This is an optimization exercise on Yosys and OpenROAD, whose aim is small area, not a production implementation.
RTL that was checked went through simulation tests only; none was proved equivalent to the original.
The series may have gaps, and a smaller design here may also do less where the tests do not look.
Only the layout flow was run in run 8; the RTL was not checked for function there.

Run 1, power grid:
Scale bar: 50 um. Pins as bars on the die edge.
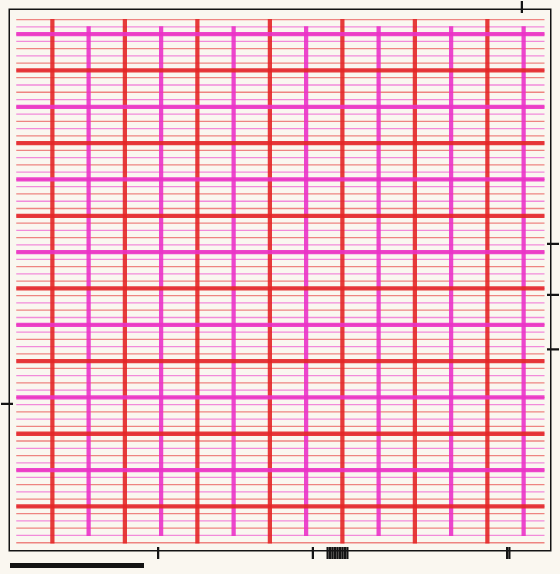
Run 1, routed clock nets over the placement:
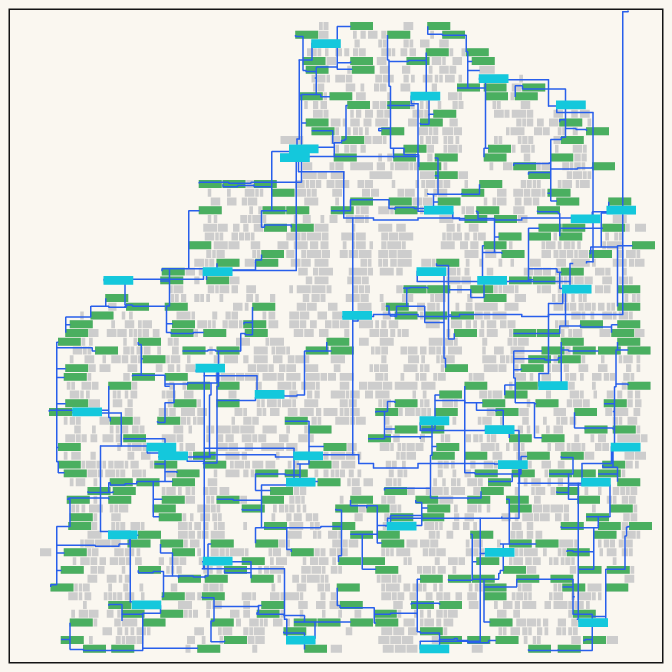
Run 1, signal wires by layer:
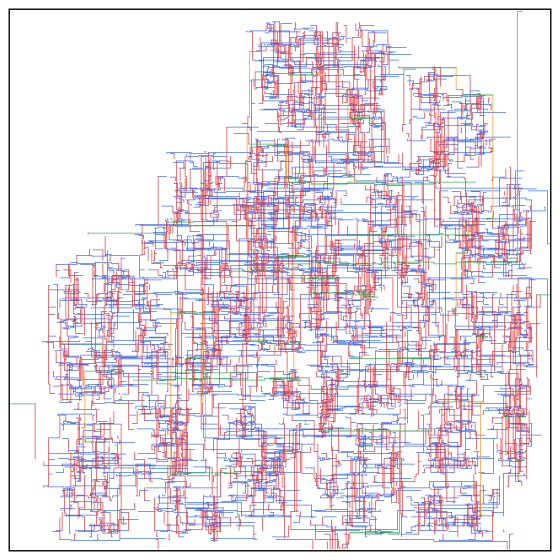
## design.v

```verilog
module VGA_Sync_Count #(
    parameter TOTAL_COLS = 800,
    parameter TOTAL_ROWS = 525
) (
    input clk_i,
    input rst_i,
    input Hsync_i,
    input Vsync_i,
    output reg Hsync_o,
    output reg Vsync_o,
    output reg [9:0] col_count_o,
    output reg [9:0] row_count_o
);
    wire frame_start_w;
    always@(posedge clk_i)
    begin
        if (rst_i)
        begin
            Vsync_o <= 1'b0;
            Hsync_o <= 1'b0;
        end
        else
        begin
            Vsync_o <= Vsync_i;
            Hsync_o <= Hsync_i;
        end
    end
    always @(posedge clk_i) 
    begin
        if (rst_i || frame_start_w == 1'b1)
        begin
            col_count_o <= 0;
            row_count_o <= 0;
        end
        else
        begin
            if (col_count_o == TOTAL_COLS - 1)
            begin
                if (row_count_o == TOTAL_ROWS - 1)
                begin
                    row_count_o <= 0;
                end
                else
                begin
                    row_count_o <= row_count_o + 1;
                end
                col_count_o <= 0;
            end
            else
            begin
                col_count_o <= col_count_o + 1;                
            end
        end
    end
    assign frame_start_w = (~Vsync_o & Vsync_i);
endmodule
module VGA_Sync_Pulse #(
    parameter TOTAL_COLS = 800, 
    parameter TOTAL_ROWS = 525, 
    parameter ACTIVE_COLS = 640, 
    parameter ACTIVE_ROWS = 480
) (
    input clk_i,
    input rst_i,
    output Hsync_o,
    output Vsync_o,
    output reg [9:0] col_count_o,
    output reg [9:0] row_count_o
);
    always@(posedge clk_i)
    begin
        if (rst_i)
        begin
            col_count_o <= 0;
            row_count_o <= 0;
        end
        else if (col_count_o == TOTAL_COLS - 1)
        begin
            col_count_o <= 0;
            if (row_count_o == TOTAL_ROWS - 1)
                row_count_o <= 0;
            else
                row_count_o <= row_count_o + 1;
        end
        else
            col_count_o <= col_count_o + 1;
    end
    assign Hsync_o = col_count_o < ACTIVE_COLS - 1 ? 1'b1 : 1'b0;
    assign Vsync_o = row_count_o < ACTIVE_ROWS - 1 ? 1'b1 : 1'b0;
endmodule 
module VGA_Sync_Porch #(
    parameter VIDEO_WIDTH = 3,
    parameter TOTAL_COLS = 3,
    parameter TOTAL_ROWS = 3,
    parameter ACTIVE_COLS = 2,
    parameter ACTIVE_ROWS = 2
) (
    input clk_i,
    input rst_i,
    input Hsync_i,
    input Vsync_i,
    input [VIDEO_WIDTH-1:0] red_video_i,
    input [VIDEO_WIDTH-1:0] grn_video_i,
    input [VIDEO_WIDTH-1:0] blu_video_i,
    output reg Hsync_o,
    output reg Vsync_o,
    output reg [VIDEO_WIDTH-1:0] red_video_o,
    output reg [VIDEO_WIDTH-1:0] grn_video_o,
    output reg [VIDEO_WIDTH-1:0] blu_video_o
);
    parameter FRONT_PORCH_HORIZ = 18;
    parameter BACK_PORCH_HORIZ = 50;
    parameter FRONT_PORCH_VERT = 10;
    parameter BACK_PORCH_VERT = 33;
    wire Hsync_w;
    wire Vsync_w;
    wire [9:0] col_count_w;
    wire [9:0] row_count_w;
    reg [VIDEO_WIDTH-1:0] red_video_r;
    reg [VIDEO_WIDTH-1:0] grn_video_r;
    reg [VIDEO_WIDTH-1:0] blu_video_r;
    VGA_Sync_Count #(.TOTAL_COLS(TOTAL_COLS),
                  .TOTAL_ROWS(TOTAL_ROWS)) VGA_Sync_Count_Inst 
    (
        .clk_i(clk_i),
        .rst_i(rst_i),
        .Hsync_i(Hsync_i),
        .Vsync_i(Vsync_i),
        .Hsync_o(Hsync_w),
        .Vsync_o(Vsync_w),
        .col_count_o(col_count_w),
        .row_count_o(row_count_w)
    );
    always @(posedge clk_i) 
    begin
        if (rst_i)
        begin
            Hsync_o <= 1'b0;
            Vsync_o <= 1'b0;
        end
        else
        begin
        if ((col_count_w < FRONT_PORCH_HORIZ + ACTIVE_COLS) || (col_count_w > TOTAL_COLS - BACK_PORCH_HORIZ - 1))
            Hsync_o <= 1'b1;
        else
            Hsync_o <= Hsync_w;
        if ((row_count_w < FRONT_PORCH_VERT + ACTIVE_ROWS) || (row_count_w > TOTAL_ROWS - BACK_PORCH_VERT - 1))
            Vsync_o <= 1'b1;
        else
            Vsync_o <= Vsync_w;
        end
    end
    always @(posedge clk_i) 
    begin
        if (rst_i)
        begin
            red_video_r <= 0;
            grn_video_r <= 0;
            blu_video_r <= 0;
            red_video_o <= 0;
            grn_video_o <= 0;
            blu_video_o <= 0;
        end
        else
        begin
        red_video_r <= red_video_i;
        grn_video_r <= grn_video_i;
        blu_video_r <= blu_video_i;
        red_video_o <= red_video_r;
        grn_video_o <= grn_video_r;
        blu_video_o <= blu_video_r;
        end
    end
endmodule
module Debounced_Switch #(parameter DEBOUNCE_LIMIT = 250000) (
    input clk_i,
    input rst_i, 
    input sw_i, 
    output sw_o 
);
    reg state_r;
    reg [$clog2(DEBOUNCE_LIMIT)-1:0] count_r;
    always @(posedge clk_i)
    begin
        if (rst_i)
            begin
                count_r <= 0;
                state_r <= 1'b0;
            end
        else if (sw_i != state_r && count_r < DEBOUNCE_LIMIT)
            count_r <= count_r + 1;  
        else if(count_r == DEBOUNCE_LIMIT)
            begin
                count_r <= 0;
                state_r <= sw_i;
            end
        else
            count_r <= 0;
   	end
    assign sw_o = state_r;
endmodule
module UART_RX #(parameter CLKS_PER_BIT = 217) (
    input clk_i,
    input rst_i,
    input rx_serial_i,
    output rx_dv_o,
    output [7:0] rx_byte_o
);
    parameter IDLE = 3'b000;
    parameter RX_START_BIT = 3'b001;
    parameter RX_DATA_BITS = 3'b010;
    parameter RX_STOP_BITS = 3'b011;
    parameter CLEANUP = 3'b100;
    reg [7:0] clk_count_r;
    reg [2:0] bit_index_r;
    reg [7:0] rx_byte_r;
    reg rx_dv_r;
    reg [2:0] state_r;
    always @(posedge clk_i) 
    begin
        if (rst_i)
        begin
            state_r <= IDLE;
            rx_dv_r <= 1'b0;
            clk_count_r <= 0;
            bit_index_r <= 0;
        end
        else
        case (state_r)
            IDLE : 
                begin
                    rx_dv_r <= 1'b0;
                    clk_count_r <= 0;
                    bit_index_r <= 0;
                    if (rx_serial_i == 1'b0)
                        state_r <= RX_START_BIT;
                    else
                        state_r <= IDLE;
                end
            RX_START_BIT :
                begin
                    if (clk_count_r == (CLKS_PER_BIT - 1) / 2)
                    begin
                        if (rx_serial_i == 1'b0)
                        begin
                            clk_count_r <= 0;
                            state_r <= RX_DATA_BITS;
                        end
                        else
                            state_r <= IDLE;
                    end
                    else
                    begin
                        clk_count_r <= clk_count_r + 1;
                        state_r <= RX_START_BIT;
                    end
                end
            RX_DATA_BITS :
                begin
                    if (clk_count_r < CLKS_PER_BIT - 1)
                    begin
                        clk_count_r <= clk_count_r + 1;
                        state_r <= RX_DATA_BITS;
                    end
                    else
                    begin
                        clk_count_r <= 0;
                        rx_byte_r[bit_index_r] <= rx_serial_i;
                        if (bit_index_r < 7)
                        begin
                            bit_index_r <= bit_index_r + 1;
                            state_r <= RX_DATA_BITS;
                        end
                        else
                        begin
                            bit_index_r <= 0;
                            state_r <= RX_STOP_BITS;
                        end
                    end
                end
            RX_STOP_BITS :
                begin
                    if (clk_count_r < CLKS_PER_BIT - 1)
                    begin
                        clk_count_r <= clk_count_r + 1;
                        state_r <= RX_STOP_BITS;
                    end           
                    else
                    begin
                        rx_dv_r <= 1'b1;
                        clk_count_r <= 0;
                        state_r <= CLEANUP;
                    end
                end
            CLEANUP :
                begin
                    state_r <= IDLE;
                    rx_dv_r <= 1'b0;
                end
            default: 
                state_r <= IDLE;
        endcase
    end
    assign rx_dv_o = rx_dv_r;
    assign rx_byte_o = rx_byte_r;
endmodule
module Pong_Paddle_Ctl #(
    parameter PLAYER_PADDLE_X = 0,
    parameter PADDLE_HEIGHT = 6,
    parameter GAME_HEIGHT = 30 
) (
        input clk_i,
        input rst_i,
        input [5:0] col_count_div_i,
        input [5:0] row_count_div_i,
        input Paddle_Up_i,
        input Paddle_Down_i,
        output reg Draw_Paddle_o,
        output reg [5:0] Paddle_Y_o 
);
    parameter PADDLE_SPEED = 1250000;  
    reg [31:0] Paddle_Count_r;
    wire Paddle_Count_en;
    assign Paddle_Count_en = Paddle_Up_i ^ Paddle_Down_i;
    always @(posedge clk_i) 
    begin
        if (rst_i)
        begin
            Paddle_Count_r <= 0;
            Paddle_Y_o <= (GAME_HEIGHT - PADDLE_HEIGHT) / 2;
        end
        else
        begin
        if (Paddle_Count_en == 1'b1)
        begin
            if (Paddle_Count_r == PADDLE_SPEED)
                Paddle_Count_r <= 0;
            else
                Paddle_Count_r <= Paddle_Count_r + 1;
        end
        if (Paddle_Up_i == 1'b1 && Paddle_Count_r == PADDLE_SPEED && Paddle_Y_o !== 0)
            Paddle_Y_o <= Paddle_Y_o - 1;
        else if (Paddle_Down_i == 1'b1 && Paddle_Count_r == PADDLE_SPEED && Paddle_Y_o !== GAME_HEIGHT - PADDLE_HEIGHT - 1)
            Paddle_Y_o <= Paddle_Y_o + 1;
        end
    end
    always @(posedge clk_i) 
    begin
        if (rst_i)
            Draw_Paddle_o <= 1'b0;
        else if (col_count_div_i == PLAYER_PADDLE_X && row_count_div_i >= Paddle_Y_o && row_count_div_i <= Paddle_Y_o + PADDLE_HEIGHT)
            Draw_Paddle_o <= 1'b1;
        else
            Draw_Paddle_o <= 1'b0;
    end
endmodule
module Pong_Ball_Ctl #(
    parameter GAME_WIDTH = 40,
    parameter GAME_HEIGHT = 30 
) (
    input clk_i,
    input rst_i,
    input Game_Active_i,
    input [5:0] col_count_div_i,
    input [5:0] row_count_div_i,
    output reg Draw_Ball_o,
    output reg [5:0] Ball_X_o,
    output reg [5:0] Ball_Y_o 
);
    parameter BALL_SPEED = 1250000;
    reg [5:0] Ball_X_prev_r;
    reg [5:0] Ball_Y_prev_r;
    reg [31:0] Ball_Count_r;
    always @(posedge clk_i) 
    begin
        if (rst_i)
        begin
            Ball_X_o <= GAME_WIDTH / 2;
            Ball_Y_o <= GAME_HEIGHT / 2;
            Ball_X_prev_r <= (GAME_WIDTH / 2) + 1;
            Ball_Y_prev_r <= (GAME_HEIGHT / 2) + 1;
            Ball_Count_r <= 0;
        end
        else if (Game_Active_i == 1'b0)
        begin
            Ball_X_o <= GAME_WIDTH / 2;
            Ball_Y_o <= GAME_HEIGHT / 2;
            Ball_X_prev_r <= (GAME_WIDTH / 2) + 1;
            Ball_Y_prev_r <= (GAME_HEIGHT / 2) + 1;
        end
        else
        begin
            if (Ball_Count_r < BALL_SPEED)
                Ball_Count_r <= Ball_Count_r + 1;
            else
            begin
                Ball_Count_r <= 0;
                Ball_X_prev_r <= Ball_X_o;
                Ball_Y_prev_r <= Ball_Y_o;
                if ((Ball_X_prev_r < Ball_X_o && Ball_X_o == GAME_WIDTH-1) || (Ball_X_prev_r > Ball_X_o && Ball_X_o != 0))
                    Ball_X_o <= Ball_X_o - 1;  
                else 
                    Ball_X_o <= Ball_X_o + 1;  
                if ((Ball_Y_prev_r < Ball_Y_o && Ball_Y_o == GAME_HEIGHT-1) || (Ball_Y_prev_r > Ball_Y_o && Ball_Y_o != 0))
                    Ball_Y_o <= Ball_Y_o - 1;  
                else 
                    Ball_Y_o <= Ball_Y_o + 1;  
            end
        end
    end
    always @(posedge clk_i) 
    begin
        if (rst_i)
            Draw_Ball_o <= 1'b0;
        else if (col_count_div_i == Ball_X_o && row_count_div_i == Ball_Y_o)
            Draw_Ball_o <= 1'b1;
        else
            Draw_Ball_o <= 1'b0;
    end
endmodule
module Pong_Top #(
    parameter TOTAL_COLS = 800, 
    parameter TOTAL_ROWS = 525, 
    parameter ACTIVE_COLS = 640, 
    parameter ACTIVE_ROWS = 480
) (
    input clk_i,
    input rst_i,
    input Hsync_i,
    input Vsync_i,
    input Game_Start_i, 
    input Paddle_Up_P1_i,
    input Paddle_Down_P1_i,
    input Paddle_Up_P2_i,
    input Paddle_Down_P2_i,
    output reg Hsync_o,
    output reg Vsync_o,
    output [2:0] Red_Video_o,
    output [2:0] Grn_Video_o,
    output [2:0] Blu_Video_o
);
    parameter GAME_WIDTH = 40;
    parameter GAME_HEIGHT = 30;
    parameter SCORE_LIMIT = 9;
    parameter PADDLE_HEIGHT = 6;
    parameter PADDLE_COL_P1 = 0;
    parameter PADDLE_COL_P2 = GAME_WIDTH - 1;  
    parameter IDLE = 3'b000;
    parameter RUNNING = 3'b001;
    parameter P1_Wins = 3'b010;
    parameter P2_Wins = 3'b011;
    parameter CLEANUP = 3'b100;
    reg [2:0] state_r;
    wire Hsync_w, Vsync_w;
    wire [9:0] col_count_w, row_count_w;
    wire Draw_Paddle_P1_w, Draw_Paddle_P2_w; 
    wire [5:0] Paddle_Y_P1_w, Paddle_Y_P2_w;
    wire Draw_Ball_w, Draw_Any_w;
    wire [5:0] Ball_X_w, Ball_Y_w;
    reg [3:0] P1_Score_r;
    reg [3:0] P2_Score_r;
    wire [5:0] col_count_div_w, row_count_div_w;
    VGA_Sync_Count #(.TOTAL_COLS(TOTAL_COLS),
                  .TOTAL_ROWS(TOTAL_ROWS)) VGA_Sync_Count_Inst 
    (
        .clk_i(clk_i),
        .rst_i(rst_i),
        .Hsync_i(Hsync_i),
        .Vsync_i(Vsync_i),
        .Hsync_o(Hsync_w),
        .Vsync_o(Vsync_w),
        .col_count_o(col_count_w),
        .row_count_o(row_count_w)
    );
    always @(posedge clk_i) 
    begin
        if (rst_i)
        begin
            Hsync_o <= 1'b0;
            Vsync_o <= 1'b0;
        end
        else
        begin
            Hsync_o <= Hsync_w;
            Vsync_o <= Vsync_w;
        end
    end
    assign col_count_div_w = col_count_w[9:4];
    assign row_count_div_w = row_count_w[9:4];
    Pong_Paddle_Ctl #(
        .PLAYER_PADDLE_X(PADDLE_COL_P1),
        .GAME_HEIGHT(GAME_HEIGHT)
    ) P1_Inst (
        .clk_i(clk_i),
        .rst_i(rst_i),
        .col_count_div_i(col_count_div_w),
        .row_count_div_i(row_count_div_w),
        .Paddle_Up_i(Paddle_Up_P1_i),
        .Paddle_Down_i(Paddle_Down_P1_i),
        .Draw_Paddle_o(Draw_Paddle_P1_w),
        .Paddle_Y_o(Paddle_Y_P1_w) 
    );
    Pong_Paddle_Ctl #(
        .PLAYER_PADDLE_X(PADDLE_COL_P2),
        .GAME_HEIGHT(GAME_HEIGHT)
        ) P2_Inst (
        .clk_i(clk_i),
        .rst_i(rst_i),
        .col_count_div_i(col_count_div_w),
        .row_count_div_i(row_count_div_w),
        .Paddle_Up_i(Paddle_Up_P2_i),
        .Paddle_Down_i(Paddle_Down_P2_i),
        .Draw_Paddle_o(Draw_Paddle_P2_w),
        .Paddle_Y_o(Paddle_Y_P2_w) 
    );
    wire Game_Active_w;
    Pong_Ball_Ctl Ball_Inst (
        .clk_i(clk_i),
        .rst_i(rst_i),
        .Game_Active_i(Game_Active_w),
        .col_count_div_i(col_count_div_w),
        .row_count_div_i(row_count_div_w),
        .Draw_Ball_o(Draw_Ball_w),
        .Ball_X_o(Ball_X_w),
        .Ball_Y_o(Ball_Y_w) 
    );
    always @(posedge clk_i) 
    begin
        if (rst_i)
        begin
            state_r <= IDLE;
            P1_Score_r <= 0;
            P2_Score_r <= 0;
        end
        else
        case (state_r)
            IDLE : 
            begin
                if (Game_Start_i == 1'b1)
                    state_r <= RUNNING;
            end
            RUNNING : 
            begin
                if (Ball_X_w == 0 && (Ball_Y_w < Paddle_Y_P1_w || Ball_Y_w > Paddle_Y_P1_w + PADDLE_HEIGHT))
                    state_r <= P2_Wins;
                else if (Ball_X_w == GAME_WIDTH-1 && (Ball_Y_w < Paddle_Y_P2_w || Ball_Y_w > Paddle_Y_P2_w + PADDLE_HEIGHT))
                    state_r <= P1_Wins;
            end
            P1_Wins : 
            begin
                if (P1_Score_r == SCORE_LIMIT - 1)
                    P1_Score_r <= 0;
                else
                begin
                    P1_Score_r <= P1_Score_r + 1;
                    state_r <= CLEANUP;
                end
            end
            P2_Wins : 
            begin
                if (P2_Score_r == SCORE_LIMIT - 1)
                    P2_Score_r <= 0;
                else
                begin
                    P2_Score_r <= P2_Score_r + 1;
                    state_r <= CLEANUP;
                end
            end
            CLEANUP :
                state_r <= IDLE;
        endcase
    end
    assign Game_Active_w = (state_r == RUNNING) ? 1'b1 : 1'b0;
    assign Draw_Any_w = Draw_Ball_w | Draw_Paddle_P1_w | Draw_Paddle_P2_w;
    assign Red_Video_o = Draw_Any_w ? 4'b1111 : 4'b0000;
    assign Grn_Video_o = Draw_Any_w ? 4'b1111 : 4'b0000;
    assign Blu_Video_o = Draw_Any_w ? 4'b1111 : 4'b0000;
endmodule
module Classic_Pong_Top (
    input clk_i,
    input rst_i,
    input UART_RX_i,
    input sw1_i,
    input sw2_i,
    input sw3_i,
    input sw4_i,
    output VGA_Hsync_o,
    output VGA_Vsync_o,
    output VGA_Red_0_o,
    output VGA_Red_1_o,
    output VGA_Red_2_o,
    output VGA_Grn_0_o,
    output VGA_Grn_1_o,
    output VGA_Grn_2_o,
    output VGA_Blu_0_o,
    output VGA_Blu_1_o,
    output VGA_Blu_2_o
);
    parameter CLKS_PER_BIT = 217;
    parameter VIDEO_WIDTH = 3;  
    parameter TOTAL_COLS = 800;
    parameter TOTAL_ROWS = 525;
    parameter ACTIVE_COLS = 640;
    parameter ACTIVE_ROWS = 480;
    wire [VIDEO_WIDTH-1:0] Red_Video_Pong_w, Red_Video_Porch_w;
    wire [VIDEO_WIDTH-1:0] Grn_Video_Pong_w, Grn_Video_Porch_w;
    wire [VIDEO_WIDTH-1:0] Blu_Video_Pong_w, Blu_Video_Porch_w;
    wire rx_dv_w;
    UART_RX #(.CLKS_PER_BIT(CLKS_PER_BIT)) UART_RX_Inst
    (
        .clk_i(clk_i),
        .rst_i(rst_i),
        .rx_serial_i(UART_RX_i),
        .rx_dv_o(rx_dv_w),
        .rx_byte_o()
    );
    wire Hsync_w, Vsync_w;
    VGA_Sync_Pulse #( 
        .TOTAL_COLS(TOTAL_COLS),
        .TOTAL_ROWS(TOTAL_ROWS),
        .ACTIVE_COLS(ACTIVE_COLS),
        .ACTIVE_ROWS(ACTIVE_ROWS) 
    ) VGA_Sync_Inst (
        .clk_i(clk_i),
        .rst_i(rst_i),
        .Hsync_o(Hsync_w),
        .Vsync_o(Vsync_w),
        .col_count_o(),
        .row_count_o()
    );
    wire sw1_w, sw2_w, sw3_w, sw4_w;
    Debounced_Switch sw_1 (
        .clk_i(clk_i),
        .rst_i(rst_i),
        .sw_i(sw1_i),
        .sw_o(sw1_w)
    );
    Debounced_Switch sw_2 (
        .clk_i(clk_i),
        .rst_i(rst_i),
        .sw_i(sw2_i),
        .sw_o(sw2_w)
    );
    Debounced_Switch sw_3 (
        .clk_i(clk_i),
        .rst_i(rst_i),
        .sw_i(sw3_i),
        .sw_o(sw3_w)
    );
    Debounced_Switch sw_4 (
        .clk_i(clk_i),
        .rst_i(rst_i),
        .sw_i(sw4_i),
        .sw_o(sw4_w)
    );
    wire Hsync_Pong_w, Vsync_Pong_w;
    Pong_Top #( 
        .TOTAL_COLS(TOTAL_COLS),
        .TOTAL_ROWS(TOTAL_ROWS),
        .ACTIVE_COLS(ACTIVE_COLS),
        .ACTIVE_ROWS(ACTIVE_ROWS) ) 
    Pong_Top_Inst (
        .clk_i(clk_i),
        .rst_i(rst_i),
        .Hsync_i(Hsync_w),
        .Vsync_i(Vsync_w),
        .Game_Start_i(rx_dv_w),
        .Paddle_Up_P1_i(sw1_w),
        .Paddle_Down_P1_i(sw2_w),
        .Paddle_Up_P2_i(sw3_w),
        .Paddle_Down_P2_i(sw4_w),
        .Hsync_o(Hsync_Pong_w),
        .Vsync_o(Vsync_Pong_w),
        .Red_Video_o(Red_Video_Pong_w),
        .Grn_Video_o(Grn_Video_Pong_w),
        .Blu_Video_o(Blu_Video_Pong_w)
    );
    wire Hsync_porch_w, Vsync_porch_w;
    VGA_Sync_Porch #(
        .VIDEO_WIDTH(VIDEO_WIDTH),   
        .TOTAL_COLS(TOTAL_COLS),
        .TOTAL_ROWS(TOTAL_ROWS),
        .ACTIVE_COLS(ACTIVE_COLS),
        .ACTIVE_ROWS(ACTIVE_ROWS)
    ) VGA_Sync_Porch_Inst (
        .clk_i(clk_i),
        .rst_i(rst_i),
        .Hsync_i(Hsync_Pong_w),
        .Vsync_i(Vsync_Pong_w),
        .red_video_i(Red_Video_Pong_w),
        .grn_video_i(Grn_Video_Pong_w),
        .blu_video_i(Blu_Video_Pong_w),
        .Hsync_o(Hsync_porch_w),
        .Vsync_o(Vsync_porch_w),
        .red_video_o(Red_Video_Porch_w),
        .grn_video_o(Grn_Video_Porch_w),
        .blu_video_o(Blu_Video_Porch_w)
    );
    assign VGA_Hsync_o = Hsync_porch_w;
    assign VGA_Vsync_o = Vsync_porch_w;
    assign { VGA_Red_2_o, VGA_Red_1_o, VGA_Red_0_o } = Red_Video_Porch_w; 
    assign { VGA_Grn_2_o, VGA_Grn_1_o, VGA_Grn_0_o } = Grn_Video_Porch_w; 
    assign { VGA_Blu_2_o, VGA_Blu_1_o, VGA_Blu_0_o } = Blu_Video_Porch_w; 
endmodule
```

## run.sh

```bash
#!/bin/bash
# synth_recipe.tcl (not shown) runs the flow's synth.tcl, then flattens the netlist and writes it again
# the make line also repeats each setting of config.mk as NAME=value (left out here)
make -C /OpenROAD-flow-scripts/flow DESIGN_CONFIG=/design/flow/config.mk WORK_HOME=/design/flow/orfs CLKGATE_MAP_FILE= SYNTH_SCRIPT=/design/flow/synth_recipe.tcl finish
```

## config.mk

```make
export PLATFORM = sky130hd
export DESIGN_NAME = Classic_Pong_Top
export DESIGN_NICKNAME = Classic_Pong_Top
export VERILOG_FILES = /design/flow/design.v
export SDC_FILE = /design/flow/constraint.sdc
export NUM_CORES = 4
export LEC_CHECK = 0
export CAP_MARGIN = 20
export CORE_MARGIN = 2
export CORE_UTILIZATION = 40
export PLACE_DENSITY = 0.6
export SLEW_MARGIN = 20
```

## constraint.sdc

```tcl
create_clock -name core_clock -period 40.0 [get_ports {clk_i}]
set_input_delay 8.0000 -clock core_clock [delete_from_list [all_inputs] [get_ports {clk_i}]]
set_output_delay 8.0000 -clock core_clock [all_outputs]
set_load 0.01 [all_outputs]
```

==> report_table.html, run 1 <==
<table>
<tr><th>Metric</th><th>Value</th></tr>
<tr><th colspan="2">Outcome</th></tr>
<tr><td>Status</td><td>timing/DRC/antenna clean</td></tr>
<tr><th colspan="2">STA</th></tr>
<tr><td>Final Critical Period</td><td>between 9 and 10 ns</td></tr>
<tr><td>Normalized max-slew margin</td><td>0.3067</td></tr>
<tr><td>Final setup violation count</td><td>0</td></tr>
<tr><td>Worst hold slack</td><td>between 0.4 and 0.5 ns</td></tr>
<tr><td>Setup repair after global routing missed its margin</td><td>no</td></tr>
<tr><td>Fin Setup TNS</td><td>0 ns</td></tr>
<tr><td>Number of hold-slack violations in the final timing report</td><td>0</td></tr>
<tr><th colspan="2">Yosys</th></tr>
<tr><td>Proportion of synthesized chip area in sequential cells</td><td>0.3913</td></tr>
<tr><td>XOR/XNOR Fraction of Synth Area</td><td>0.1316</td></tr>
<tr><td>Leading post-synthesis cells by instance count</td><td>332 x nor2_1, 307 x dfxtp_1, 141 x xor2_1, 128 x nand2_1, 101 x ha_1</td></tr>
<tr><td>Dominant synthesized flop cell</td><td>dfxtp_1</td></tr>
<tr><td>Area leader, netlist</td><td>dfxtp_1</td></tr>
<tr><td>Compound-cell area share of the yosys netlist</td><td>0.08580</td></tr>
<tr><td>Most instantiated library cell after synthesis</td><td>nor2_1</td></tr>
<tr><td>Distinct cell type count of the synthesized netlist</td><td>between 70 and 80</td></tr>
<tr><td>Synthesis warning total</td><td>9</td></tr>
<tr><td>EDFF count, synth</td><td>0</td></tr>
<tr><td>Mux cell area share after synthesis</td><td>0.01283</td></tr>
<tr><td>Cells taking the most area after synthesis</td><td>dfxtp_1 39%, ha_1 8.0%, nor2_1 7.9%, xor2_1 7.9%, xnor2_1 5.3%</td></tr>
<tr><td>Share of the synthesized area in the top cell type</td><td>0.3913</td></tr>
<tr><td>Synthesized instance count</td><td>~1800</td></tr>
<tr><td>Async set-or-reset flop fraction in the synthesized netlist</td><td>0</td></tr>
<tr><td>Fraction of the mapped netlist area in simple logic gates</td><td>0.2587</td></tr>
<tr><th colspan="2">Finish</th></tr>
<tr><td>ClkCell Share</td><td>0.06296</td></tr>
<tr><td>Non-clock buffer share of cell area</td><td>0.01289</td></tr>
<tr><td>Sequential cell area share</td><td>0.3518</td></tr>
<tr><td>Total area of multi-input combinational cells</td><td>0.009052 mm^2</td></tr>
<tr><td>Most area-hungry cell class in the final design</td><td>multi-input gates</td></tr>
<tr><td>Sequential cell area in the final layout</td><td>0.006146 mm^2</td></tr>
<tr><td>Number of non-clock buffers in the layout</td><td>25</td></tr>
<tr><td>Most frequent cells in the layout</td><td>332 x nor2_1, 307 x dfxtp_1, 141 x xor2_1</td></tr>
<tr><td>Invs w/o clock</td><td>just under 80</td></tr>
<tr><td>Final net count</td><td>about 2000</td></tr>
<tr><td>Fraction of final layout cells sized beyond drive strength 1</td><td>0.04313</td></tr>
<tr><td>Leading cell type in the layout, fill and taps excluded</td><td>nor2_1</td></tr>
<tr><td>Signed area change from the synthesized netlist to the final layout</td><td>11.22%</td></tr>
<tr><td>Sequential cell count</td><td>307</td></tr>
<tr><td>Filler instances</td><td>approximately 3800</td></tr>
<tr><td>Multi-Input Combinational</td><td>roughly 1400</td></tr>
<tr><td>Multi-input gate share of total cell area</td><td>0.5182</td></tr>
<tr><td>Inserted Diodes</td><td>0</td></tr>
<tr><th colspan="2">Setup path</th></tr>
<tr><td>Count of cells along the worst register-to-register path</td><td>15</td></tr>
<tr><td>Top delay family on crit path</td><td>buffers and inverters</td></tr>
<tr><td>CP bufs+invs</td><td>3</td></tr>
<tr><td>Kind of end point of the critical path</td><td>register</td></tr>
<tr><td>Start of the worst register-to-register path</td><td>Pong_Top_Inst.Ball_Inst.Ball_Y_o[3]$_SDFFE_PP1N_</td></tr>
<tr><td>Highest-delay cell along the critical path</td><td>buf_4</td></tr>
<tr><td>Required time of the critical path</td><td>roughly 40 ns</td></tr>
<tr><td>Critical Path AT</td><td>roughly 10 ns</td></tr>
<tr><td>Crit Path Max Fanout</td><td>53</td></tr>
<tr><td>Type of the worst setup path</td><td>in -&gt; reg</td></tr>
<tr><td>Cell count along the critical path</td><td>7</td></tr>
<tr><th colspan="2">GRT</th></tr>
<tr><td>Met1 global-route usage</td><td>0.2071</td></tr>
<tr><td>GR peak layer</td><td>met2</td></tr>
<tr><td>Global-route wire length before repair</td><td>54420 um</td></tr>
<tr><th colspan="2">Clock network</th></tr>
<tr><td>Total of hold buffers inserted after clock tree synthesis</td><td>0</td></tr>
<tr><td># resized after CTS</td><td>0</td></tr>
<tr><td>Clk pin slew, worst setup/hold paths</td><td>around 0.060 ns</td></tr>
<tr><td>CTS Root Cell</td><td>clkbuf_16</td></tr>
<tr><td>Number of H-tree levels</td><td>2</td></tr>
<tr><td>Count of clock tree sinks</td><td>307</td></tr>
<tr><td>TritonCTS clock tree</td><td>built</td></tr>
<tr><th colspan="2">Drt</th></tr>
<tr><td>WL met3</td><td>1030 um</td></tr>
<tr><td>Met1 wire length</td><td>roughly 16000 um</td></tr>
<tr><td>Uppermost routed layer</td><td>met4</td></tr>
<tr><td>Number of DRC violations after detailed-routing iteration 0</td><td>~600</td></tr>
<tr><td>Total wire length after detailed routing</td><td>~32000 um</td></tr>
<tr><td>Via-per-instance ratio</td><td>5.124</td></tr>
<tr><th colspan="2">Placement</th></tr>
<tr><td>Count of input and output buffers</td><td>17</td></tr>
<tr><td>Routability Congestion</td><td>around 0.8</td></tr>
<tr><td>Detailed Place HPWL</td><td>21630 um</td></tr>
<tr><th colspan="2">Floorplanning</th></tr>
<tr><td>Initial Utilization</td><td>0.4055</td></tr>
<tr><td>Die footprint</td><td>0.04087 mm^2</td></tr>
<tr><th colspan="2">Hold path</th></tr>
<tr><td>Hold Path Stages</td><td>1</td></tr>
<tr><td>Hold Crit Start</td><td>VGA_Sync_Inst.col_count_o[0]$_SDFF_PP0_</td></tr>
<tr><th colspan="2">Job</th></tr>
<tr><td>Max-cap viol count</td><td>0</td></tr>
</table>
About 'power grid':
red -> VSS
magenta -> VDD
met1 rails = 73
met4 straps = 14
area inside the core boundary: 0.03874 mm^2
x dimension of the die: 202.2 um
vertical die dimension: 202.2 um

About 'routed clock nets over the placement':
blue -> clock wires  # length 4380 um
cyan -> clock-net drivers  # count 36
green -> flip-flops  # count 307
routed clock nets = 37
flops lie = widely spread
Worst-Skew Late Latency: 0.56 ns
Worst Skew: 0.02217 ns

About 'signal wires by layer':
green -> M3  # wire length 1030 um
orange -> M4  # wire length 666 um
red -> M2  # wire length 14300 um
blue -> M1  # wire length 15600 um
WL/cell: 13.18 um
All-Layer GR Usage: 0.1558

Run 1, routing congestion:
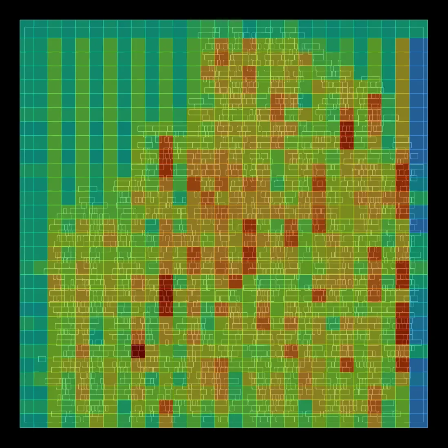

==> run 2: a larger rewrite; changed files in full <==
==> design.v <==
module VGA_Sync_Count (
    input  clk_i,
    input  rst_i,
    output reg [9:0] col_o,
    output reg [9:0] row_o
);
    always @(posedge clk_i) begin
        if (rst_i) begin
            col_o <= 10'd799;
            row_o <= 10'd524;
        end else if (col_o == 10'd799) begin
            col_o <= 10'd0;
            row_o <= (row_o == 10'd524) ? 10'd0 : row_o + 10'd1;
        end else
            col_o <= col_o + 10'd1;
    end
endmodule
module Debounced_Switch (
    input  clk_i,
    input  rst_i,
    input  sw_i,
    output reg sw_o
);
    localparam [17:0] SEED = 18'h00001;
    localparam [17:0] TERM = 18'h16385;
    reg [17:0] cnt_r;
    wire term_w = (cnt_r == TERM);
    wire diff_w = sw_i ^ sw_o;
    always @(posedge clk_i) begin
        if (rst_i) begin
            cnt_r <= SEED;
            sw_o  <= 1'b0;
        end else begin
            if (diff_w && !term_w)
                cnt_r <= {cnt_r[16:0], cnt_r[17] ^ cnt_r[10]};
            else
                cnt_r <= SEED;
            if (term_w)
                sw_o <= sw_i;
        end
    end
endmodule
module UART_RX (
    input  clk_i,
    input  rst_i,
    input  rx_serial_i,
    output rx_dv_o
);
    localparam [11:0] SEED  = 12'h001;
    localparam [11:0] P109  = 12'hee0;
    localparam [11:0] CLEAN = 12'hf96;
    reg [11:0] st_r;
    assign rx_dv_o = (st_r == CLEAN);
    always @(posedge clk_i) begin
        if (rst_i || rx_dv_o || (rx_serial_i && (st_r == SEED || st_r == P109)))
            st_r <= SEED;
        else
            st_r <= {st_r[10:0], st_r[11] ^ st_r[5] ^ st_r[3] ^ st_r[0]};
    end
endmodule
module Pong_Paddle_Ctl (
    input  clk_i,
    input  rst_i,
    input  up_i,
    input  dn_i,
    output reg [4:0] y_o
);
    localparam [20:0] SEED = 21'h0996ae;
    localparam [20:0] TERM = 21'h04cb57;
    reg [20:0] cnt_r;
    wire term_w = (cnt_r == TERM);
    always @(posedge clk_i) begin
        if (rst_i) begin
            cnt_r <= SEED;
            y_o   <= 5'd12;
        end else begin
            if (up_i ^ dn_i)
                cnt_r <= {cnt_r[19:0], cnt_r[20] ^ cnt_r[1] ^ term_w};
            if (term_w && up_i && y_o != 5'd0)
                y_o <= y_o - 5'd1;
            else if (term_w && dn_i && y_o != 5'd23)
                y_o <= y_o + 5'd1;
        end
    end
endmodule
module Pong_Ball_Ctl (
    input  clk_i,
    input  rst_i,
    input  active_i,
    output reg [5:0] x_o,
    output reg [4:0] y_o
);
    localparam [20:0] SEED = 21'h0996ae;
    localparam [20:0] TERM = 21'h04cb57;
    reg [20:0] cnt_r;
    reg left_r, up_r;
    wire term_w = (cnt_r == TERM);
    wire go_left_w = left_r ? (x_o != 6'd0) : (x_o == 6'd39);
    wire go_up_w   = up_r   ? (y_o != 5'd0) : (y_o == 5'd29);
    always @(posedge clk_i) begin
        if (rst_i)
            cnt_r <= SEED;
        else if (active_i)
            cnt_r <= {cnt_r[19:0], cnt_r[20] ^ cnt_r[1] ^ term_w};
    end
    always @(posedge clk_i) begin
        if (rst_i || !active_i) begin
            x_o    <= 6'd20;
            y_o    <= 5'd15;
            left_r <= 1'b1;
            up_r   <= 1'b1;
        end else if (term_w) begin
            x_o    <= go_left_w ? x_o - 6'd1 : x_o + 6'd1;
            y_o    <= go_up_w   ? y_o - 5'd1 : y_o + 5'd1;
            left_r <= go_left_w;
            up_r   <= go_up_w;
        end
    end
endmodule
module Classic_Pong_Top (
    input clk_i,
    input rst_i,
    input UART_RX_i,
    input sw1_i,
    input sw2_i,
    input sw3_i,
    input sw4_i,
    output VGA_Hsync_o,
    output VGA_Vsync_o,
    output VGA_Red_0_o,
    output VGA_Red_1_o,
    output VGA_Red_2_o,
    output VGA_Grn_0_o,
    output VGA_Grn_1_o,
    output VGA_Grn_2_o,
    output VGA_Blu_0_o,
    output VGA_Blu_1_o,
    output VGA_Blu_2_o
);
    localparam [2:0] IDLE = 3'd0, RUNNING = 3'd1, P1_WINS = 3'd2,
                     P2_WINS = 3'd3, CLEANUP = 3'd4;
    wire rx_dv_w;
    UART_RX uart_i (.clk_i(clk_i), .rst_i(rst_i), .rx_serial_i(UART_RX_i),
                    .rx_dv_o(rx_dv_w));
    wire sw1_w, sw2_w, sw3_w, sw4_w;
    Debounced_Switch sw_1 (.clk_i(clk_i), .rst_i(rst_i), .sw_i(sw1_i), .sw_o(sw1_w));
    Debounced_Switch sw_2 (.clk_i(clk_i), .rst_i(rst_i), .sw_i(sw2_i), .sw_o(sw2_w));
    Debounced_Switch sw_3 (.clk_i(clk_i), .rst_i(rst_i), .sw_i(sw3_i), .sw_o(sw3_w));
    Debounced_Switch sw_4 (.clk_i(clk_i), .rst_i(rst_i), .sw_i(sw4_i), .sw_o(sw4_w));
    wire [4:0] p1_y_w, p2_y_w;
    Pong_Paddle_Ctl p1_i (.clk_i(clk_i), .rst_i(rst_i), .up_i(sw1_w), .dn_i(sw2_w), .y_o(p1_y_w));
    Pong_Paddle_Ctl p2_i (.clk_i(clk_i), .rst_i(rst_i), .up_i(sw3_w), .dn_i(sw4_w), .y_o(p2_y_w));
    reg [2:0] state_r;
    reg [3:0] p1_score_r, p2_score_r;
    wire [5:0] ball_x_w;
    wire [4:0] ball_y_w;
    Pong_Ball_Ctl ball_i (.clk_i(clk_i), .rst_i(rst_i), .active_i(state_r == RUNNING),
                          .x_o(ball_x_w), .y_o(ball_y_w));
    function covers(input [5:0] r, input [4:0] y);
        covers = (r >= {1'b0, y}) && (r <= {1'b0, y} + 6'd6);
    endfunction
    always @(posedge clk_i) begin
        if (rst_i) begin
            state_r    <= IDLE;
            p1_score_r <= 4'd0;
            p2_score_r <= 4'd0;
        end else
            case (state_r)
                IDLE:
                    if (rx_dv_w) state_r <= RUNNING;
                RUNNING:
                    if (ball_x_w == 6'd0 && !covers({1'b0, ball_y_w}, p1_y_w))
                        state_r <= P2_WINS;
                    else if (ball_x_w == 6'd39 && !covers({1'b0, ball_y_w}, p2_y_w))
                        state_r <= P1_WINS;
                P1_WINS:
                    if (p1_score_r == 4'd8)
                        p1_score_r <= 4'd0;
                    else begin
                        p1_score_r <= p1_score_r + 4'd1;
                        state_r    <= CLEANUP;
                    end
                P2_WINS:
                    if (p2_score_r == 4'd8)
                        p2_score_r <= 4'd0;
                    else begin
                        p2_score_r <= p2_score_r + 4'd1;
                        state_r    <= CLEANUP;
                    end
                CLEANUP:
                    state_r <= IDLE;
                default: ;
            endcase
    end
    wire [9:0] col_w, row_w;
    VGA_Sync_Count vga_i (.clk_i(clk_i), .rst_i(rst_i), .col_o(col_w), .row_o(row_w));
    wire [5:0] cell_x_w = col_w[9:4];
    wire [5:0] cell_y_w = row_w[9:4];
    wire draw_w = (cell_x_w == ball_x_w && cell_y_w == {1'b0, ball_y_w})
                | (cell_x_w == 6'd0  && covers(cell_y_w, p1_y_w))
                | (cell_x_w == 6'd39 && covers(cell_y_w, p2_y_w));
    reg [2:0] video_r;
    always @(posedge clk_i) begin
        if (rst_i)
            video_r <= 3'b000;
        else
            video_r <= {video_r[1:0], draw_w};
    end
    assign VGA_Hsync_o = !(col_w >= 10'd661 && col_w <= 10'd752);
    assign VGA_Vsync_o = !((row_w == 10'd490 && col_w >= 10'd3) || row_w == 10'd491 ||
                           (row_w == 10'd492 && col_w < 10'd3));
    assign {VGA_Red_2_o, VGA_Red_1_o, VGA_Red_0_o} = {3{video_r[2]}};
    assign {VGA_Grn_2_o, VGA_Grn_1_o, VGA_Grn_0_o} = {3{video_r[2]}};
    assign {VGA_Blu_2_o, VGA_Blu_1_o, VGA_Blu_0_o} = {3{video_r[2]}};
endmodule
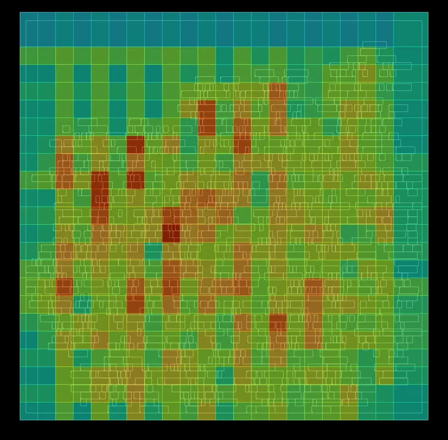
Run 2: routing congestion
GRT met3 Usage: 0.02450
Finished Core Util: 0.4590
met1 global-route usage: 0.2047
GR peak layer: met2
All-Layer GR Usage: 0.1467

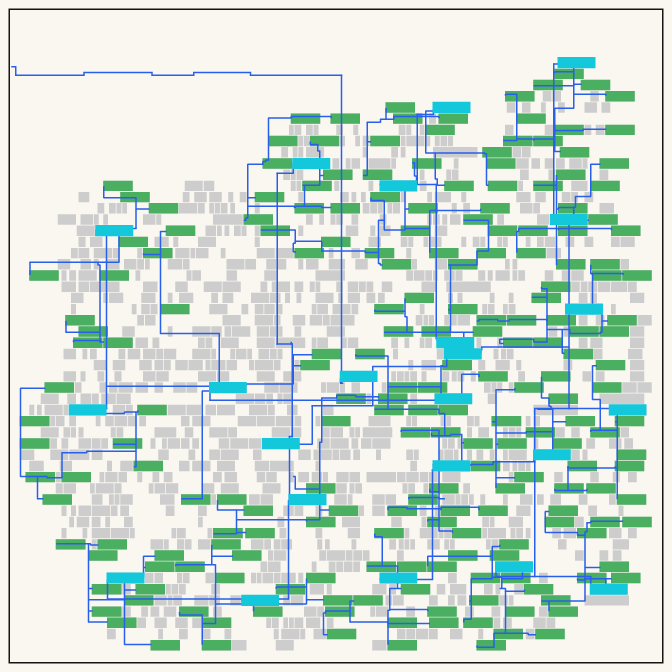
Run 2: routed clock nets over the placement
cyan -> clock-net drivers  # count 23
green -> flip-flops  # count 208
blue -> clock wires  # length 2720 um
flops lie = widely spread
routed clock nets = 24
Worst-Skew Late Latency: 0.52 ns
Worst Skew: 0.008026 ns

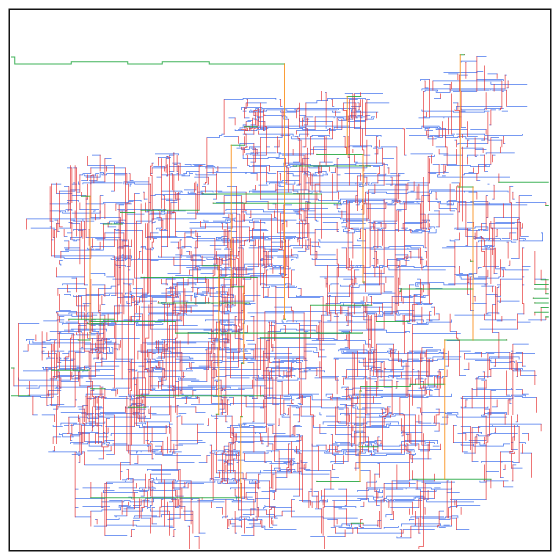
Run 2: signal wires by layer
green -> M3  # wire length 713 um
red -> M2  # wire length 7620 um
orange -> M4  # wire length 454 um
blue -> M1  # wire length 9180 um
WL/cell: 12.90 um
vias after detailed routing: 6916
total wire length after detailed routing: 17970 um

==> report_table.html, run 2 <==
<table>
<tr><th>Metric</th><th>Value</th></tr>
<tr><th colspan="2">Setup path</th></tr>
<tr><td>CP bufs+invs</td><td>1</td></tr>
<tr><td>Type of the worst setup path</td><td>reg -&gt; out</td></tr>
<tr><td>Cell count along the critical path</td><td>7</td></tr>
<tr><td>Kind of end point of the critical path</td><td>output port</td></tr>
<tr><td>Critical Path AT</td><td>2.64 ns</td></tr>
<tr><td>Highest-delay cell along the critical path</td><td>clkdlybuf4s50_1</td></tr>
<tr><td>Start of the worst register-to-register path</td><td>p1_i.y_o[1]$_SDFFE_PP0P_</td></tr>
<tr><th colspan="2">Drt</th></tr>
<tr><td>Number of DRC violations after detailed-routing iteration 0</td><td>286</td></tr>
<tr><td>WL met3</td><td>about 700 um</td></tr>
<tr><td>Via-per-instance ratio</td><td>between 4 and 5</td></tr>
<tr><td>Uppermost routed layer</td><td>met4</td></tr>
<tr><td>Met1 wire length</td><td>just over 9000 um</td></tr>
<tr><th colspan="2">Finish</th></tr>
<tr><td>Multi-Input Combinational</td><td>about 770</td></tr>
<tr><td>Signed area change from the synthesized netlist to the final layout</td><td>12.80%</td></tr>
<tr><td>Sequential cell area in the final layout</td><td>approximately 0.0042 mm^2</td></tr>
<tr><td>Non-clock buffer share of cell area</td><td>0.02376</td></tr>
<tr><td>Most frequent cells in the layout</td><td>208 x dfxtp_1, 172 x nand2_1, 79 x and2_1</td></tr>
<tr><td>Final net count</td><td>around 1100</td></tr>
<tr><td>Inserted Diodes</td><td>0</td></tr>
<tr><td>Most area-hungry cell class in the final design</td><td>multi-input gates</td></tr>
<tr><td>Sequential cell count</td><td>around 210</td></tr>
<tr><td>Sequential cell area share</td><td>0.3876</td></tr>
<tr><td>Invs w/o clock</td><td>31</td></tr>
<tr><td>Leading cell type in the layout, fill and taps excluded</td><td>dfxtp_1</td></tr>
<tr><th colspan="2">STA</th></tr>
<tr><td>Worst hold slack</td><td>approximately 0.45 ns</td></tr>
<tr><td>Number of hold-slack violations in the final timing report</td><td>0</td></tr>
<tr><td>Setup repair after global routing missed its margin</td><td>no</td></tr>
<tr><td>Final setup violation count</td><td>0</td></tr>
<tr><td>Normalized max-slew margin</td><td>0.4360</td></tr>
<tr><th colspan="2">Floorplanning</th></tr>
<tr><td>Initial Utilization</td><td>0.4070</td></tr>
<tr><td>Vertical die dimension</td><td>about 160 um</td></tr>
<tr><td>Area inside the core boundary</td><td>approximately 0.023 mm^2</td></tr>
<tr><th colspan="2">Clock network</th></tr>
<tr><td>CTS Root Cell</td><td>clkbuf_16</td></tr>
<tr><td>Number of H-tree levels</td><td>1</td></tr>
<tr><td>Total of hold buffers inserted after clock tree synthesis</td><td>0</td></tr>
<tr><th colspan="2">Outcome</th></tr>
<tr><td>Status</td><td>timing/DRC/antenna clean</td></tr>
<tr><th colspan="2">Yosys</th></tr>
<tr><td>Leading post-synthesis cells by instance count</td><td>208 x dfxtp_1, 172 x nand2_1, 79 x and2_1, 60 x ha_1, 58 x a21oi_1</td></tr>
<tr><td>Synthesized instance count</td><td>~1100</td></tr>
<tr><td>Distinct cell type count of the synthesized netlist</td><td>73</td></tr>
<tr><td>Async set-or-reset flop fraction in the synthesized netlist</td><td>0</td></tr>
<tr><td>Compound-cell area share of the yosys netlist</td><td>0.1002</td></tr>
<tr><td>Area leader, netlist</td><td>dfxtp_1</td></tr>
<tr><td>EDFF count, synth</td><td>0</td></tr>
<tr><th colspan="2">Hold path</th></tr>
<tr><td>Hold Path Stages</td><td>1</td></tr>
<tr><th colspan="2">Placement</th></tr>
<tr><td>Count of input and output buffers</td><td>17</td></tr>
<tr><td>Detailed Place HPWL</td><td>about 12000 um</td></tr>
</table>
Run 2, power grid:
Scale bar: 50 um. Pins as bars on the die edge.
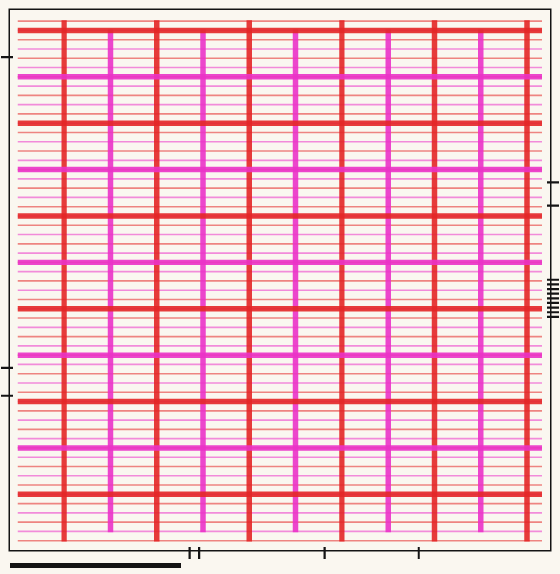

## Run 3: files that changed since run 2, shown whole
==> design.v <==
module VGA_Sync_Count (
    input  clk_i,
    input  rst_i,
    output reg [3:0] px_o,
    output reg [5:0] cx_o,
    output reg [3:0] py_o,
    output reg [5:0] cy_o
);
    wire cell_end_w = (px_o == 4'd15);
    wire line_end_w = cell_end_w && cx_o[5] && cx_o[4] && cx_o[0];    
    wire row_end_w  = line_end_w && (py_o == 4'd15);
    wire frame_end_w = line_end_w && cy_o[5] && py_o[3] && py_o[2];   
    always @(posedge clk_i) begin
        if (rst_i) begin
            px_o <= 4'd15;
            cx_o <= 6'd49;
            py_o <= 4'd12;
            cy_o <= 6'd32;
        end else begin
            px_o <= px_o + 4'd1;
            if (line_end_w)
                cx_o <= 6'd0;
            else if (cell_end_w)
                cx_o <= cx_o + 6'd1;
            if (frame_end_w) begin
                py_o <= 4'd0;
                cy_o <= 6'd0;
            end else begin
                if (line_end_w)
                    py_o <= py_o + 4'd1;
                if (row_end_w)
                    cy_o <= cy_o + 6'd1;
            end
        end
    end
endmodule
module Debounced_Switch (
    input  clk_i,
    input  rst_i,
    input  sw_i,
    output reg sw_o
);
    localparam [17:0] SEED = 18'h00001;
    localparam [17:0] TERM = 18'h16385;
    localparam [17:0] POL  = 18'h2aaaa;
    reg [17:0] q_r;
    wire [17:0] s_w = q_r ^ POL;
    wire term_w = (s_w == TERM);
    wire go_w = (sw_i ^ sw_o) & ~term_w & ~rst_i;
    wire [17:0] n_w = go_w ? {s_w[16:0], s_w[17] ^ s_w[10]} : SEED;
    always @(posedge clk_i) begin
        q_r <= n_w ^ POL;
        if (rst_i)
            sw_o <= 1'b0;
        else if (term_w)
            sw_o <= sw_i;
    end
endmodule
module UART_RX (
    input  clk_i,
    input  rst_i,
    input  rx_serial_i,
    output rx_dv_o
);
    localparam [11:0] SEED  = 12'h001;
    localparam [11:0] P109  = 12'hee0;
    localparam [11:0] CLEAN = 12'hf96;
    reg [11:0] st_r;
    assign rx_dv_o = (st_r == CLEAN);
    always @(posedge clk_i) begin
        if (rst_i || rx_dv_o || (rx_serial_i && (st_r == SEED || st_r == P109)))
            st_r <= SEED;
        else
            st_r <= {st_r[10:0], st_r[11] ^ st_r[5] ^ st_r[3] ^ st_r[0]};
    end
endmodule
module Pong_Paddle_Ctl (
    input  clk_i,
    input  rst_i,
    input  up_i,
    input  dn_i,
    output reg [4:0] y_o
);
    localparam [20:0] SEED = 21'h0996ae;
    localparam [20:0] TERM = 21'h04cb57;
    reg [20:0] q_r;
    wire term_w = (q_r == TERM);
    wire en_w = up_i ^ dn_i;
    wire e0 = en_w & ~rst_i, h0 = ~en_w & ~rst_i;
    wire e1 = ~en_w | rst_i, h1 = en_w | rst_i;
    wire [20:0] sh = {q_r[19:0], q_r[20] ^ q_r[1] ^ term_w};
    wire [20:0] n0 = (sh & {21{e0}}) | (q_r & {21{h0}});
    wire [20:0] n1 = (sh | {21{e1}}) & (q_r | {21{h1}});
    wire mv_up = term_w & up_i & (y_o != 5'd0);
    wire mv_dn = term_w & dn_i & (y_o != 5'd23) & ~mv_up;
    wire mv = mv_up | mv_dn;
    wire [4:0] t;
    assign t[0] = mv;
    genvar i;
    generate for (i = 1; i < 5; i = i + 1) begin : g
        assign t[i] = t[i-1] & (y_o[i-1] ^ mv_up);
    end endgenerate
    always @(posedge clk_i) begin
        q_r <= (n0 & ~SEED) | (n1 & SEED);
        if (rst_i)
            y_o <= 5'd12;
        else
            y_o <= y_o ^ t;
    end
endmodule
module Pong_Ball_Ctl (
    input  clk_i,
    input  rst_i,
    input  active_i,
    output reg [5:0] x_o,
    output reg [4:0] y_o
);
    localparam [20:0] SEED = 21'h0996ae;
    localparam [20:0] TERM = 21'h04cb57;
    reg [20:0] q_r;
    reg left_r, up_r;
    wire term_w = (q_r == TERM);
    wire e0 = active_i & ~rst_i, h0 = ~active_i & ~rst_i;
    wire e1 = ~active_i | rst_i, h1 = active_i | rst_i;
    wire [20:0] sh = {q_r[19:0], q_r[20] ^ q_r[1] ^ term_w};
    wire [20:0] n0 = (sh & {21{e0}}) | (q_r & {21{h0}});
    wire [20:0] n1 = (sh | {21{e1}}) & (q_r | {21{h1}});
    wire ld_w = rst_i | ~active_i;
    wire go_left_w = left_r ? (x_o != 6'd0) : (x_o == 6'd39);
    wire go_up_w   = up_r   ? (y_o != 5'd0) : (y_o == 5'd29);
    wire [5:0] tx_w;
    wire [4:0] ty_w;
    assign tx_w[0] = term_w;
    assign ty_w[0] = term_w;
    genvar i;
    generate
        for (i = 1; i < 6; i = i + 1) begin : gx
            assign tx_w[i] = tx_w[i-1] & (x_o[i-1] ^ go_left_w);
        end
        for (i = 1; i < 5; i = i + 1) begin : gy
            assign ty_w[i] = ty_w[i-1] & (y_o[i-1] ^ go_up_w);
        end
    endgenerate
    always @(posedge clk_i) begin
        q_r <= (n0 & ~SEED) | (n1 & SEED);
        if (ld_w) begin
            x_o    <= 6'd20;
            y_o    <= 5'd15;
            left_r <= 1'b1;
            up_r   <= 1'b1;
        end else begin
            x_o <= x_o ^ tx_w;
            y_o <= y_o ^ ty_w;
            if (term_w) begin
                left_r <= go_left_w;
                up_r   <= go_up_w;
            end
        end
    end
endmodule
module Classic_Pong_Top (
    input clk_i,
    input rst_i,
    input UART_RX_i,
    input sw1_i,
    input sw2_i,
    input sw3_i,
    input sw4_i,
    output VGA_Hsync_o,
    output VGA_Vsync_o,
    output VGA_Red_0_o,
    output VGA_Red_1_o,
    output VGA_Red_2_o,
    output VGA_Grn_0_o,
    output VGA_Grn_1_o,
    output VGA_Grn_2_o,
    output VGA_Blu_0_o,
    output VGA_Blu_1_o,
    output VGA_Blu_2_o
);
    localparam [2:0] IDLE = 3'd0, RUNNING = 3'd1, P1_WINS = 3'd2,
                     P2_WINS = 3'd3, CLEANUP = 3'd4;
    wire rx_dv_w;
    UART_RX uart_i (.clk_i(clk_i), .rst_i(rst_i), .rx_serial_i(UART_RX_i),
                    .rx_dv_o(rx_dv_w));
    wire sw1_w, sw2_w, sw3_w, sw4_w;
    Debounced_Switch sw_1 (.clk_i(clk_i), .rst_i(rst_i), .sw_i(sw1_i), .sw_o(sw1_w));
    Debounced_Switch sw_2 (.clk_i(clk_i), .rst_i(rst_i), .sw_i(sw2_i), .sw_o(sw2_w));
    Debounced_Switch sw_3 (.clk_i(clk_i), .rst_i(rst_i), .sw_i(sw3_i), .sw_o(sw3_w));
    Debounced_Switch sw_4 (.clk_i(clk_i), .rst_i(rst_i), .sw_i(sw4_i), .sw_o(sw4_w));
    wire [4:0] p1_y_w, p2_y_w;
    Pong_Paddle_Ctl p1_i (.clk_i(clk_i), .rst_i(rst_i), .up_i(sw1_w), .dn_i(sw2_w), .y_o(p1_y_w));
    Pong_Paddle_Ctl p2_i (.clk_i(clk_i), .rst_i(rst_i), .up_i(sw3_w), .dn_i(sw4_w), .y_o(p2_y_w));
    reg [2:0] state_r;
    reg [3:0] p1_score_r, p2_score_r;
    wire [5:0] ball_x_w;
    wire [4:0] ball_y_w;
    Pong_Ball_Ctl ball_i (.clk_i(clk_i), .rst_i(rst_i), .active_i(state_r == RUNNING),
                          .x_o(ball_x_w), .y_o(ball_y_w));
    function covers(input [5:0] r, input [4:0] y);
        covers = (r >= {1'b0, y}) && (r <= {1'b0, y} + 6'd6);
    endfunction
    wire ball_edge_w = (ball_x_w == 6'd0) || (ball_x_w == 6'd39);
    wire ball_cov_w  = covers({1'b0, ball_y_w}, ball_x_w[5] ? p2_y_w : p1_y_w);
    always @(posedge clk_i) begin
        if (rst_i) begin
            state_r    <= IDLE;
            p1_score_r <= 4'd0;
            p2_score_r <= 4'd0;
        end else
            case (state_r)
                IDLE:
                    if (rx_dv_w) state_r <= RUNNING;
                RUNNING:
                    if (ball_edge_w && !ball_cov_w)
                        state_r <= ball_x_w[5] ? P1_WINS : P2_WINS;
                P1_WINS:
                    if (p1_score_r == 4'd8)
                        p1_score_r <= 4'd0;
                    else begin
                        p1_score_r <= p1_score_r + 4'd1;
                        state_r    <= CLEANUP;
                    end
                P2_WINS:
                    if (p2_score_r == 4'd8)
                        p2_score_r <= 4'd0;
                    else begin
                        p2_score_r <= p2_score_r + 4'd1;
                        state_r    <= CLEANUP;
                    end
                CLEANUP:
                    state_r <= IDLE;
                default: ;
            endcase
    end
    wire [3:0] px_w, py_w;
    wire [5:0] cell_x_w, cell_y_w;
    VGA_Sync_Count vga_i (.clk_i(clk_i), .rst_i(rst_i), .px_o(px_w), .cx_o(cell_x_w),
                          .py_o(py_w), .cy_o(cell_y_w));
    wire [9:0] col_w = {cell_x_w, px_w};
    wire [9:0] row_w = {cell_y_w, py_w};
    wire draw_w = (cell_x_w == ball_x_w && cell_y_w == {1'b0, ball_y_w})
                | ((cell_x_w == 6'd0 || cell_x_w == 6'd39)
                   && covers(cell_y_w, cell_x_w[5] ? p2_y_w : p1_y_w));
    reg [2:0] video_r;
    always @(posedge clk_i) begin
        if (rst_i)
            video_r <= 3'b000;
        else
            video_r <= {video_r[1:0], draw_w};
    end
    assign VGA_Hsync_o = !(col_w >= 10'd661 && col_w <= 10'd752);
    assign VGA_Vsync_o = !((row_w == 10'd490 && col_w >= 10'd3) || row_w == 10'd491 ||
                           (row_w == 10'd492 && col_w < 10'd3));
    assign {VGA_Red_2_o, VGA_Red_1_o, VGA_Red_0_o} = {3{video_r[2]}};
    assign {VGA_Grn_2_o, VGA_Grn_1_o, VGA_Grn_0_o} = {3{video_r[2]}};
    assign {VGA_Blu_2_o, VGA_Blu_1_o, VGA_Blu_0_o} = {3{video_r[2]}};
endmodule
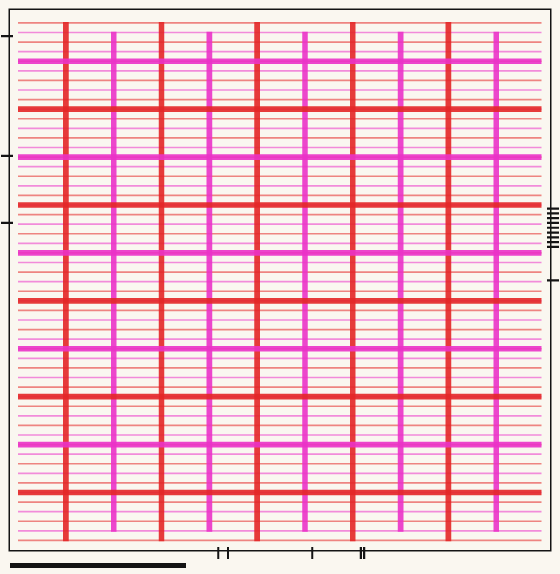
Run 3: power grid
Scale bar: 50 um. Pins as bars on the die edge.
red -> VSS
magenta -> VDD
signal pins = 18
met4 straps = 10
met1 rails = 55
area inside the core boundary: 0.02182 mm^2

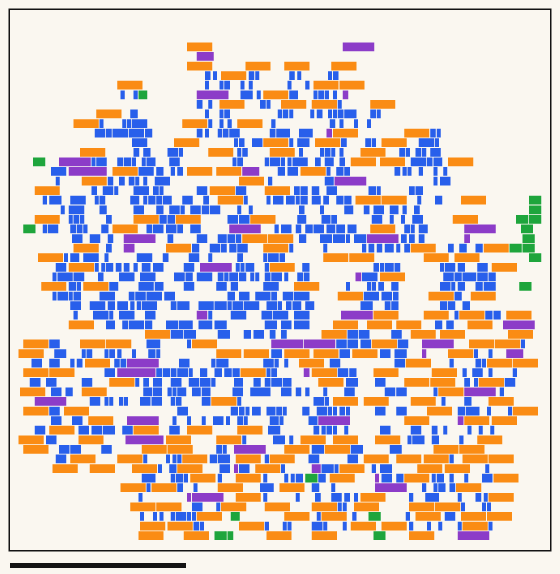
Run 3: cell classes on the final placement
Scale bar: 50 um.
purple -> clock drivers and dummy loads  # cells 42, share of their area 8.1%
green -> remaining buffers and delay cells  # cells 19, share of their area 1.9%
orange -> registers  # cells 208, share of their area 43%
blue -> remaining logic cells  # cells 708, share of their area 47%
Std-Cell Rows: 54
Finished Core Util: 0.4549
sequential cell area share: 0.4195
Layout Cell Area excl Fill: 0.009927 mm^2

==> report_table.html, run 3 <==
<table>
<tr><th>Metric</th><th>Value</th></tr>
<tr><th colspan="2">Finish</th></tr>
<tr><td>Fraction of final layout cells sized beyond drive strength 1</td><td>0.06448</td></tr>
<tr><td>Number of non-clock buffers in the layout</td><td>19</td></tr>
<tr><td>Most frequent cells in the layout</td><td>208 x dfxtp_1, 134 x nand2_1, 95 x nor2_1</td></tr>
<tr><td>Inserted Diodes</td><td>0</td></tr>
<tr><td>Leading cell type in the layout, fill and taps excluded</td><td>dfxtp_1</td></tr>
<tr><td>Final net count</td><td>roughly 1000</td></tr>
<tr><td>Multi-Input Combinational</td><td>685</td></tr>
<tr><td>Sequential cell area in the final layout</td><td>between 0.004 and 0.005 mm^2</td></tr>
<tr><td>Signed area change from the synthesized netlist to the final layout</td><td>11.39%</td></tr>
<tr><td>Filler instances</td><td>2108</td></tr>
<tr><td>Most area-hungry cell class in the final design</td><td>multi-input gates</td></tr>
<tr><td>ClkCell Share</td><td>0.07827</td></tr>
<tr><td>Total area of multi-input combinational cells</td><td>roughly 0.0044 mm^2</td></tr>
<tr><td>Multi-input gate share of total cell area</td><td>0.4401</td></tr>
<tr><th colspan="2">Clock network</th></tr>
<tr><td>Count of clock tree sinks</td><td>approximately 210</td></tr>
<tr><td>Clk pin slew, worst setup/hold paths</td><td>~0.060 ns</td></tr>
<tr><td>Total of hold buffers inserted after clock tree synthesis</td><td>0</td></tr>
<tr><td>Worst-Skew Late Latency</td><td>around 0.51 ns</td></tr>
<tr><td>TritonCTS clock tree</td><td>built</td></tr>
<tr><td>Number of H-tree levels</td><td>1</td></tr>
<tr><td>CTS Root Cell</td><td>clkbuf_16</td></tr>
<tr><th colspan="2">STA</th></tr>
<tr><td>Fin Setup TNS</td><td>0 ns</td></tr>
<tr><td>Worst Skew</td><td>~0.013 ns</td></tr>
<tr><td>Normalized max-slew margin</td><td>0.2934</td></tr>
<tr><td>Worst hold slack</td><td>between 0.3 and 0.4 ns</td></tr>
<tr><td>Final setup violation count</td><td>0</td></tr>
<tr><td>Final Critical Period</td><td>10.44 ns</td></tr>
<tr><td>Setup repair after global routing missed its margin</td><td>no</td></tr>
<tr><th colspan="2">GRT</th></tr>
<tr><td>GRT met3 Usage</td><td>0.02325</td></tr>
<tr><td>Overall overflow remaining after global route</td><td>0</td></tr>
<tr><th colspan="2">Setup path</th></tr>
<tr><td>Critical Path AT</td><td>roughly 2.4 ns</td></tr>
<tr><td>Type of the worst setup path</td><td>reg -&gt; out</td></tr>
<tr><td>Count of cells along the worst register-to-register path</td><td>9</td></tr>
<tr><td>Required time of the critical path</td><td>between 30 and 40 ns</td></tr>
<tr><td>Top delay family on crit path</td><td>simple AND/OR/NAND/NOR gates</td></tr>
<tr><td>Highest-delay cell along the critical path</td><td>clkdlybuf4s50_1</td></tr>
<tr><td>CP bufs+invs</td><td>1</td></tr>
<tr><td>Start of the worst register-to-register path</td><td>ball_i.x_o[5]$_SDFF_PP0_</td></tr>
<tr><td>Crit Path Max Fanout</td><td>11</td></tr>
<tr><td>Kind of end point of the critical path</td><td>output port</td></tr>
<tr><th colspan="2">Placement</th></tr>
<tr><td>Routability Congestion</td><td>a little under 0.8</td></tr>
<tr><th colspan="2">Yosys</th></tr>
<tr><td>Async set-or-reset flop fraction in the synthesized netlist</td><td>0</td></tr>
<tr><td>Area leader, netlist</td><td>dfxtp_1</td></tr>
<tr><td>Distinct cell type count of the synthesized netlist</td><td>75</td></tr>
<tr><td>Leading post-synthesis cells by instance count</td><td>208 x dfxtp_1, 134 x nand2_1, 95 x nor2_1, 44 x a21oi_1, 44 x clkbuf_1</td></tr>
<tr><td>Compound-cell area share of the yosys netlist</td><td>0.1242</td></tr>
<tr><td>Fraction of the mapped netlist area in simple logic gates</td><td>0.2342</td></tr>
<tr><td>Dominant synthesized flop cell</td><td>dfxtp_1</td></tr>
<tr><td>Mux cell area share after synthesis</td><td>0.02176</td></tr>
<tr><td>Synthesized instance count</td><td>between 900 and 1000</td></tr>
<tr><td>EDFF count, synth</td><td>0</td></tr>
<tr><td>Proportion of synthesized chip area in sequential cells</td><td>0.4672</td></tr>
<tr><td>XOR/XNOR Fraction of Synth Area</td><td>0.05700</td></tr>
<tr><th colspan="2">Outcome</th></tr>
<tr><td>Status</td><td>timing/DRC/antenna clean</td></tr>
<tr><th colspan="2">Drt</th></tr>
<tr><td>Uppermost routed layer</td><td>met4</td></tr>
<tr><td>Met1 wire length</td><td>just under 9000 um</td></tr>
<tr><td>WL met3</td><td>around 480 um</td></tr>
<tr><td>Via-per-instance ratio</td><td>just over 5</td></tr>
<tr><th colspan="2">Floorplanning</th></tr>
<tr><td>X dimension of the die</td><td>153.3 um</td></tr>
<tr><td>Die footprint</td><td>about 0.023 mm^2</td></tr>
<tr><td>Vertical die dimension</td><td>153.3 um</td></tr>
<tr><th colspan="2">Hold path</th></tr>
<tr><td>Hold Path Stages</td><td>1</td></tr>
</table>
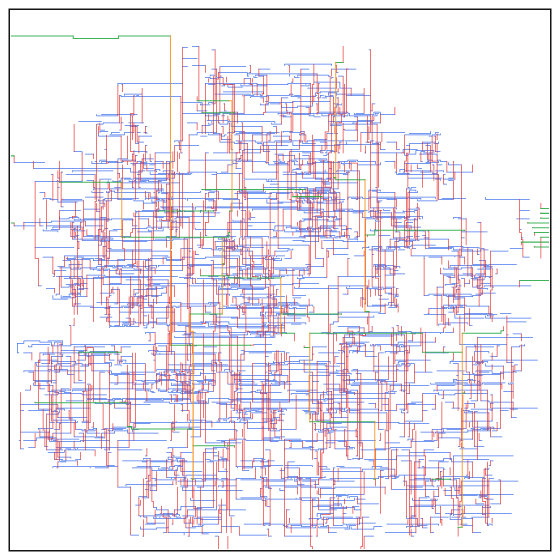
Run 3: signal wires by layer
red -> M2  # wire length 7090 um
orange -> M4  # wire length 387 um
blue -> M1  # wire length 8900 um
green -> M3  # wire length 484 um
total wire length after detailed routing: 16860 um
vias after detailed routing: 6520
All-Layer GR Usage: 0.1444
WL/cell: 13.41 um

Run 3, routing congestion:
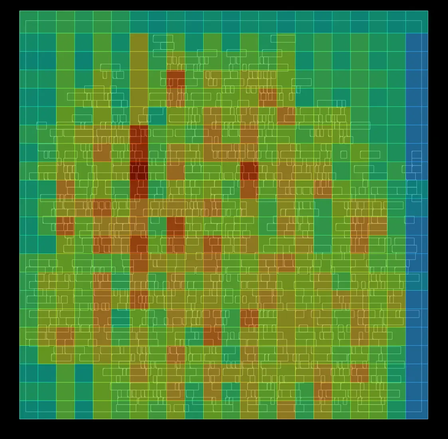

==> run 4: changes to the inputs <==
==> flow/run.sh (new file) <==
#!/bin/bash
# Layout flow: the standard synthesis, an area re-mapping of its
# combinational logic (flip-flops untouched), then the standard layout
# steps with a smaller clock tree and smaller port buffers.
set -euo pipefail
W=$PWD
F=$W/flow
R=$W/orfs/results/sky130hd/Classic_Pong_Top/base
LIB=$FLOW_HOME/platforms/sky130hd/lib/sky130_fd_sc_hd__tt_025C_1v80.lib

bash standard.sh synth > $W/log_1_synth.txt 2>&1

cp $R/1_2_yosys.v $W/std_synth.v
LIBFILE=$LIB NETIN=$W/std_synth.v NETOUT=$W/reopt.v TOP=$FLOW_TOP ABCSCRIPT=$F/area.abc \
  yosys -c $F/reopt.tcl > $W/log_2_reopt.txt 2>&1
cp $W/reopt.v $R/1_2_yosys.v
rm -f $R/1_synth.odb $R/1_synth.sdc

CTS="-sink_clustering_enable -repair_clock_nets -dont_use_dummy_load"
CTS="$CTS -buf_list sky130_fd_sc_hd__clkbuf_8 -root_buf sky130_fd_sc_hd__clkbuf_8"
CTS="$CTS -sink_clustering_size 14 -sink_clustering_max_diameter 60"
bash standard.sh "CTS_ARGS=$CTS" "BUFFER_PORTS_ARGS=-buffer_cell sky130_fd_sc_hd__buf_1" \
  RECOVER_POWER=100 finish > $W/log_3_layout.txt 2>&1
==> flow/area.abc (new file) <==
strash
&get -n
&deepsyn -T 180
&put
&get -n
&st
&dch -f
&nf -p -R 1000
&put
topo
==> flow/reopt.tcl (new file) <==
# Re-map the combinational logic of the standard synthesis netlist for area.
# Every flip-flop instance is kept as it is (same name, same cell); only the
# gates between them are re-mapped by ABC with an area-oriented script.
yosys -import
set lib $::env(LIBFILE)
read_liberty -ignore_miss_func -overwrite $lib
foreach c {sky130_fd_sc_hd__dfxtp_1 sky130_fd_sc_hd__dfxtp_2 sky130_fd_sc_hd__dfxtp_4} { blackbox $c }
read_verilog $::env(NETIN)
hierarchy -top $::env(TOP)
flatten
opt -purge
abc -liberty $lib -dont_use *probe* -dont_use *lpflow* -script $::env(ABCSCRIPT)
opt_clean -purge
hilomap -singleton -hicell sky130_fd_sc_hd__conb_1 HI -locell sky130_fd_sc_hd__conb_1 LO
insbuf -buf sky130_fd_sc_hd__buf_1 A X
opt_clean -purge
tee -o $::env(NETOUT).stat stat -liberty $lib
write_verilog -noattr -nohex -nodec -noexpr $::env(NETOUT)
==> standard.sh (new file) <==
#!/bin/bash
# synth_recipe.tcl (not shown) runs the flow's synth.tcl, then flattens the netlist and writes it again
# the make line also repeats each setting of config.mk as NAME=value (left out here)
make -C /OpenROAD-flow-scripts/flow DESIGN_CONFIG=/design/flow/config.mk WORK_HOME=/design/flow/orfs CLKGATE_MAP_FILE= SYNTH_SCRIPT=/design/flow/synth_recipe.tcl "${@:-finish}"
removed: run.sh
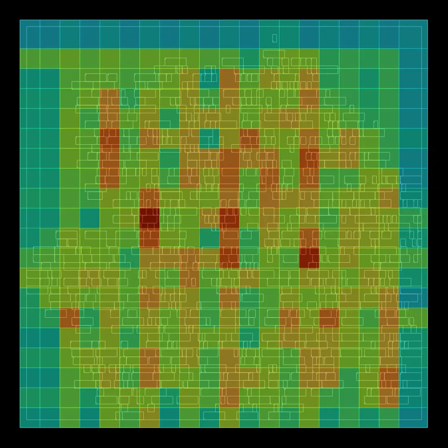
Run 4: routing congestion
WL/cell: 13.42 um
Finished Core Util: 0.4361
GR Util met2: 0.2321

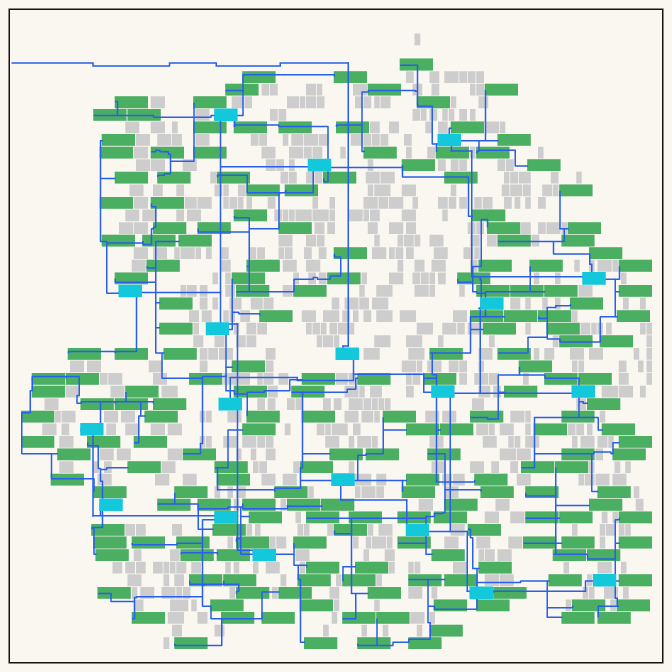
Run 4: routed clock nets over the placement
blue -> clock wires  # length 2430 um
cyan -> clock-net drivers  # count 19
green -> flip-flops  # count 208
flops lie = widely spread
Worst Skew: 0.04434 ns

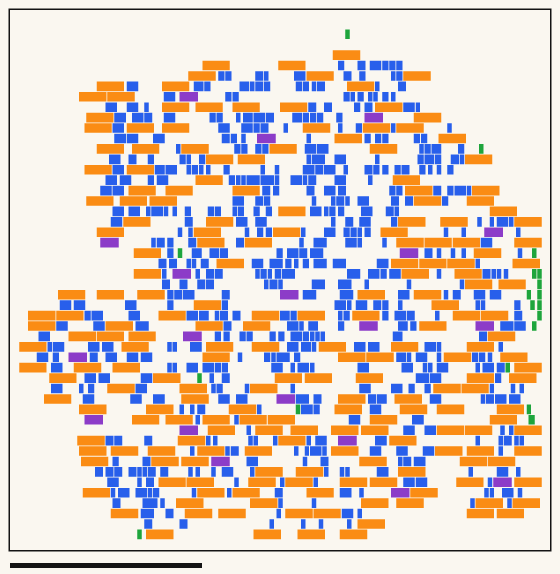
Run 4: cell classes on the final placement
Scale bar: 50 um.
green -> remaining buffers and delay cells  # cells 19, share of their area 0.93%
purple -> clock-net drivers  # cells 19, share of their area 3.3%
blue -> remaining logic cells  # cells 555, share of their area 42%
orange -> registers  # cells 208, share of their area 53%
area inside the core boundary: 0.01858 mm^2
Std-Cell Rows: 50

==> report_table.html, run 4 <==
<table>
<tr><th>Metric</th><th>Value</th></tr>
<tr><th colspan="2">Setup path</th></tr>
<tr><td>Required time of the critical path</td><td>around 40 ns</td></tr>
<tr><td>Peak per-stage delay on the critical path</td><td>1.17 ns</td></tr>
<tr><td>Crit Path Max Fanout</td><td>37</td></tr>
<tr><td>Kind of end point of the critical path</td><td>register</td></tr>
<tr><td>Count of cells along the worst register-to-register path</td><td>11</td></tr>
<tr><td>CP bufs+invs</td><td>3</td></tr>
<tr><td>Highest-delay cell along the critical path</td><td>clkbuf_1</td></tr>
<tr><td>Endpoint of the worst setup timing path</td><td>ball_i.q_r[5]$_DFF_P_</td></tr>
<tr><td>Type of the worst setup path</td><td>in -&gt; reg</td></tr>
<tr><td>Top delay family on crit path</td><td>buffers and inverters</td></tr>
<tr><td>Cell count along the critical path</td><td>7</td></tr>
<tr><td>Start of the worst register-to-register path</td><td>vga_i.px_o[0]$_SDFF_PP1_</td></tr>
<tr><td>Critical Path AT</td><td>~12 ns</td></tr>
<tr><th colspan="2">GRT</th></tr>
<tr><td>GRT met3 Usage</td><td>0.02683</td></tr>
<tr><td>All-Layer GR Usage</td><td>0.1435</td></tr>
<tr><td>Overall overflow remaining after global route</td><td>0</td></tr>
<tr><td>Met1 global-route usage</td><td>0.1996</td></tr>
<tr><td>Global-route wire length before repair</td><td>around 24000 um</td></tr>
<tr><td>GR peak layer</td><td>met2</td></tr>
<tr><th colspan="2">Placement</th></tr>
<tr><td>Worst slack at placement</td><td>29.58 ns</td></tr>
<tr><td>Detailed Place HPWL</td><td>~9400 um</td></tr>
<tr><td>Routability Congestion</td><td>0.8170</td></tr>
<tr><td>Area after detailed placement</td><td>0.007849 mm^2</td></tr>
<tr><td>Count of input and output buffers</td><td>17</td></tr>
<tr><th colspan="2">Floorplanning</th></tr>
<tr><td>X dimension of the die</td><td>between 100 and 150 um</td></tr>
<tr><td># Taps</td><td>234</td></tr>
<tr><td>Die footprint</td><td>just under 0.02 mm^2</td></tr>
<tr><td>Vertical die dimension</td><td>roughly 140 um</td></tr>
<tr><td>Initial Utilization</td><td>0.4040</td></tr>
<tr><th colspan="2">STA</th></tr>
<tr><td>Setup repair after global routing missed its margin</td><td>no</td></tr>
<tr><td>Number of hold-slack violations in the final timing report</td><td>0</td></tr>
<tr><td>Achievable clock frequency</td><td>roughly 90 MHz</td></tr>
<tr><td>Final Critical Period</td><td>~11 ns</td></tr>
<tr><td>Normalized max-slew margin</td><td>-0.09753</td></tr>
<tr><td>Final clock period utilization by the worst path</td><td>0.2772</td></tr>
<tr><td>Fin Setup TNS</td><td>0 ns</td></tr>
<tr><td>Worst hold slack</td><td>0.3809 ns</td></tr>
<tr><td>Count of final max-slew check failures</td><td>38</td></tr>
<tr><td>Least-Margin Pin Slew</td><td>approximately 1.6 ns</td></tr>
<tr><td>Final setup violation count</td><td>0</td></tr>
<tr><th colspan="2">Clock network</th></tr>
<tr><td>Total of hold buffers inserted after clock tree synthesis</td><td>0</td></tr>
<tr><td>Clk pin slew, worst setup/hold paths</td><td>0.08 ns</td></tr>
<tr><td>Buffer levels on the longest clock path</td><td>3</td></tr>
<tr><td>TritonCTS clock tree</td><td>built</td></tr>
<tr><td># resized after CTS</td><td>0</td></tr>
<tr><td>Worst-Skew Late Latency</td><td>approximately 0.50 ns</td></tr>
<tr><td>CTS Root Cell</td><td>clkbuf_8</td></tr>
<tr><td>Number of H-tree levels</td><td>1</td></tr>
<tr><td>Count of clock tree sinks</td><td>208</td></tr>
<tr><td>Post-CTS setup buffer count</td><td>0</td></tr>
<tr><th colspan="2">Finish</th></tr>
<tr><td>Multi-input gate share of total cell area</td><td>0.4009</td></tr>
<tr><td>Non-clock buffer share of cell area</td><td>0.008956</td></tr>
<tr><td>Sequential cell area share</td><td>0.5139</td></tr>
<tr><td>Most area-hungry cell class in the final design</td><td>registers</td></tr>
<tr><td>Multi-Input Combinational</td><td>538</td></tr>
<tr><td>Leading cell type in the layout, fill and taps excluded</td><td>dfxtp_1</td></tr>
<tr><td>Sequential cell count</td><td>about 210</td></tr>
<tr><td>Number of clock buffers in the layout</td><td>19</td></tr>
<tr><td>Sequential cell area in the final layout</td><td>approximately 0.0042 mm^2</td></tr>
<tr><td>Inserted Diodes</td><td>0</td></tr>
<tr><td>Layout Cell Area excl Fill</td><td>0.008103 mm^2</td></tr>
<tr><td>Fraction of final layout cells sized beyond drive strength 1</td><td>0.02497</td></tr>
<tr><td>Number of non-clock buffers in the layout</td><td>19</td></tr>
<tr><td>ClkCell Share</td><td>0.03227</td></tr>
<tr><td>Filler instances</td><td>1815</td></tr>
<tr><td>Signed area change from the synthesized netlist to the final layout</td><td>7.951%</td></tr>
<tr><td>Final net count</td><td>810</td></tr>
<tr><td>Most frequent cells in the layout</td><td>208 x dfxtp_1, 92 x nand2_1, 75 x nor2_1</td></tr>
<tr><td>Invs w/o clock</td><td>17</td></tr>
<tr><td>Total area of multi-input combinational cells</td><td>roughly 0.0032 mm^2</td></tr>
<tr><th colspan="2">Hold path</th></tr>
<tr><td>Hold Crit Start</td><td>sw_1.q_r[8]$_SDFF_PN0_</td></tr>
<tr><td>Hold Path Stages</td><td>1</td></tr>
<tr><th colspan="2">Drt</th></tr>
<tr><td>Vias after detailed routing</td><td>approximately 5500</td></tr>
<tr><td>Via-per-instance ratio</td><td>5.289</td></tr>
<tr><td>WL met3</td><td>around 490 um</td></tr>
<tr><td>Met1 wire length</td><td>7053 um</td></tr>
<tr><td>ANT nets after route</td><td>0</td></tr>
<tr><td>Total wire length after detailed routing</td><td>between 10000 and 15000 um</td></tr>
<tr><td>Uppermost routed layer</td><td>met4</td></tr>
<tr><td>Number of DRC violations after detailed-routing iteration 0</td><td>about 300</td></tr>
<tr><th colspan="2">Yosys</th></tr>
<tr><td>Synthesis warning total</td><td>6</td></tr>
<tr><td>Synthesized instance count</td><td>771</td></tr>
<tr><td>Synthesized net count</td><td>a little under 800</td></tr>
<tr><th colspan="2">Outcome</th></tr>
<tr><td>Status</td><td>complete, but fails checks</td></tr>
<tr><td>Layout Check Fails</td><td>capacitance limit, slew limit</td></tr>
<tr><th colspan="2">Job</th></tr>
<tr><td>Max-cap viol count</td><td>1</td></tr>
</table>
Run 4, signal wires by layer:
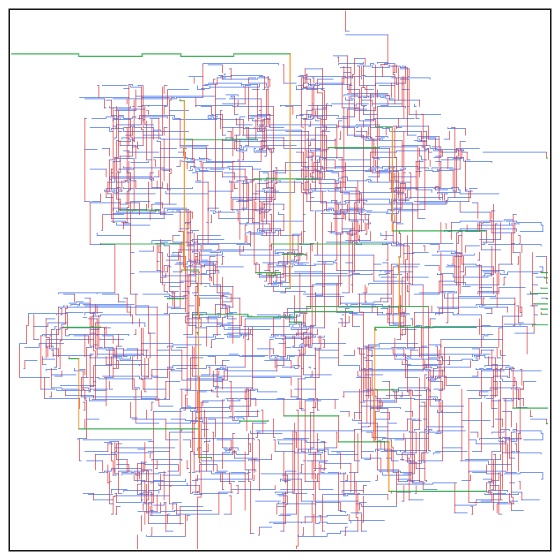

==> run 5: changes to the inputs <==
--- a/flow/run.sh
+++ b/flow/run.sh
@@ -21,3 +21,3 @@
 CTS="$CTS -sink_clustering_size 14 -sink_clustering_max_diameter 60"
 bash standard.sh "CTS_ARGS=$CTS" "BUFFER_PORTS_ARGS=-buffer_cell sky130_fd_sc_hd__buf_1" \
-  RECOVER_POWER=100 finish > $W/log_3_layout.txt 2>&1
+  finish > $W/log_3_layout.txt 2>&1
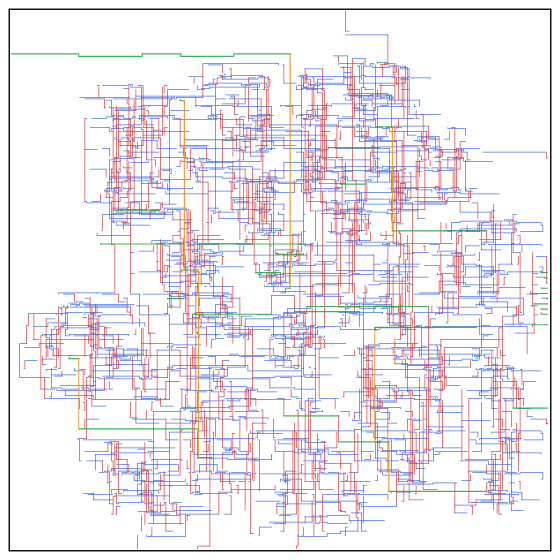
Run 5: signal wires by layer
red -> M2  # wire length 6070 um
orange -> M4  # wire length 260 um
green -> M3  # wire length 467 um
blue -> M1  # wire length 7110 um
All-Layer GR Usage: 0.1435
total wire length after detailed routing: 13910 um
WL/cell: 13.44 um
vias after detailed routing: 5458

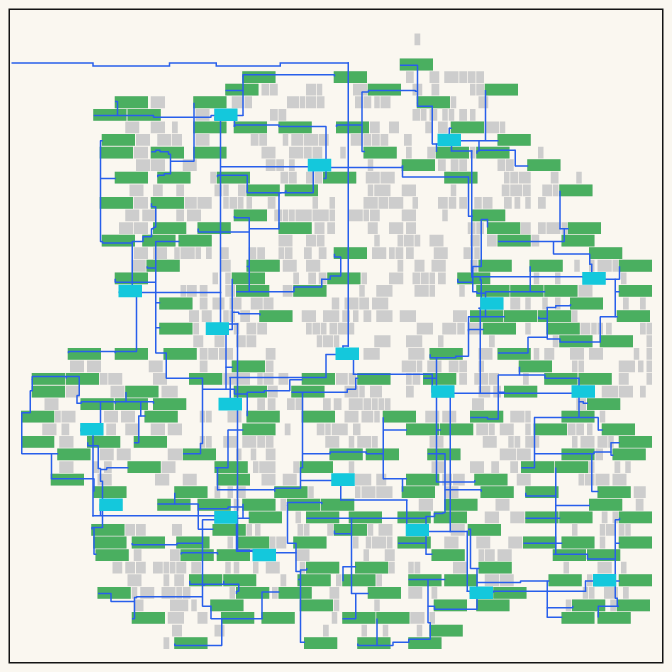
Run 5: routed clock nets over the placement
green -> flip-flops  # count 208
cyan -> clock-net drivers  # count 19
blue -> clock wires  # length 2420 um
routed clock nets = 20
Worst-Skew Late Latency: 0.50 ns
Worst Skew: 0.04468 ns

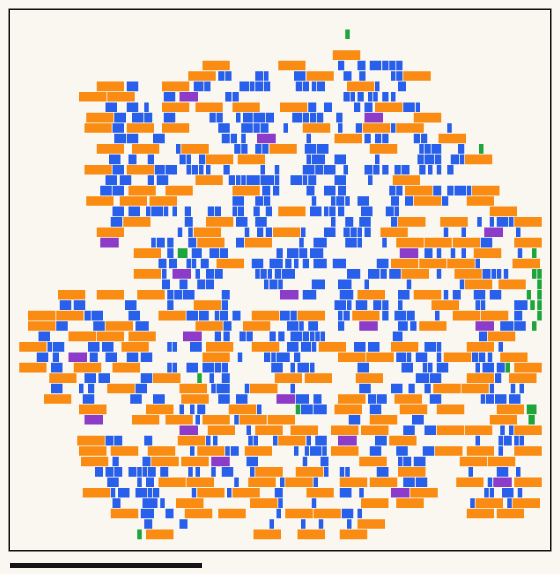
Run 5: cell classes on the final placement
Scale bar: 50 um.
blue -> remaining logic cells  # cells 555, share of their area 42%
purple -> clock-net drivers  # cells 19, share of their area 3.3%
orange -> registers  # cells 208, share of their area 53%
green -> remaining buffers and delay cells  # cells 19, share of their area 1.0%
Layout Cell Area excl Fill: 0.008125 mm^2
sequential cell area share: 0.5125
Finished Core Util: 0.4373

==> report_table.html, run 5 <==
<table>
<tr><th>Metric</th><th>Value</th></tr>
<tr><th colspan="2">Outcome</th></tr>
<tr><td>Status</td><td>timing/DRC/antenna clean</td></tr>
<tr><th colspan="2">Floorplanning</th></tr>
<tr><td>Vertical die dimension</td><td>141.0 um</td></tr>
<tr><td>X dimension of the die</td><td>around 140 um</td></tr>
<tr><td>Std-Cell Rows</td><td>50</td></tr>
<tr><td>Area inside the core boundary</td><td>0.01858 mm^2</td></tr>
<tr><td>Die footprint</td><td>approximately 0.02 mm^2</td></tr>
<tr><th colspan="2">Clock network</th></tr>
<tr><td>Post-CTS setup buffer count</td><td>0</td></tr>
<tr><td># resized after CTS</td><td>0</td></tr>
<tr><th colspan="2">Yosys</th></tr>
<tr><td>Synthesized instance count</td><td>771</td></tr>
<tr><td>Synthesis warning total</td><td>6</td></tr>
<tr><th colspan="2">Finish</th></tr>
<tr><td>Most frequent cells in the layout</td><td>208 x dfxtp_1, 92 x nand2_1, 75 x nor2_1</td></tr>
<tr><td>ClkCell Share</td><td>0.03218</td></tr>
<tr><td>Multi-Input Combinational</td><td>approximately 540</td></tr>
<tr><td>Signed area change from the synthesized netlist to the final layout</td><td>8.251%</td></tr>
<tr><td>Sequential cell area in the final layout</td><td>approximately 0.0042 mm^2</td></tr>
<tr><td>Final net count</td><td>810</td></tr>
<tr><td>Leading cell type in the layout, fill and taps excluded</td><td>dfxtp_1</td></tr>
<tr><td>Number of non-clock buffers in the layout</td><td>19</td></tr>
<tr><td>Sequential cell count</td><td>between 200 and 250</td></tr>
<tr><th colspan="2">STA</th></tr>
<tr><td>Final Critical Period</td><td>about 10 ns</td></tr>
<tr><td>Number of hold-slack violations in the final timing report</td><td>0</td></tr>
<tr><td>Final clock period utilization by the worst path</td><td>0.2533</td></tr>
<tr><td>Setup repair after global routing missed its margin</td><td>no</td></tr>
<tr><th colspan="2">GRT</th></tr>
<tr><td>Global-route wire length before repair</td><td>about 24000 um</td></tr>
<tr><td>Met1 global-route usage</td><td>0.1996</td></tr>
<tr><td>Overall overflow remaining after global route</td><td>0</td></tr>
<tr><td>GR peak layer</td><td>met2</td></tr>
<tr><th colspan="2">Drt</th></tr>
<tr><td>Via-per-instance ratio</td><td>between 5 and 6</td></tr>
<tr><td>Uppermost routed layer</td><td>met4</td></tr>
<tr><th colspan="2">Job</th></tr>
<tr><td>Max-cap viol count</td><td>0</td></tr>
<tr><th colspan="2">Setup path</th></tr>
<tr><td>Required time of the critical path</td><td>32.00 ns</td></tr>
<tr><td>Crit Path Max Fanout</td><td>11</td></tr>
<tr><td>Peak per-stage delay on the critical path</td><td>around 0.65 ns</td></tr>
<tr><td>Critical Path AT</td><td>2.13 ns</td></tr>
<tr><th colspan="2">Placement</th></tr>
<tr><td>Area after detailed placement</td><td>0.007849 mm^2</td></tr>
</table>
Run 5, routing congestion:
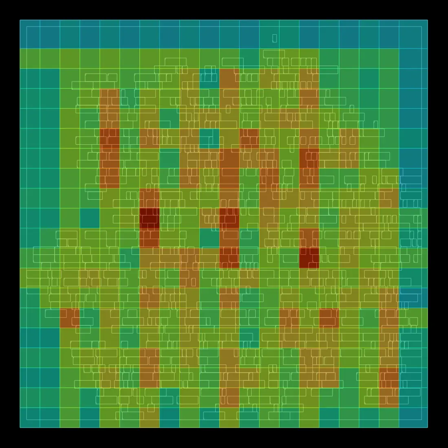

==> run 6: changes to the inputs <==
--- a/flow/run.sh
+++ b/flow/run.sh
@@ -18,6 +18,6 @@
 
 CTS="-sink_clustering_enable -repair_clock_nets -dont_use_dummy_load"
-CTS="$CTS -buf_list sky130_fd_sc_hd__clkbuf_8 -root_buf sky130_fd_sc_hd__clkbuf_8"
-CTS="$CTS -sink_clustering_size 14 -sink_clustering_max_diameter 60"
+CTS="$CTS -buf_list sky130_fd_sc_hd__clkbuf_16 -root_buf sky130_fd_sc_hd__clkbuf_16"
+CTS="$CTS -sink_clustering_size 20 -sink_clustering_max_diameter 80"
 bash standard.sh "CTS_ARGS=$CTS" "BUFFER_PORTS_ARGS=-buffer_cell sky130_fd_sc_hd__buf_1" \
   finish > $W/log_3_layout.txt 2>&1
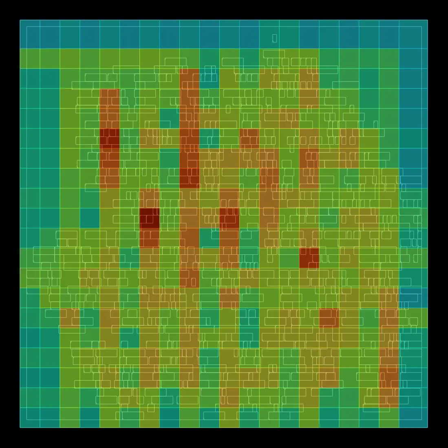
Run 6: routing congestion
met1 global-route usage: 0.1976
GR Util met2: 0.2329
WL/cell: 13.41 um
GRT met3 Usage: 0.02174

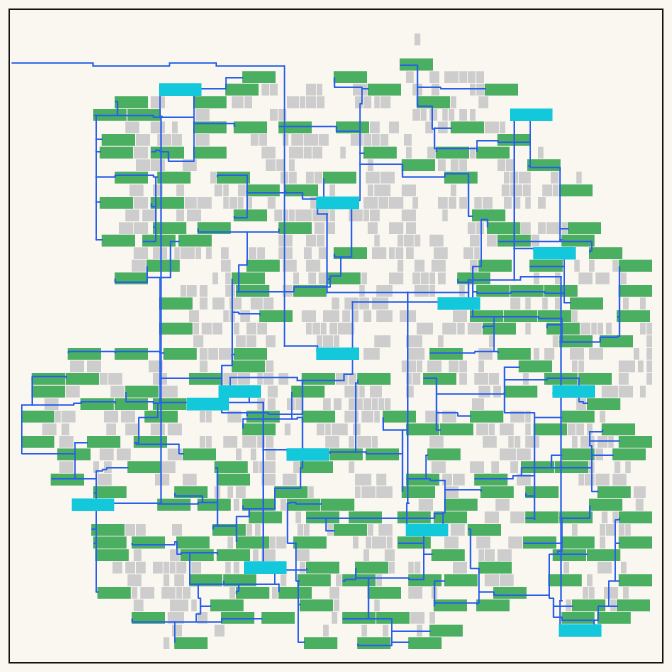
Run 6: routed clock nets over the placement
Worst-Skew Late Latency: 0.48 ns
Worst Skew: 0.04062 ns

==> report_table.html, run 6 <==
<table>
<tr><th>Metric</th><th>Value</th></tr>
<tr><th colspan="2">STA</th></tr>
<tr><td>Final Critical Period</td><td>10.10 ns</td></tr>
<tr><td>Worst hold slack</td><td>about 0.37 ns</td></tr>
<tr><td>Least-Margin Pin Slew</td><td>roughly 0.92 ns</td></tr>
<tr><td>Number of hold-slack violations in the final timing report</td><td>0</td></tr>
<tr><td>Normalized max-slew margin</td><td>0.3806</td></tr>
<tr><td>Setup repair after global routing missed its margin</td><td>no</td></tr>
<tr><td>Final setup violation count</td><td>0</td></tr>
<tr><th colspan="2">Finish</th></tr>
<tr><td>ClkCell Share</td><td>0.04265</td></tr>
<tr><td>Multi-Input Combinational</td><td>about 540</td></tr>
<tr><td>Most area-hungry cell class in the final design</td><td>registers</td></tr>
<tr><td>Filler instances</td><td>1799</td></tr>
<tr><td>Invs w/o clock</td><td>17</td></tr>
<tr><td>Layout Cell Area excl Fill</td><td>0.008214 mm^2</td></tr>
<tr><td>Total area of multi-input combinational cells</td><td>around 0.0033 mm^2</td></tr>
<tr><td>Sequential cell area in the final layout</td><td>~0.0042 mm^2</td></tr>
<tr><td>Finished Core Util</td><td>0.4421</td></tr>
<tr><td>Leading cell type in the layout, fill and taps excluded</td><td>dfxtp_1</td></tr>
<tr><td>Most frequent cells in the layout</td><td>208 x dfxtp_1, 92 x nand2_1, 75 x nor2_1</td></tr>
<tr><td>Sequential cell area share</td><td>0.5069</td></tr>
<tr><th colspan="2">Setup path</th></tr>
<tr><td>Critical Path AT</td><td>between 2 and 2.5 ns</td></tr>
<tr><td>Kind of end point of the critical path</td><td>output port</td></tr>
<tr><td>Cell count along the critical path</td><td>6</td></tr>
<tr><td>Count of cells along the worst register-to-register path</td><td>11</td></tr>
<tr><td>Top delay family on crit path</td><td>simple AND/OR/NAND/NOR gates</td></tr>
<tr><td>CP bufs+invs</td><td>1</td></tr>
<tr><td>Start of the worst register-to-register path</td><td>vga_i.px_o[0]$_SDFF_PP1_</td></tr>
<tr><td>Endpoint of the worst setup timing path</td><td>VGA_Vsync_o</td></tr>
<tr><th colspan="2">Floorplanning</th></tr>
<tr><td>Die footprint</td><td>between 0.015 and 0.02 mm^2</td></tr>
<tr><td># Taps</td><td>about 230</td></tr>
<tr><td>Area inside the core boundary</td><td>0.01858 mm^2</td></tr>
<tr><td>Std-Cell Rows</td><td>50</td></tr>
<tr><td>Initial Utilization</td><td>0.4040</td></tr>
<tr><th colspan="2">Placement</th></tr>
<tr><td>Routability Congestion</td><td>0.8170</td></tr>
<tr><td>Area after detailed placement</td><td>around 0.008 mm^2</td></tr>
<tr><td>Count of input and output buffers</td><td>17</td></tr>
<tr><td>Detailed Place HPWL</td><td>9419 um</td></tr>
<tr><th colspan="2">Drt</th></tr>
<tr><td>Total wire length after detailed routing</td><td>around 14000 um</td></tr>
<tr><td>Uppermost routed layer</td><td>met4</td></tr>
<tr><td>Via-per-instance ratio</td><td>approximately 5.3</td></tr>
<tr><td>Met1 wire length</td><td>~7000 um</td></tr>
<tr><th colspan="2">Outcome</th></tr>
<tr><td>Status</td><td>timing/DRC/antenna clean</td></tr>
<tr><th colspan="2">Yosys</th></tr>
<tr><td>Synthesized instance count</td><td>between 700 and 800</td></tr>
<tr><th colspan="2">GRT</th></tr>
<tr><td>All-Layer GR Usage</td><td>0.1436</td></tr>
<tr><td>Overall overflow remaining after global route</td><td>0</td></tr>
<tr><td>Global-route wire length before repair</td><td>24280 um</td></tr>
<tr><th colspan="2">Job</th></tr>
<tr><td>Max-cap viol count</td><td>0</td></tr>
<tr><th colspan="2">Hold path</th></tr>
<tr><td>Hold Crit Start</td><td>sw_1.q_r[8]$_SDFF_PN0_</td></tr>
</table>
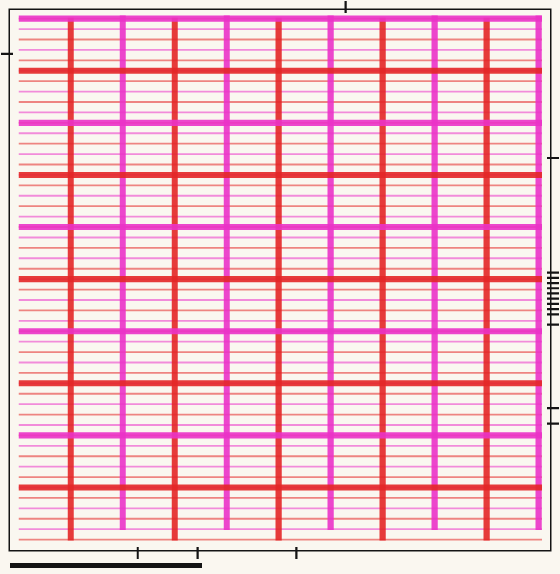
Run 6: power grid
Scale bar: 50 um. Pins as bars on the die edge.
vertical die dimension: 141.0 um
x dimension of the die: 141.0 um

Run 6, cell classes on the final placement:
Scale bar: 50 um.
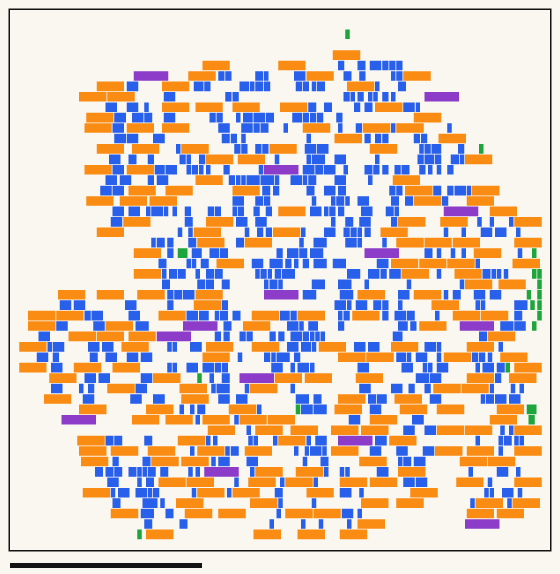

==> run 7: changes to the inputs <==
==> flow/run.sh (replaced) <==
#!/bin/bash
# Layout flow: the standard synthesis, an area re-mapping of its
# combinational logic (flip-flops untouched), then the standard layout
# steps with a smaller clock tree and smaller port buffers.
set -euo pipefail
W=$PWD
F=$W/flow
R=$W/orfs/results/sky130hd/Classic_Pong_Top/base
LIB=$FLOW_HOME/platforms/sky130hd/lib/sky130_fd_sc_hd__tt_025C_1v80.lib

# 1. the standard synthesis
bash standard.sh synth > $W/log_1_synth.txt 2>&1
cp $R/1_2_yosys.v $W/std_synth.v

# 2. re-map the gates between the flip-flops with ABC (four random seeds in
#    parallel), keep the smallest netlist
for s in 1 2 3 4; do
  sed "s/@SEED@/$s/" $F/area.abc > $W/area_$s.abc
  LIBFILE=$LIB NETIN=$W/std_synth.v NETOUT=$W/reopt_$s.v TOP=$FLOW_TOP ABCSCRIPT=$W/area_$s.abc \
    yosys -c $F/reopt.tcl > $W/log_2_reopt_$s.txt 2>&1 &
done
wait
best=""; bestA=""
for s in 1 2 3 4; do
  a=$(sed -nE "s/.*Chip area for module .*: ([0-9.]+).*/\1/p" $W/reopt_$s.v.stat | head -1)
  echo "seed $s area $a" >> $W/log_2_reopt_pick.txt
  if [[ -n "$a" ]] && { [[ -z "$bestA" ]] || awk "BEGIN{exit !($a < $bestA)}"; }; then best=$s; bestA=$a; fi
done
echo "picked seed $best area $bestA" >> $W/log_2_reopt_pick.txt
cp $W/reopt_$best.v $R/1_2_yosys.v
rm -f $R/1_synth.odb $R/1_synth.sdc

# 3. the standard flow's layout steps; the clock tree uses clkbuf_8 with clusters of up
#    to 20 flip-flops and no dummy loads, the ports get buf_1 buffers
CTS="-sink_clustering_enable -repair_clock_nets -dont_use_dummy_load"
CTS="$CTS -buf_list sky130_fd_sc_hd__clkbuf_8 -root_buf sky130_fd_sc_hd__clkbuf_8"
CTS="$CTS -sink_clustering_size 20 -sink_clustering_max_diameter 60"
bash standard.sh "CTS_ARGS=$CTS" "BUFFER_PORTS_ARGS=-buffer_cell sky130_fd_sc_hd__buf_1" \
  finish > $W/log_3_layout.txt 2>&1
==> flow/area.abc (replaced) <==
strash
&get -n
&deepsyn -T 180 -S @SEED@
&put
&get -n
&st
&dch -f
&nf -p -R 1000
&put
topo
--- a/config.mk
+++ b/config.mk
@@ -8,5 +8,5 @@
 export CAP_MARGIN = 20
 export CORE_MARGIN = 2
-export CORE_UTILIZATION = 40
-export PLACE_DENSITY = 0.6
+export CORE_UTILIZATION = 70
+export PLACE_DENSITY = 0.85
 export SLEW_MARGIN = 20
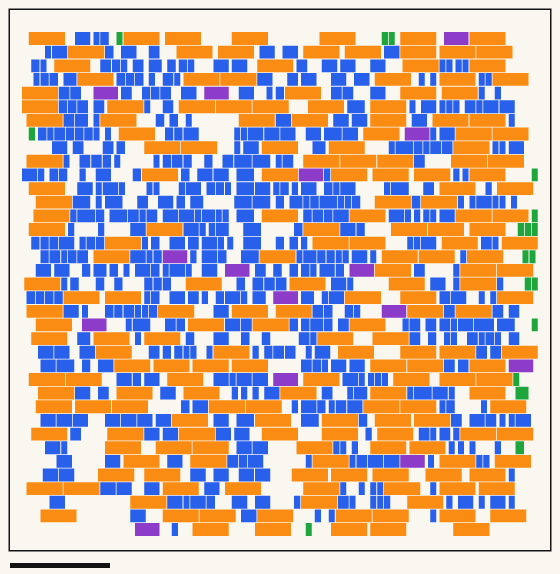
Run 7: cell classes on the final placement
Scale bar: 20 um.
green -> remaining buffers and delay cells  # cells 18, share of their area 0.93%
blue -> remaining logic cells  # cells 552, share of their area 43%
orange -> registers  # cells 208, share of their area 54%
purple -> clock-net drivers  # cells 15, share of their area 2.7%
sequential cell area share: 0.5240
Std-Cell Rows: 37
Finished Core Util: 0.7663
area inside the core boundary: 0.01037 mm^2

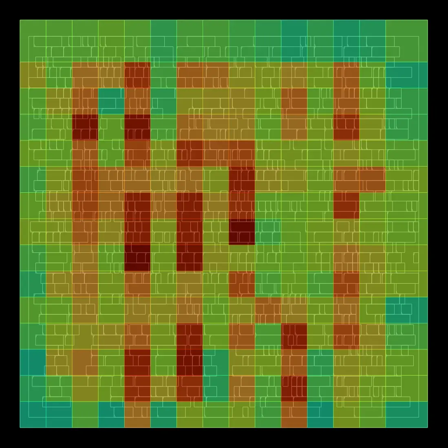
Run 7: routing congestion
GR Util met2: 0.4259
WL/cell: 15.50 um
GRT met3 Usage: 0.03269
met1 global-route usage: 0.3466

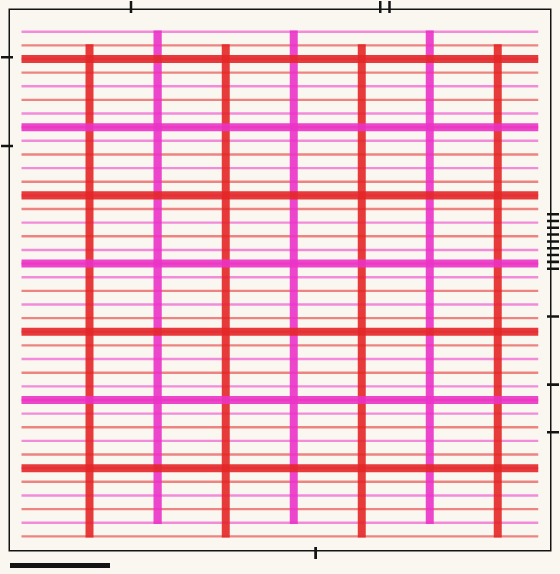
Run 7: power grid
Scale bar: 20 um. Pins as bars on the die edge.
vertical die dimension: 107.7 um
x dimension of the die: 107.7 um

==> report_table.html, run 7 <==
<table>
<tr><th>Metric</th><th>Value</th></tr>
<tr><th colspan="2">Finish</th></tr>
<tr><td>Non-clock buffer share of cell area</td><td>0.009132</td></tr>
<tr><td>Leading cell type in the layout, fill and taps excluded</td><td>dfxtp_1</td></tr>
<tr><td>Filler instances</td><td>approximately 700</td></tr>
<tr><td>ClkCell Share</td><td>0.02598</td></tr>
<tr><td>Multi-input gate share of total cell area</td><td>0.4119</td></tr>
<tr><td>Signed area change from the synthesized netlist to the final layout</td><td>5.586%</td></tr>
<tr><td>Most area-hungry cell class in the final design</td><td>registers</td></tr>
<tr><td>Fraction of final layout cells sized beyond drive strength 1</td><td>0.02144</td></tr>
<tr><td>Most frequent cells in the layout</td><td>208 x dfxtp_1, 85 x nand2_1, 82 x nor2_1</td></tr>
<tr><td>Number of clock buffers in the layout</td><td>15</td></tr>
<tr><td>Layout Cell Area excl Fill</td><td>approximately 0.008 mm^2</td></tr>
<tr><td>Inserted Diodes</td><td>0</td></tr>
<tr><td>Sequential cell count</td><td>~210</td></tr>
<tr><td>Final net count</td><td>about 800</td></tr>
<tr><td>Multi-Input Combinational</td><td>about 540</td></tr>
<tr><td>Invs w/o clock</td><td>16</td></tr>
<tr><td>Total area of multi-input combinational cells</td><td>0.003273 mm^2</td></tr>
<tr><td>Sequential cell area in the final layout</td><td>~0.0042 mm^2</td></tr>
<tr><td>Number of non-clock buffers in the layout</td><td>18</td></tr>
<tr><th colspan="2">STA</th></tr>
<tr><td>Worst Skew</td><td>just under 0.05 ns</td></tr>
<tr><td>Final clock period utilization by the worst path</td><td>0.2558</td></tr>
<tr><td>Count of final max-slew check failures</td><td>0</td></tr>
<tr><td>Number of hold-slack violations in the final timing report</td><td>0</td></tr>
<tr><td>Final setup violation count</td><td>0</td></tr>
<tr><td>Normalized max-slew margin</td><td>0.3013</td></tr>
<tr><td>Setup repair after global routing missed its margin</td><td>no</td></tr>
<tr><td>Least-Margin Pin Slew</td><td>roughly 1.0 ns</td></tr>
<tr><td>Worst hold slack</td><td>roughly 0.4 ns</td></tr>
<tr><td>Achievable clock frequency</td><td>approximately 98 MHz</td></tr>
<tr><td>Fin Setup TNS</td><td>0 ns</td></tr>
<tr><td>Final Critical Period</td><td>slightly above 10 ns</td></tr>
<tr><th colspan="2">Setup path</th></tr>
<tr><td>Type of the worst setup path</td><td>reg -&gt; out</td></tr>
<tr><td>Endpoint of the worst setup timing path</td><td>VGA_Vsync_o</td></tr>
<tr><td>Top delay family on crit path</td><td>simple AND/OR/NAND/NOR gates</td></tr>
<tr><td>Kind of end point of the critical path</td><td>output port</td></tr>
<tr><td>CP bufs+invs</td><td>1</td></tr>
<tr><td>Cells along the critical path</td><td>nor3_1, nor2_1, nor2_1, nand2_1, nor4_1, o21ai_0, nand4b_1, buf_1</td></tr>
<tr><td>Launching instance or port of the critical path</td><td>vga_i.cx_o[1]$_SDFFE_PP0N_</td></tr>
<tr><td>Crit Path Max Fanout</td><td>7</td></tr>
<tr><td>Required time of the critical path</td><td>about 32 ns</td></tr>
<tr><td>Critical Path AT</td><td>approximately 2.2 ns</td></tr>
<tr><td>Count of cells along the worst register-to-register path</td><td>10</td></tr>
<tr><td>Highest-delay cell along the critical path</td><td>dfxtp_1</td></tr>
<tr><td>Minimum setup slack among reg-to-reg paths</td><td>about 37 ns</td></tr>
<tr><td>Start of the worst register-to-register path</td><td>vga_i.px_o[0]$_SDFF_PP1_</td></tr>
<tr><td>Cell count along the critical path</td><td>8</td></tr>
<tr><td>Peak per-stage delay on the critical path</td><td>approximately 0.40 ns</td></tr>
<tr><td>Reg2Reg Capture Point</td><td>vga_i.cy_o[4]$_SDFFE_PP0P_</td></tr>
<tr><td>Most common cell type on the critical path</td><td>nor2_1</td></tr>
<tr><th colspan="2">Clock network</th></tr>
<tr><td>TritonCTS clock tree</td><td>built</td></tr>
<tr><td>Worst-Skew Late Latency</td><td>between 0.4 and 0.5 ns</td></tr>
<tr><td>Number of H-tree levels</td><td>1</td></tr>
<tr><td>Cts bufs inserted</td><td>15</td></tr>
<tr><td>Count of clock tree sinks</td><td>roughly 210</td></tr>
<tr><td>Clk pin slew, worst setup/hold paths</td><td>0.11 ns</td></tr>
<tr><td>Total of hold buffers inserted after clock tree synthesis</td><td>0</td></tr>
<tr><td># resized after CTS</td><td>0</td></tr>
<tr><td>Buffer levels on the longest clock path</td><td>3</td></tr>
<tr><td>CTS Root Cell</td><td>clkbuf_8</td></tr>
<tr><td>Post-CTS setup buffer count</td><td>0</td></tr>
<tr><th colspan="2">Drt</th></tr>
<tr><td>WL met3</td><td>approximately 580 um</td></tr>
<tr><td>Number of DRC violations after detailed-routing iteration 0</td><td>between 300 and 400</td></tr>
<tr><td>Vias after detailed routing</td><td>about 5700</td></tr>
<tr><td>Total wire length after detailed routing</td><td>between 10000 and 15000 um</td></tr>
<tr><td>ANT nets after route</td><td>0</td></tr>
<tr><td>Residual DRC</td><td>0</td></tr>
<tr><td>Routed met2 length</td><td>slightly below 7000 um</td></tr>
<tr><td>Via-per-instance ratio</td><td>~6</td></tr>
<tr><td>Met1 wire length</td><td>roughly 6700 um</td></tr>
<tr><td>Uppermost routed layer</td><td>met4</td></tr>
<tr><th colspan="2">Placement</th></tr>
<tr><td>Count of input and output buffers</td><td>17</td></tr>
<tr><td>Detailed Place HPWL</td><td>between 10000 and 15000 um</td></tr>
<tr><td>Worst slack at placement</td><td>between 20 and 30 ns</td></tr>
<tr><td>Area after detailed placement</td><td>about 0.0077 mm^2</td></tr>
<tr><td>Routability Congestion</td><td>0.8159</td></tr>
<tr><th colspan="2">Floorplanning</th></tr>
<tr><td>Number of I/O pins</td><td>18</td></tr>
<tr><td>Initial Utilization</td><td>0.7257</td></tr>
<tr><td>Die footprint</td><td>approximately 0.012 mm^2</td></tr>
<tr><td># Taps</td><td>~140</td></tr>
<tr><th colspan="2">Yosys</th></tr>
<tr><td>Synthesized net count</td><td>775</td></tr>
<tr><td>Syn Std Cell Area</td><td>between 0.007 and 0.008 mm^2</td></tr>
<tr><td>Synthesis warning total</td><td>6</td></tr>
<tr><td>Synthesized instance count</td><td>roughly 770</td></tr>
<tr><td>Post-synthesis average cell area</td><td>between 9 and 10 um^2</td></tr>
<tr><th colspan="2">GRT</th></tr>
<tr><td>Via count of the first global-routing pass</td><td>between 5000 and 6000</td></tr>
<tr><td>Global-route wire length before repair</td><td>24850 um</td></tr>
<tr><td>All-Layer GR Usage</td><td>0.2553</td></tr>
<tr><td>Maximum number of pins on one net before global-route repair</td><td>between 40 and 50</td></tr>
<tr><td>Initial antenna violation count</td><td>0</td></tr>
<tr><td>Overall overflow remaining after global route</td><td>0</td></tr>
<tr><td>GR peak layer</td><td>met2</td></tr>
<tr><th colspan="2">Outcome</th></tr>
<tr><td>Status</td><td>timing/DRC/antenna clean</td></tr>
<tr><th colspan="2">Hold path</th></tr>
<tr><td>Hold Path Stages</td><td>1</td></tr>
<tr><td>Type of the tightest min-delay check</td><td>reg -&gt; reg</td></tr>
<tr><td>Hold Crit Start</td><td>sw_1.q_r[14]$_SDFF_PN0_</td></tr>
<tr><th colspan="2">Job</th></tr>
<tr><td>Max-cap viol count</td><td>0</td></tr>
</table>
Run 7, routed clock nets over the placement:
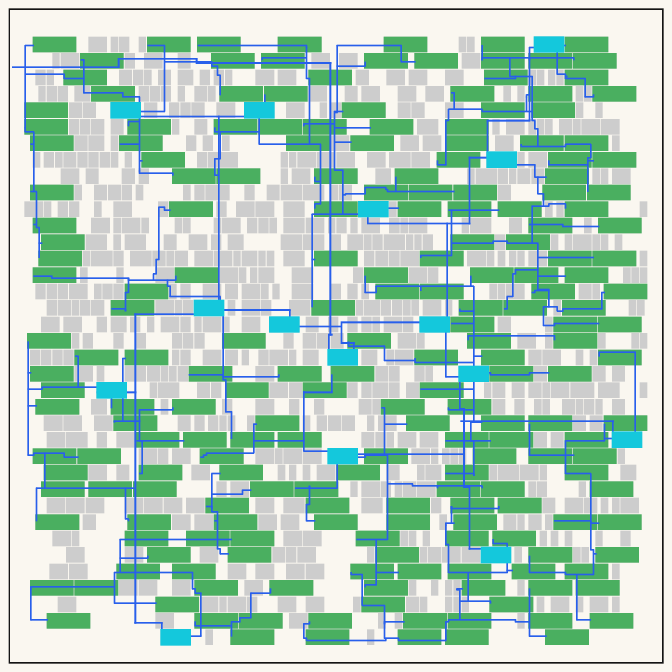

==> run 8: changes to the inputs <==
--- a/design.v
+++ b/design.v
@@ -126,5 +126,5 @@
     wire [20:0] n0 = (sh & {21{e0}}) | (q_r & {21{h0}});
     wire [20:0] n1 = (sh | {21{e1}}) & (q_r | {21{h1}});
-    wire ld_w = rst_i | ~active_i;
+    wire ld_w = ~active_i;
     wire go_left_w = left_r ? (x_o != 6'd0) : (x_o == 6'd39);
     wire go_up_w   = up_r   ? (y_o != 5'd0) : (y_o == 5'd29);
@@ -199,5 +199,9 @@
                           .x_o(ball_x_w), .y_o(ball_y_w));
     function covers(input [5:0] r, input [4:0] y);
-        covers = (r >= {1'b0, y}) && (r <= {1'b0, y} + 6'd6);
+        reg [4:0] d;
+        begin
+            d = r[4:0] - y;
+            covers = !r[5] && d[4:3] == 2'b00 && d[2:0] != 3'b111;
+        end
     endfunction
     wire ball_edge_w = (ball_x_w == 6'd0) || (ball_x_w == 6'd39);
@@ -246,7 +250,8 @@
     always @(posedge clk_i) begin
         if (rst_i)
-            video_r <= 3'b000;
+            video_r[1:0] <= 2'b00;
         else
-            video_r <= {video_r[1:0], draw_w};
+            video_r[1:0] <= {video_r[0], draw_w};
+        video_r[2] <= video_r[1];
     end
     assign VGA_Hsync_o = !(col_w >= 10'd661 && col_w <= 10'd752);
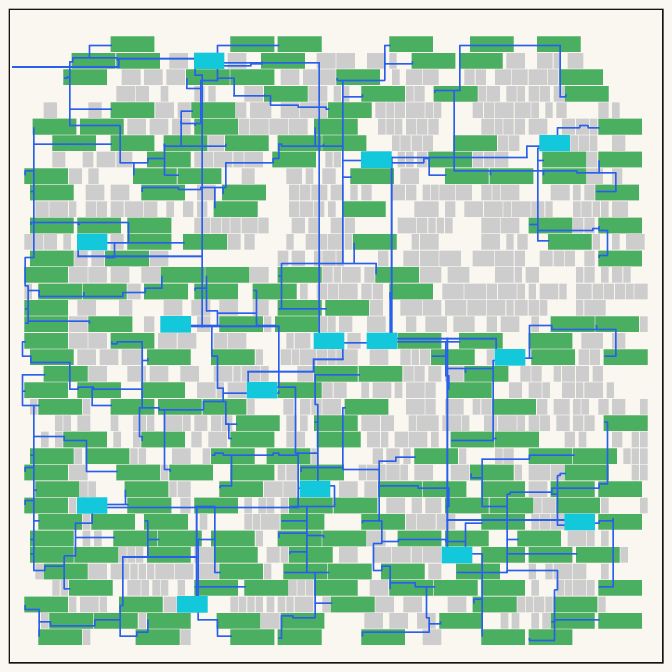
Run 8: routed clock nets over the placement
green -> flip-flops  # count 208
blue -> clock wires  # length 1920 um
cyan -> clock-net drivers  # count 14
routed clock nets = 15
Worst Skew: 0.04296 ns
Worst-Skew Late Latency: 0.49 ns

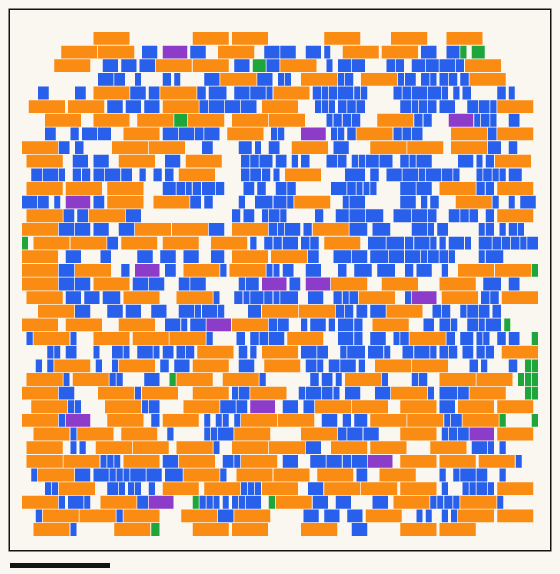
Run 8: cell classes on the final placement
Scale bar: 20 um.
purple -> clock-net drivers  # cells 14, share of their area 2.5%
blue -> remaining logic cells  # cells 558, share of their area 43%
green -> remaining buffers and delay cells  # cells 21, share of their area 1.2%
orange -> registers  # cells 208, share of their area 54%
Layout Cell Area excl Fill: 0.007946 mm^2

==> report_table.html, run 8 <==
<table>
<tr><th>Metric</th><th>Value</th></tr>
<tr><th colspan="2">Finish</th></tr>
<tr><td>Fraction of final layout cells sized beyond drive strength 1</td><td>0.02247</td></tr>
<tr><td>ClkCell Share</td><td>0.02425</td></tr>
<tr><td>Sequential cell count</td><td>approximately 210</td></tr>
<tr><td>Number of clock buffers in the layout</td><td>14</td></tr>
<tr><td>Inserted Diodes</td><td>0</td></tr>
<tr><td>Leading cell type in the layout, fill and taps excluded</td><td>dfxtp_1</td></tr>
<tr><td>Multi-Input Combinational</td><td>between 500 and 600</td></tr>
<tr><th colspan="2">Yosys</th></tr>
<tr><td>Syn Std Cell Area</td><td>0.007522 mm^2</td></tr>
<tr><td>Synthesized net count</td><td>roughly 800</td></tr>
<tr><td>Post-synthesis average cell area</td><td>roughly 9.7 um^2</td></tr>
<tr><th colspan="2">Floorplanning</th></tr>
<tr><td>Die footprint</td><td>about 0.012 mm^2</td></tr>
<tr><td># Taps</td><td>around 140</td></tr>
<tr><td>Number of I/O pins</td><td>18</td></tr>
<tr><th colspan="2">Setup path</th></tr>
<tr><td>Highest-delay cell along the critical path</td><td>dfxtp_1</td></tr>
<tr><td>Type of the worst setup path</td><td>reg -&gt; out</td></tr>
<tr><td>Endpoint of the worst setup timing path</td><td>VGA_Vsync_o</td></tr>
<tr><td>Minimum setup slack among reg-to-reg paths</td><td>between 30 and 40 ns</td></tr>
<tr><td>Kind of end point of the critical path</td><td>output port</td></tr>
<tr><td>Required time of the critical path</td><td>roughly 32 ns</td></tr>
<tr><th colspan="2">STA</th></tr>
<tr><td>Normalized max-slew margin</td><td>0.3125</td></tr>
<tr><td>Number of hold-slack violations in the final timing report</td><td>0</td></tr>
<tr><td>Setup repair after global routing missed its margin</td><td>no</td></tr>
<tr><th colspan="2">GRT</th></tr>
<tr><td>Via count of the first global-routing pass</td><td>5338</td></tr>
<tr><td>Initial antenna violation count</td><td>0</td></tr>
<tr><td>Met1 global-route usage</td><td>0.3366</td></tr>
<tr><td>GRT met3 Usage</td><td>0.03148</td></tr>
<tr><td>GR peak layer</td><td>met2</td></tr>
<tr><td>All-Layer GR Usage</td><td>0.2480</td></tr>
<tr><th colspan="2">Clock network</th></tr>
<tr><td>CTS Root Cell</td><td>clkbuf_8</td></tr>
<tr><td># resized after CTS</td><td>0</td></tr>
<tr><th colspan="2">Drt</th></tr>
<tr><td>Met1 wire length</td><td>around 6600 um</td></tr>
<tr><td>Residual DRC</td><td>0</td></tr>
<tr><td>Total wire length after detailed routing</td><td>about 14000 um</td></tr>
<tr><td>WL met3</td><td>around 540 um</td></tr>
<tr><td>Vias after detailed routing</td><td>roughly 5600</td></tr>
<tr><th colspan="2">Outcome</th></tr>
<tr><td>Status</td><td>timing/DRC/antenna clean</td></tr>
<tr><th colspan="2">Hold path</th></tr>
<tr><td>Hold Path Stages</td><td>0</td></tr>
<tr><td>Type of the tightest min-delay check</td><td>reg -&gt; reg</td></tr>
<tr><th colspan="2">Job</th></tr>
<tr><td>Max-cap viol count</td><td>0</td></tr>
<tr><th colspan="2">Placement</th></tr>
<tr><td>Worst slack at placement</td><td>approximately 30 ns</td></tr>
</table>
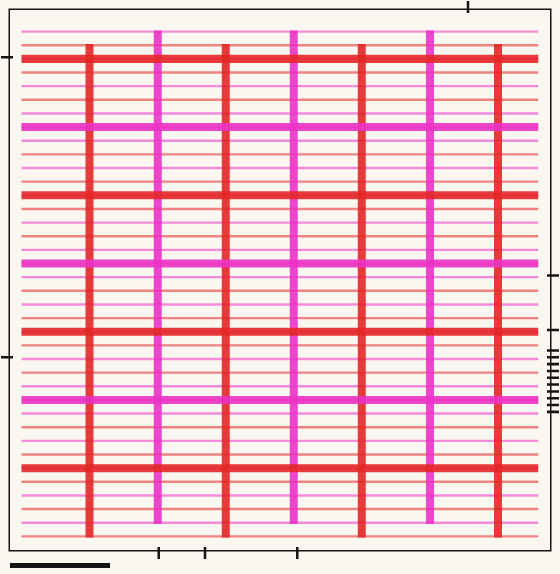
Run 8: power grid
Scale bar: 20 um. Pins as bars on the die edge.
x dimension of the die: 107.7 um


==> layout pictures side by side <==
Signal wires by layer.
image #1
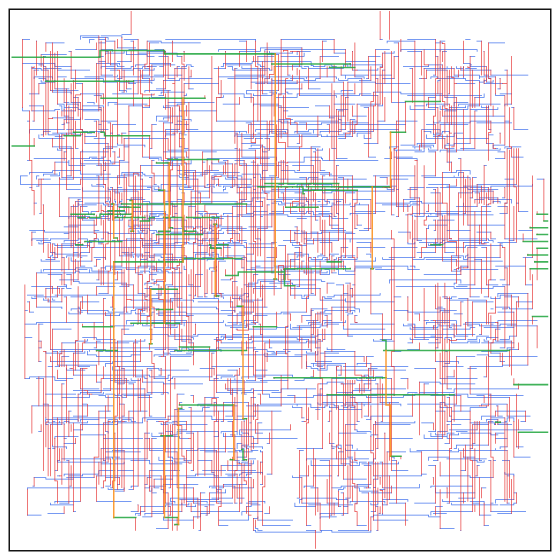
image #2
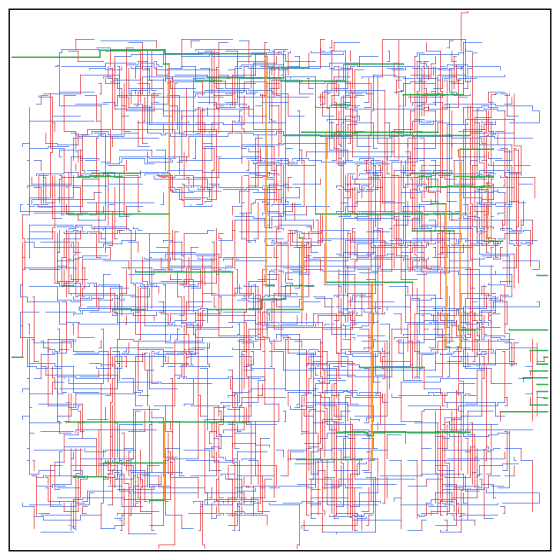
image #3
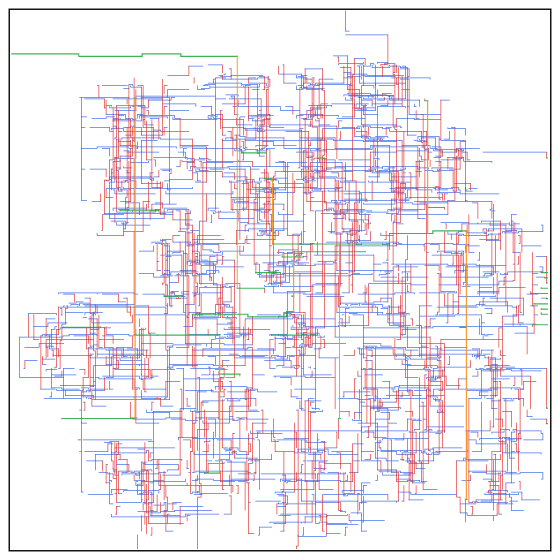
run 8: image #2
run 6: image #3
run 7: image #1

## static timing again, ports no longer ideal
The results above use ideal ports. As a check the final layouts listed here were re-extracted and re-timed, cells and wires unchanged. Step 1 sets driving cells, clkbuf_16 on the clock port and buf_2 on the other inputs (assumed; they add their load-dependent delay and slew). Step 2 moves the port delays by t, midway between the first and last clock arrival at a register: inputs arrive t later, outputs are due t later. That takes back most of the time a late clock gives input paths. a / b / c = ideal / step 1 / step 2; a / b = the first two.
run | t, ns | setup WS [ns] | hold slack, ns | worst setup path after step 2
run 1 | 0.595 | 30.272 / 30.304 / 29.709 | 0.459 / 0.459 / 0.459 | input to register
run 2 | 0.560 | 29.365 / 29.319 / 29.880 | 0.448 / 0.448 / 0.448 | register to output
run 3 | 0.553 | 29.558 / 29.508 / 30.061 | 0.374 / 0.374 / 0.374 | register to output
run 4 | 0.516 | 28.911 / 28.927 / 28.411 | 0.381 / 0.381 / 0.381 | input to register
run 5 | 0.516 | 29.869 / 29.830 / 29.560 | 0.380 / 0.380 / 0.380 | input to register
run 6 | 0.502 | 29.897 / 29.855 / 29.570 | 0.366 / 0.366 / 0.366 | input to register
run 7 | 0.502 | 29.767 / 29.731 / 29.749 | 0.392 / 0.392 / 0.392 | input to register
run 8 | 0.503 | 30.040 / 30.003 / 30.401 | 0.340 / 0.340 / 0.340 | input to register
For run 1, which loses most, drivers alone change the setup slack by +0.032 ns; drivers and shift together by -0.563 ns.
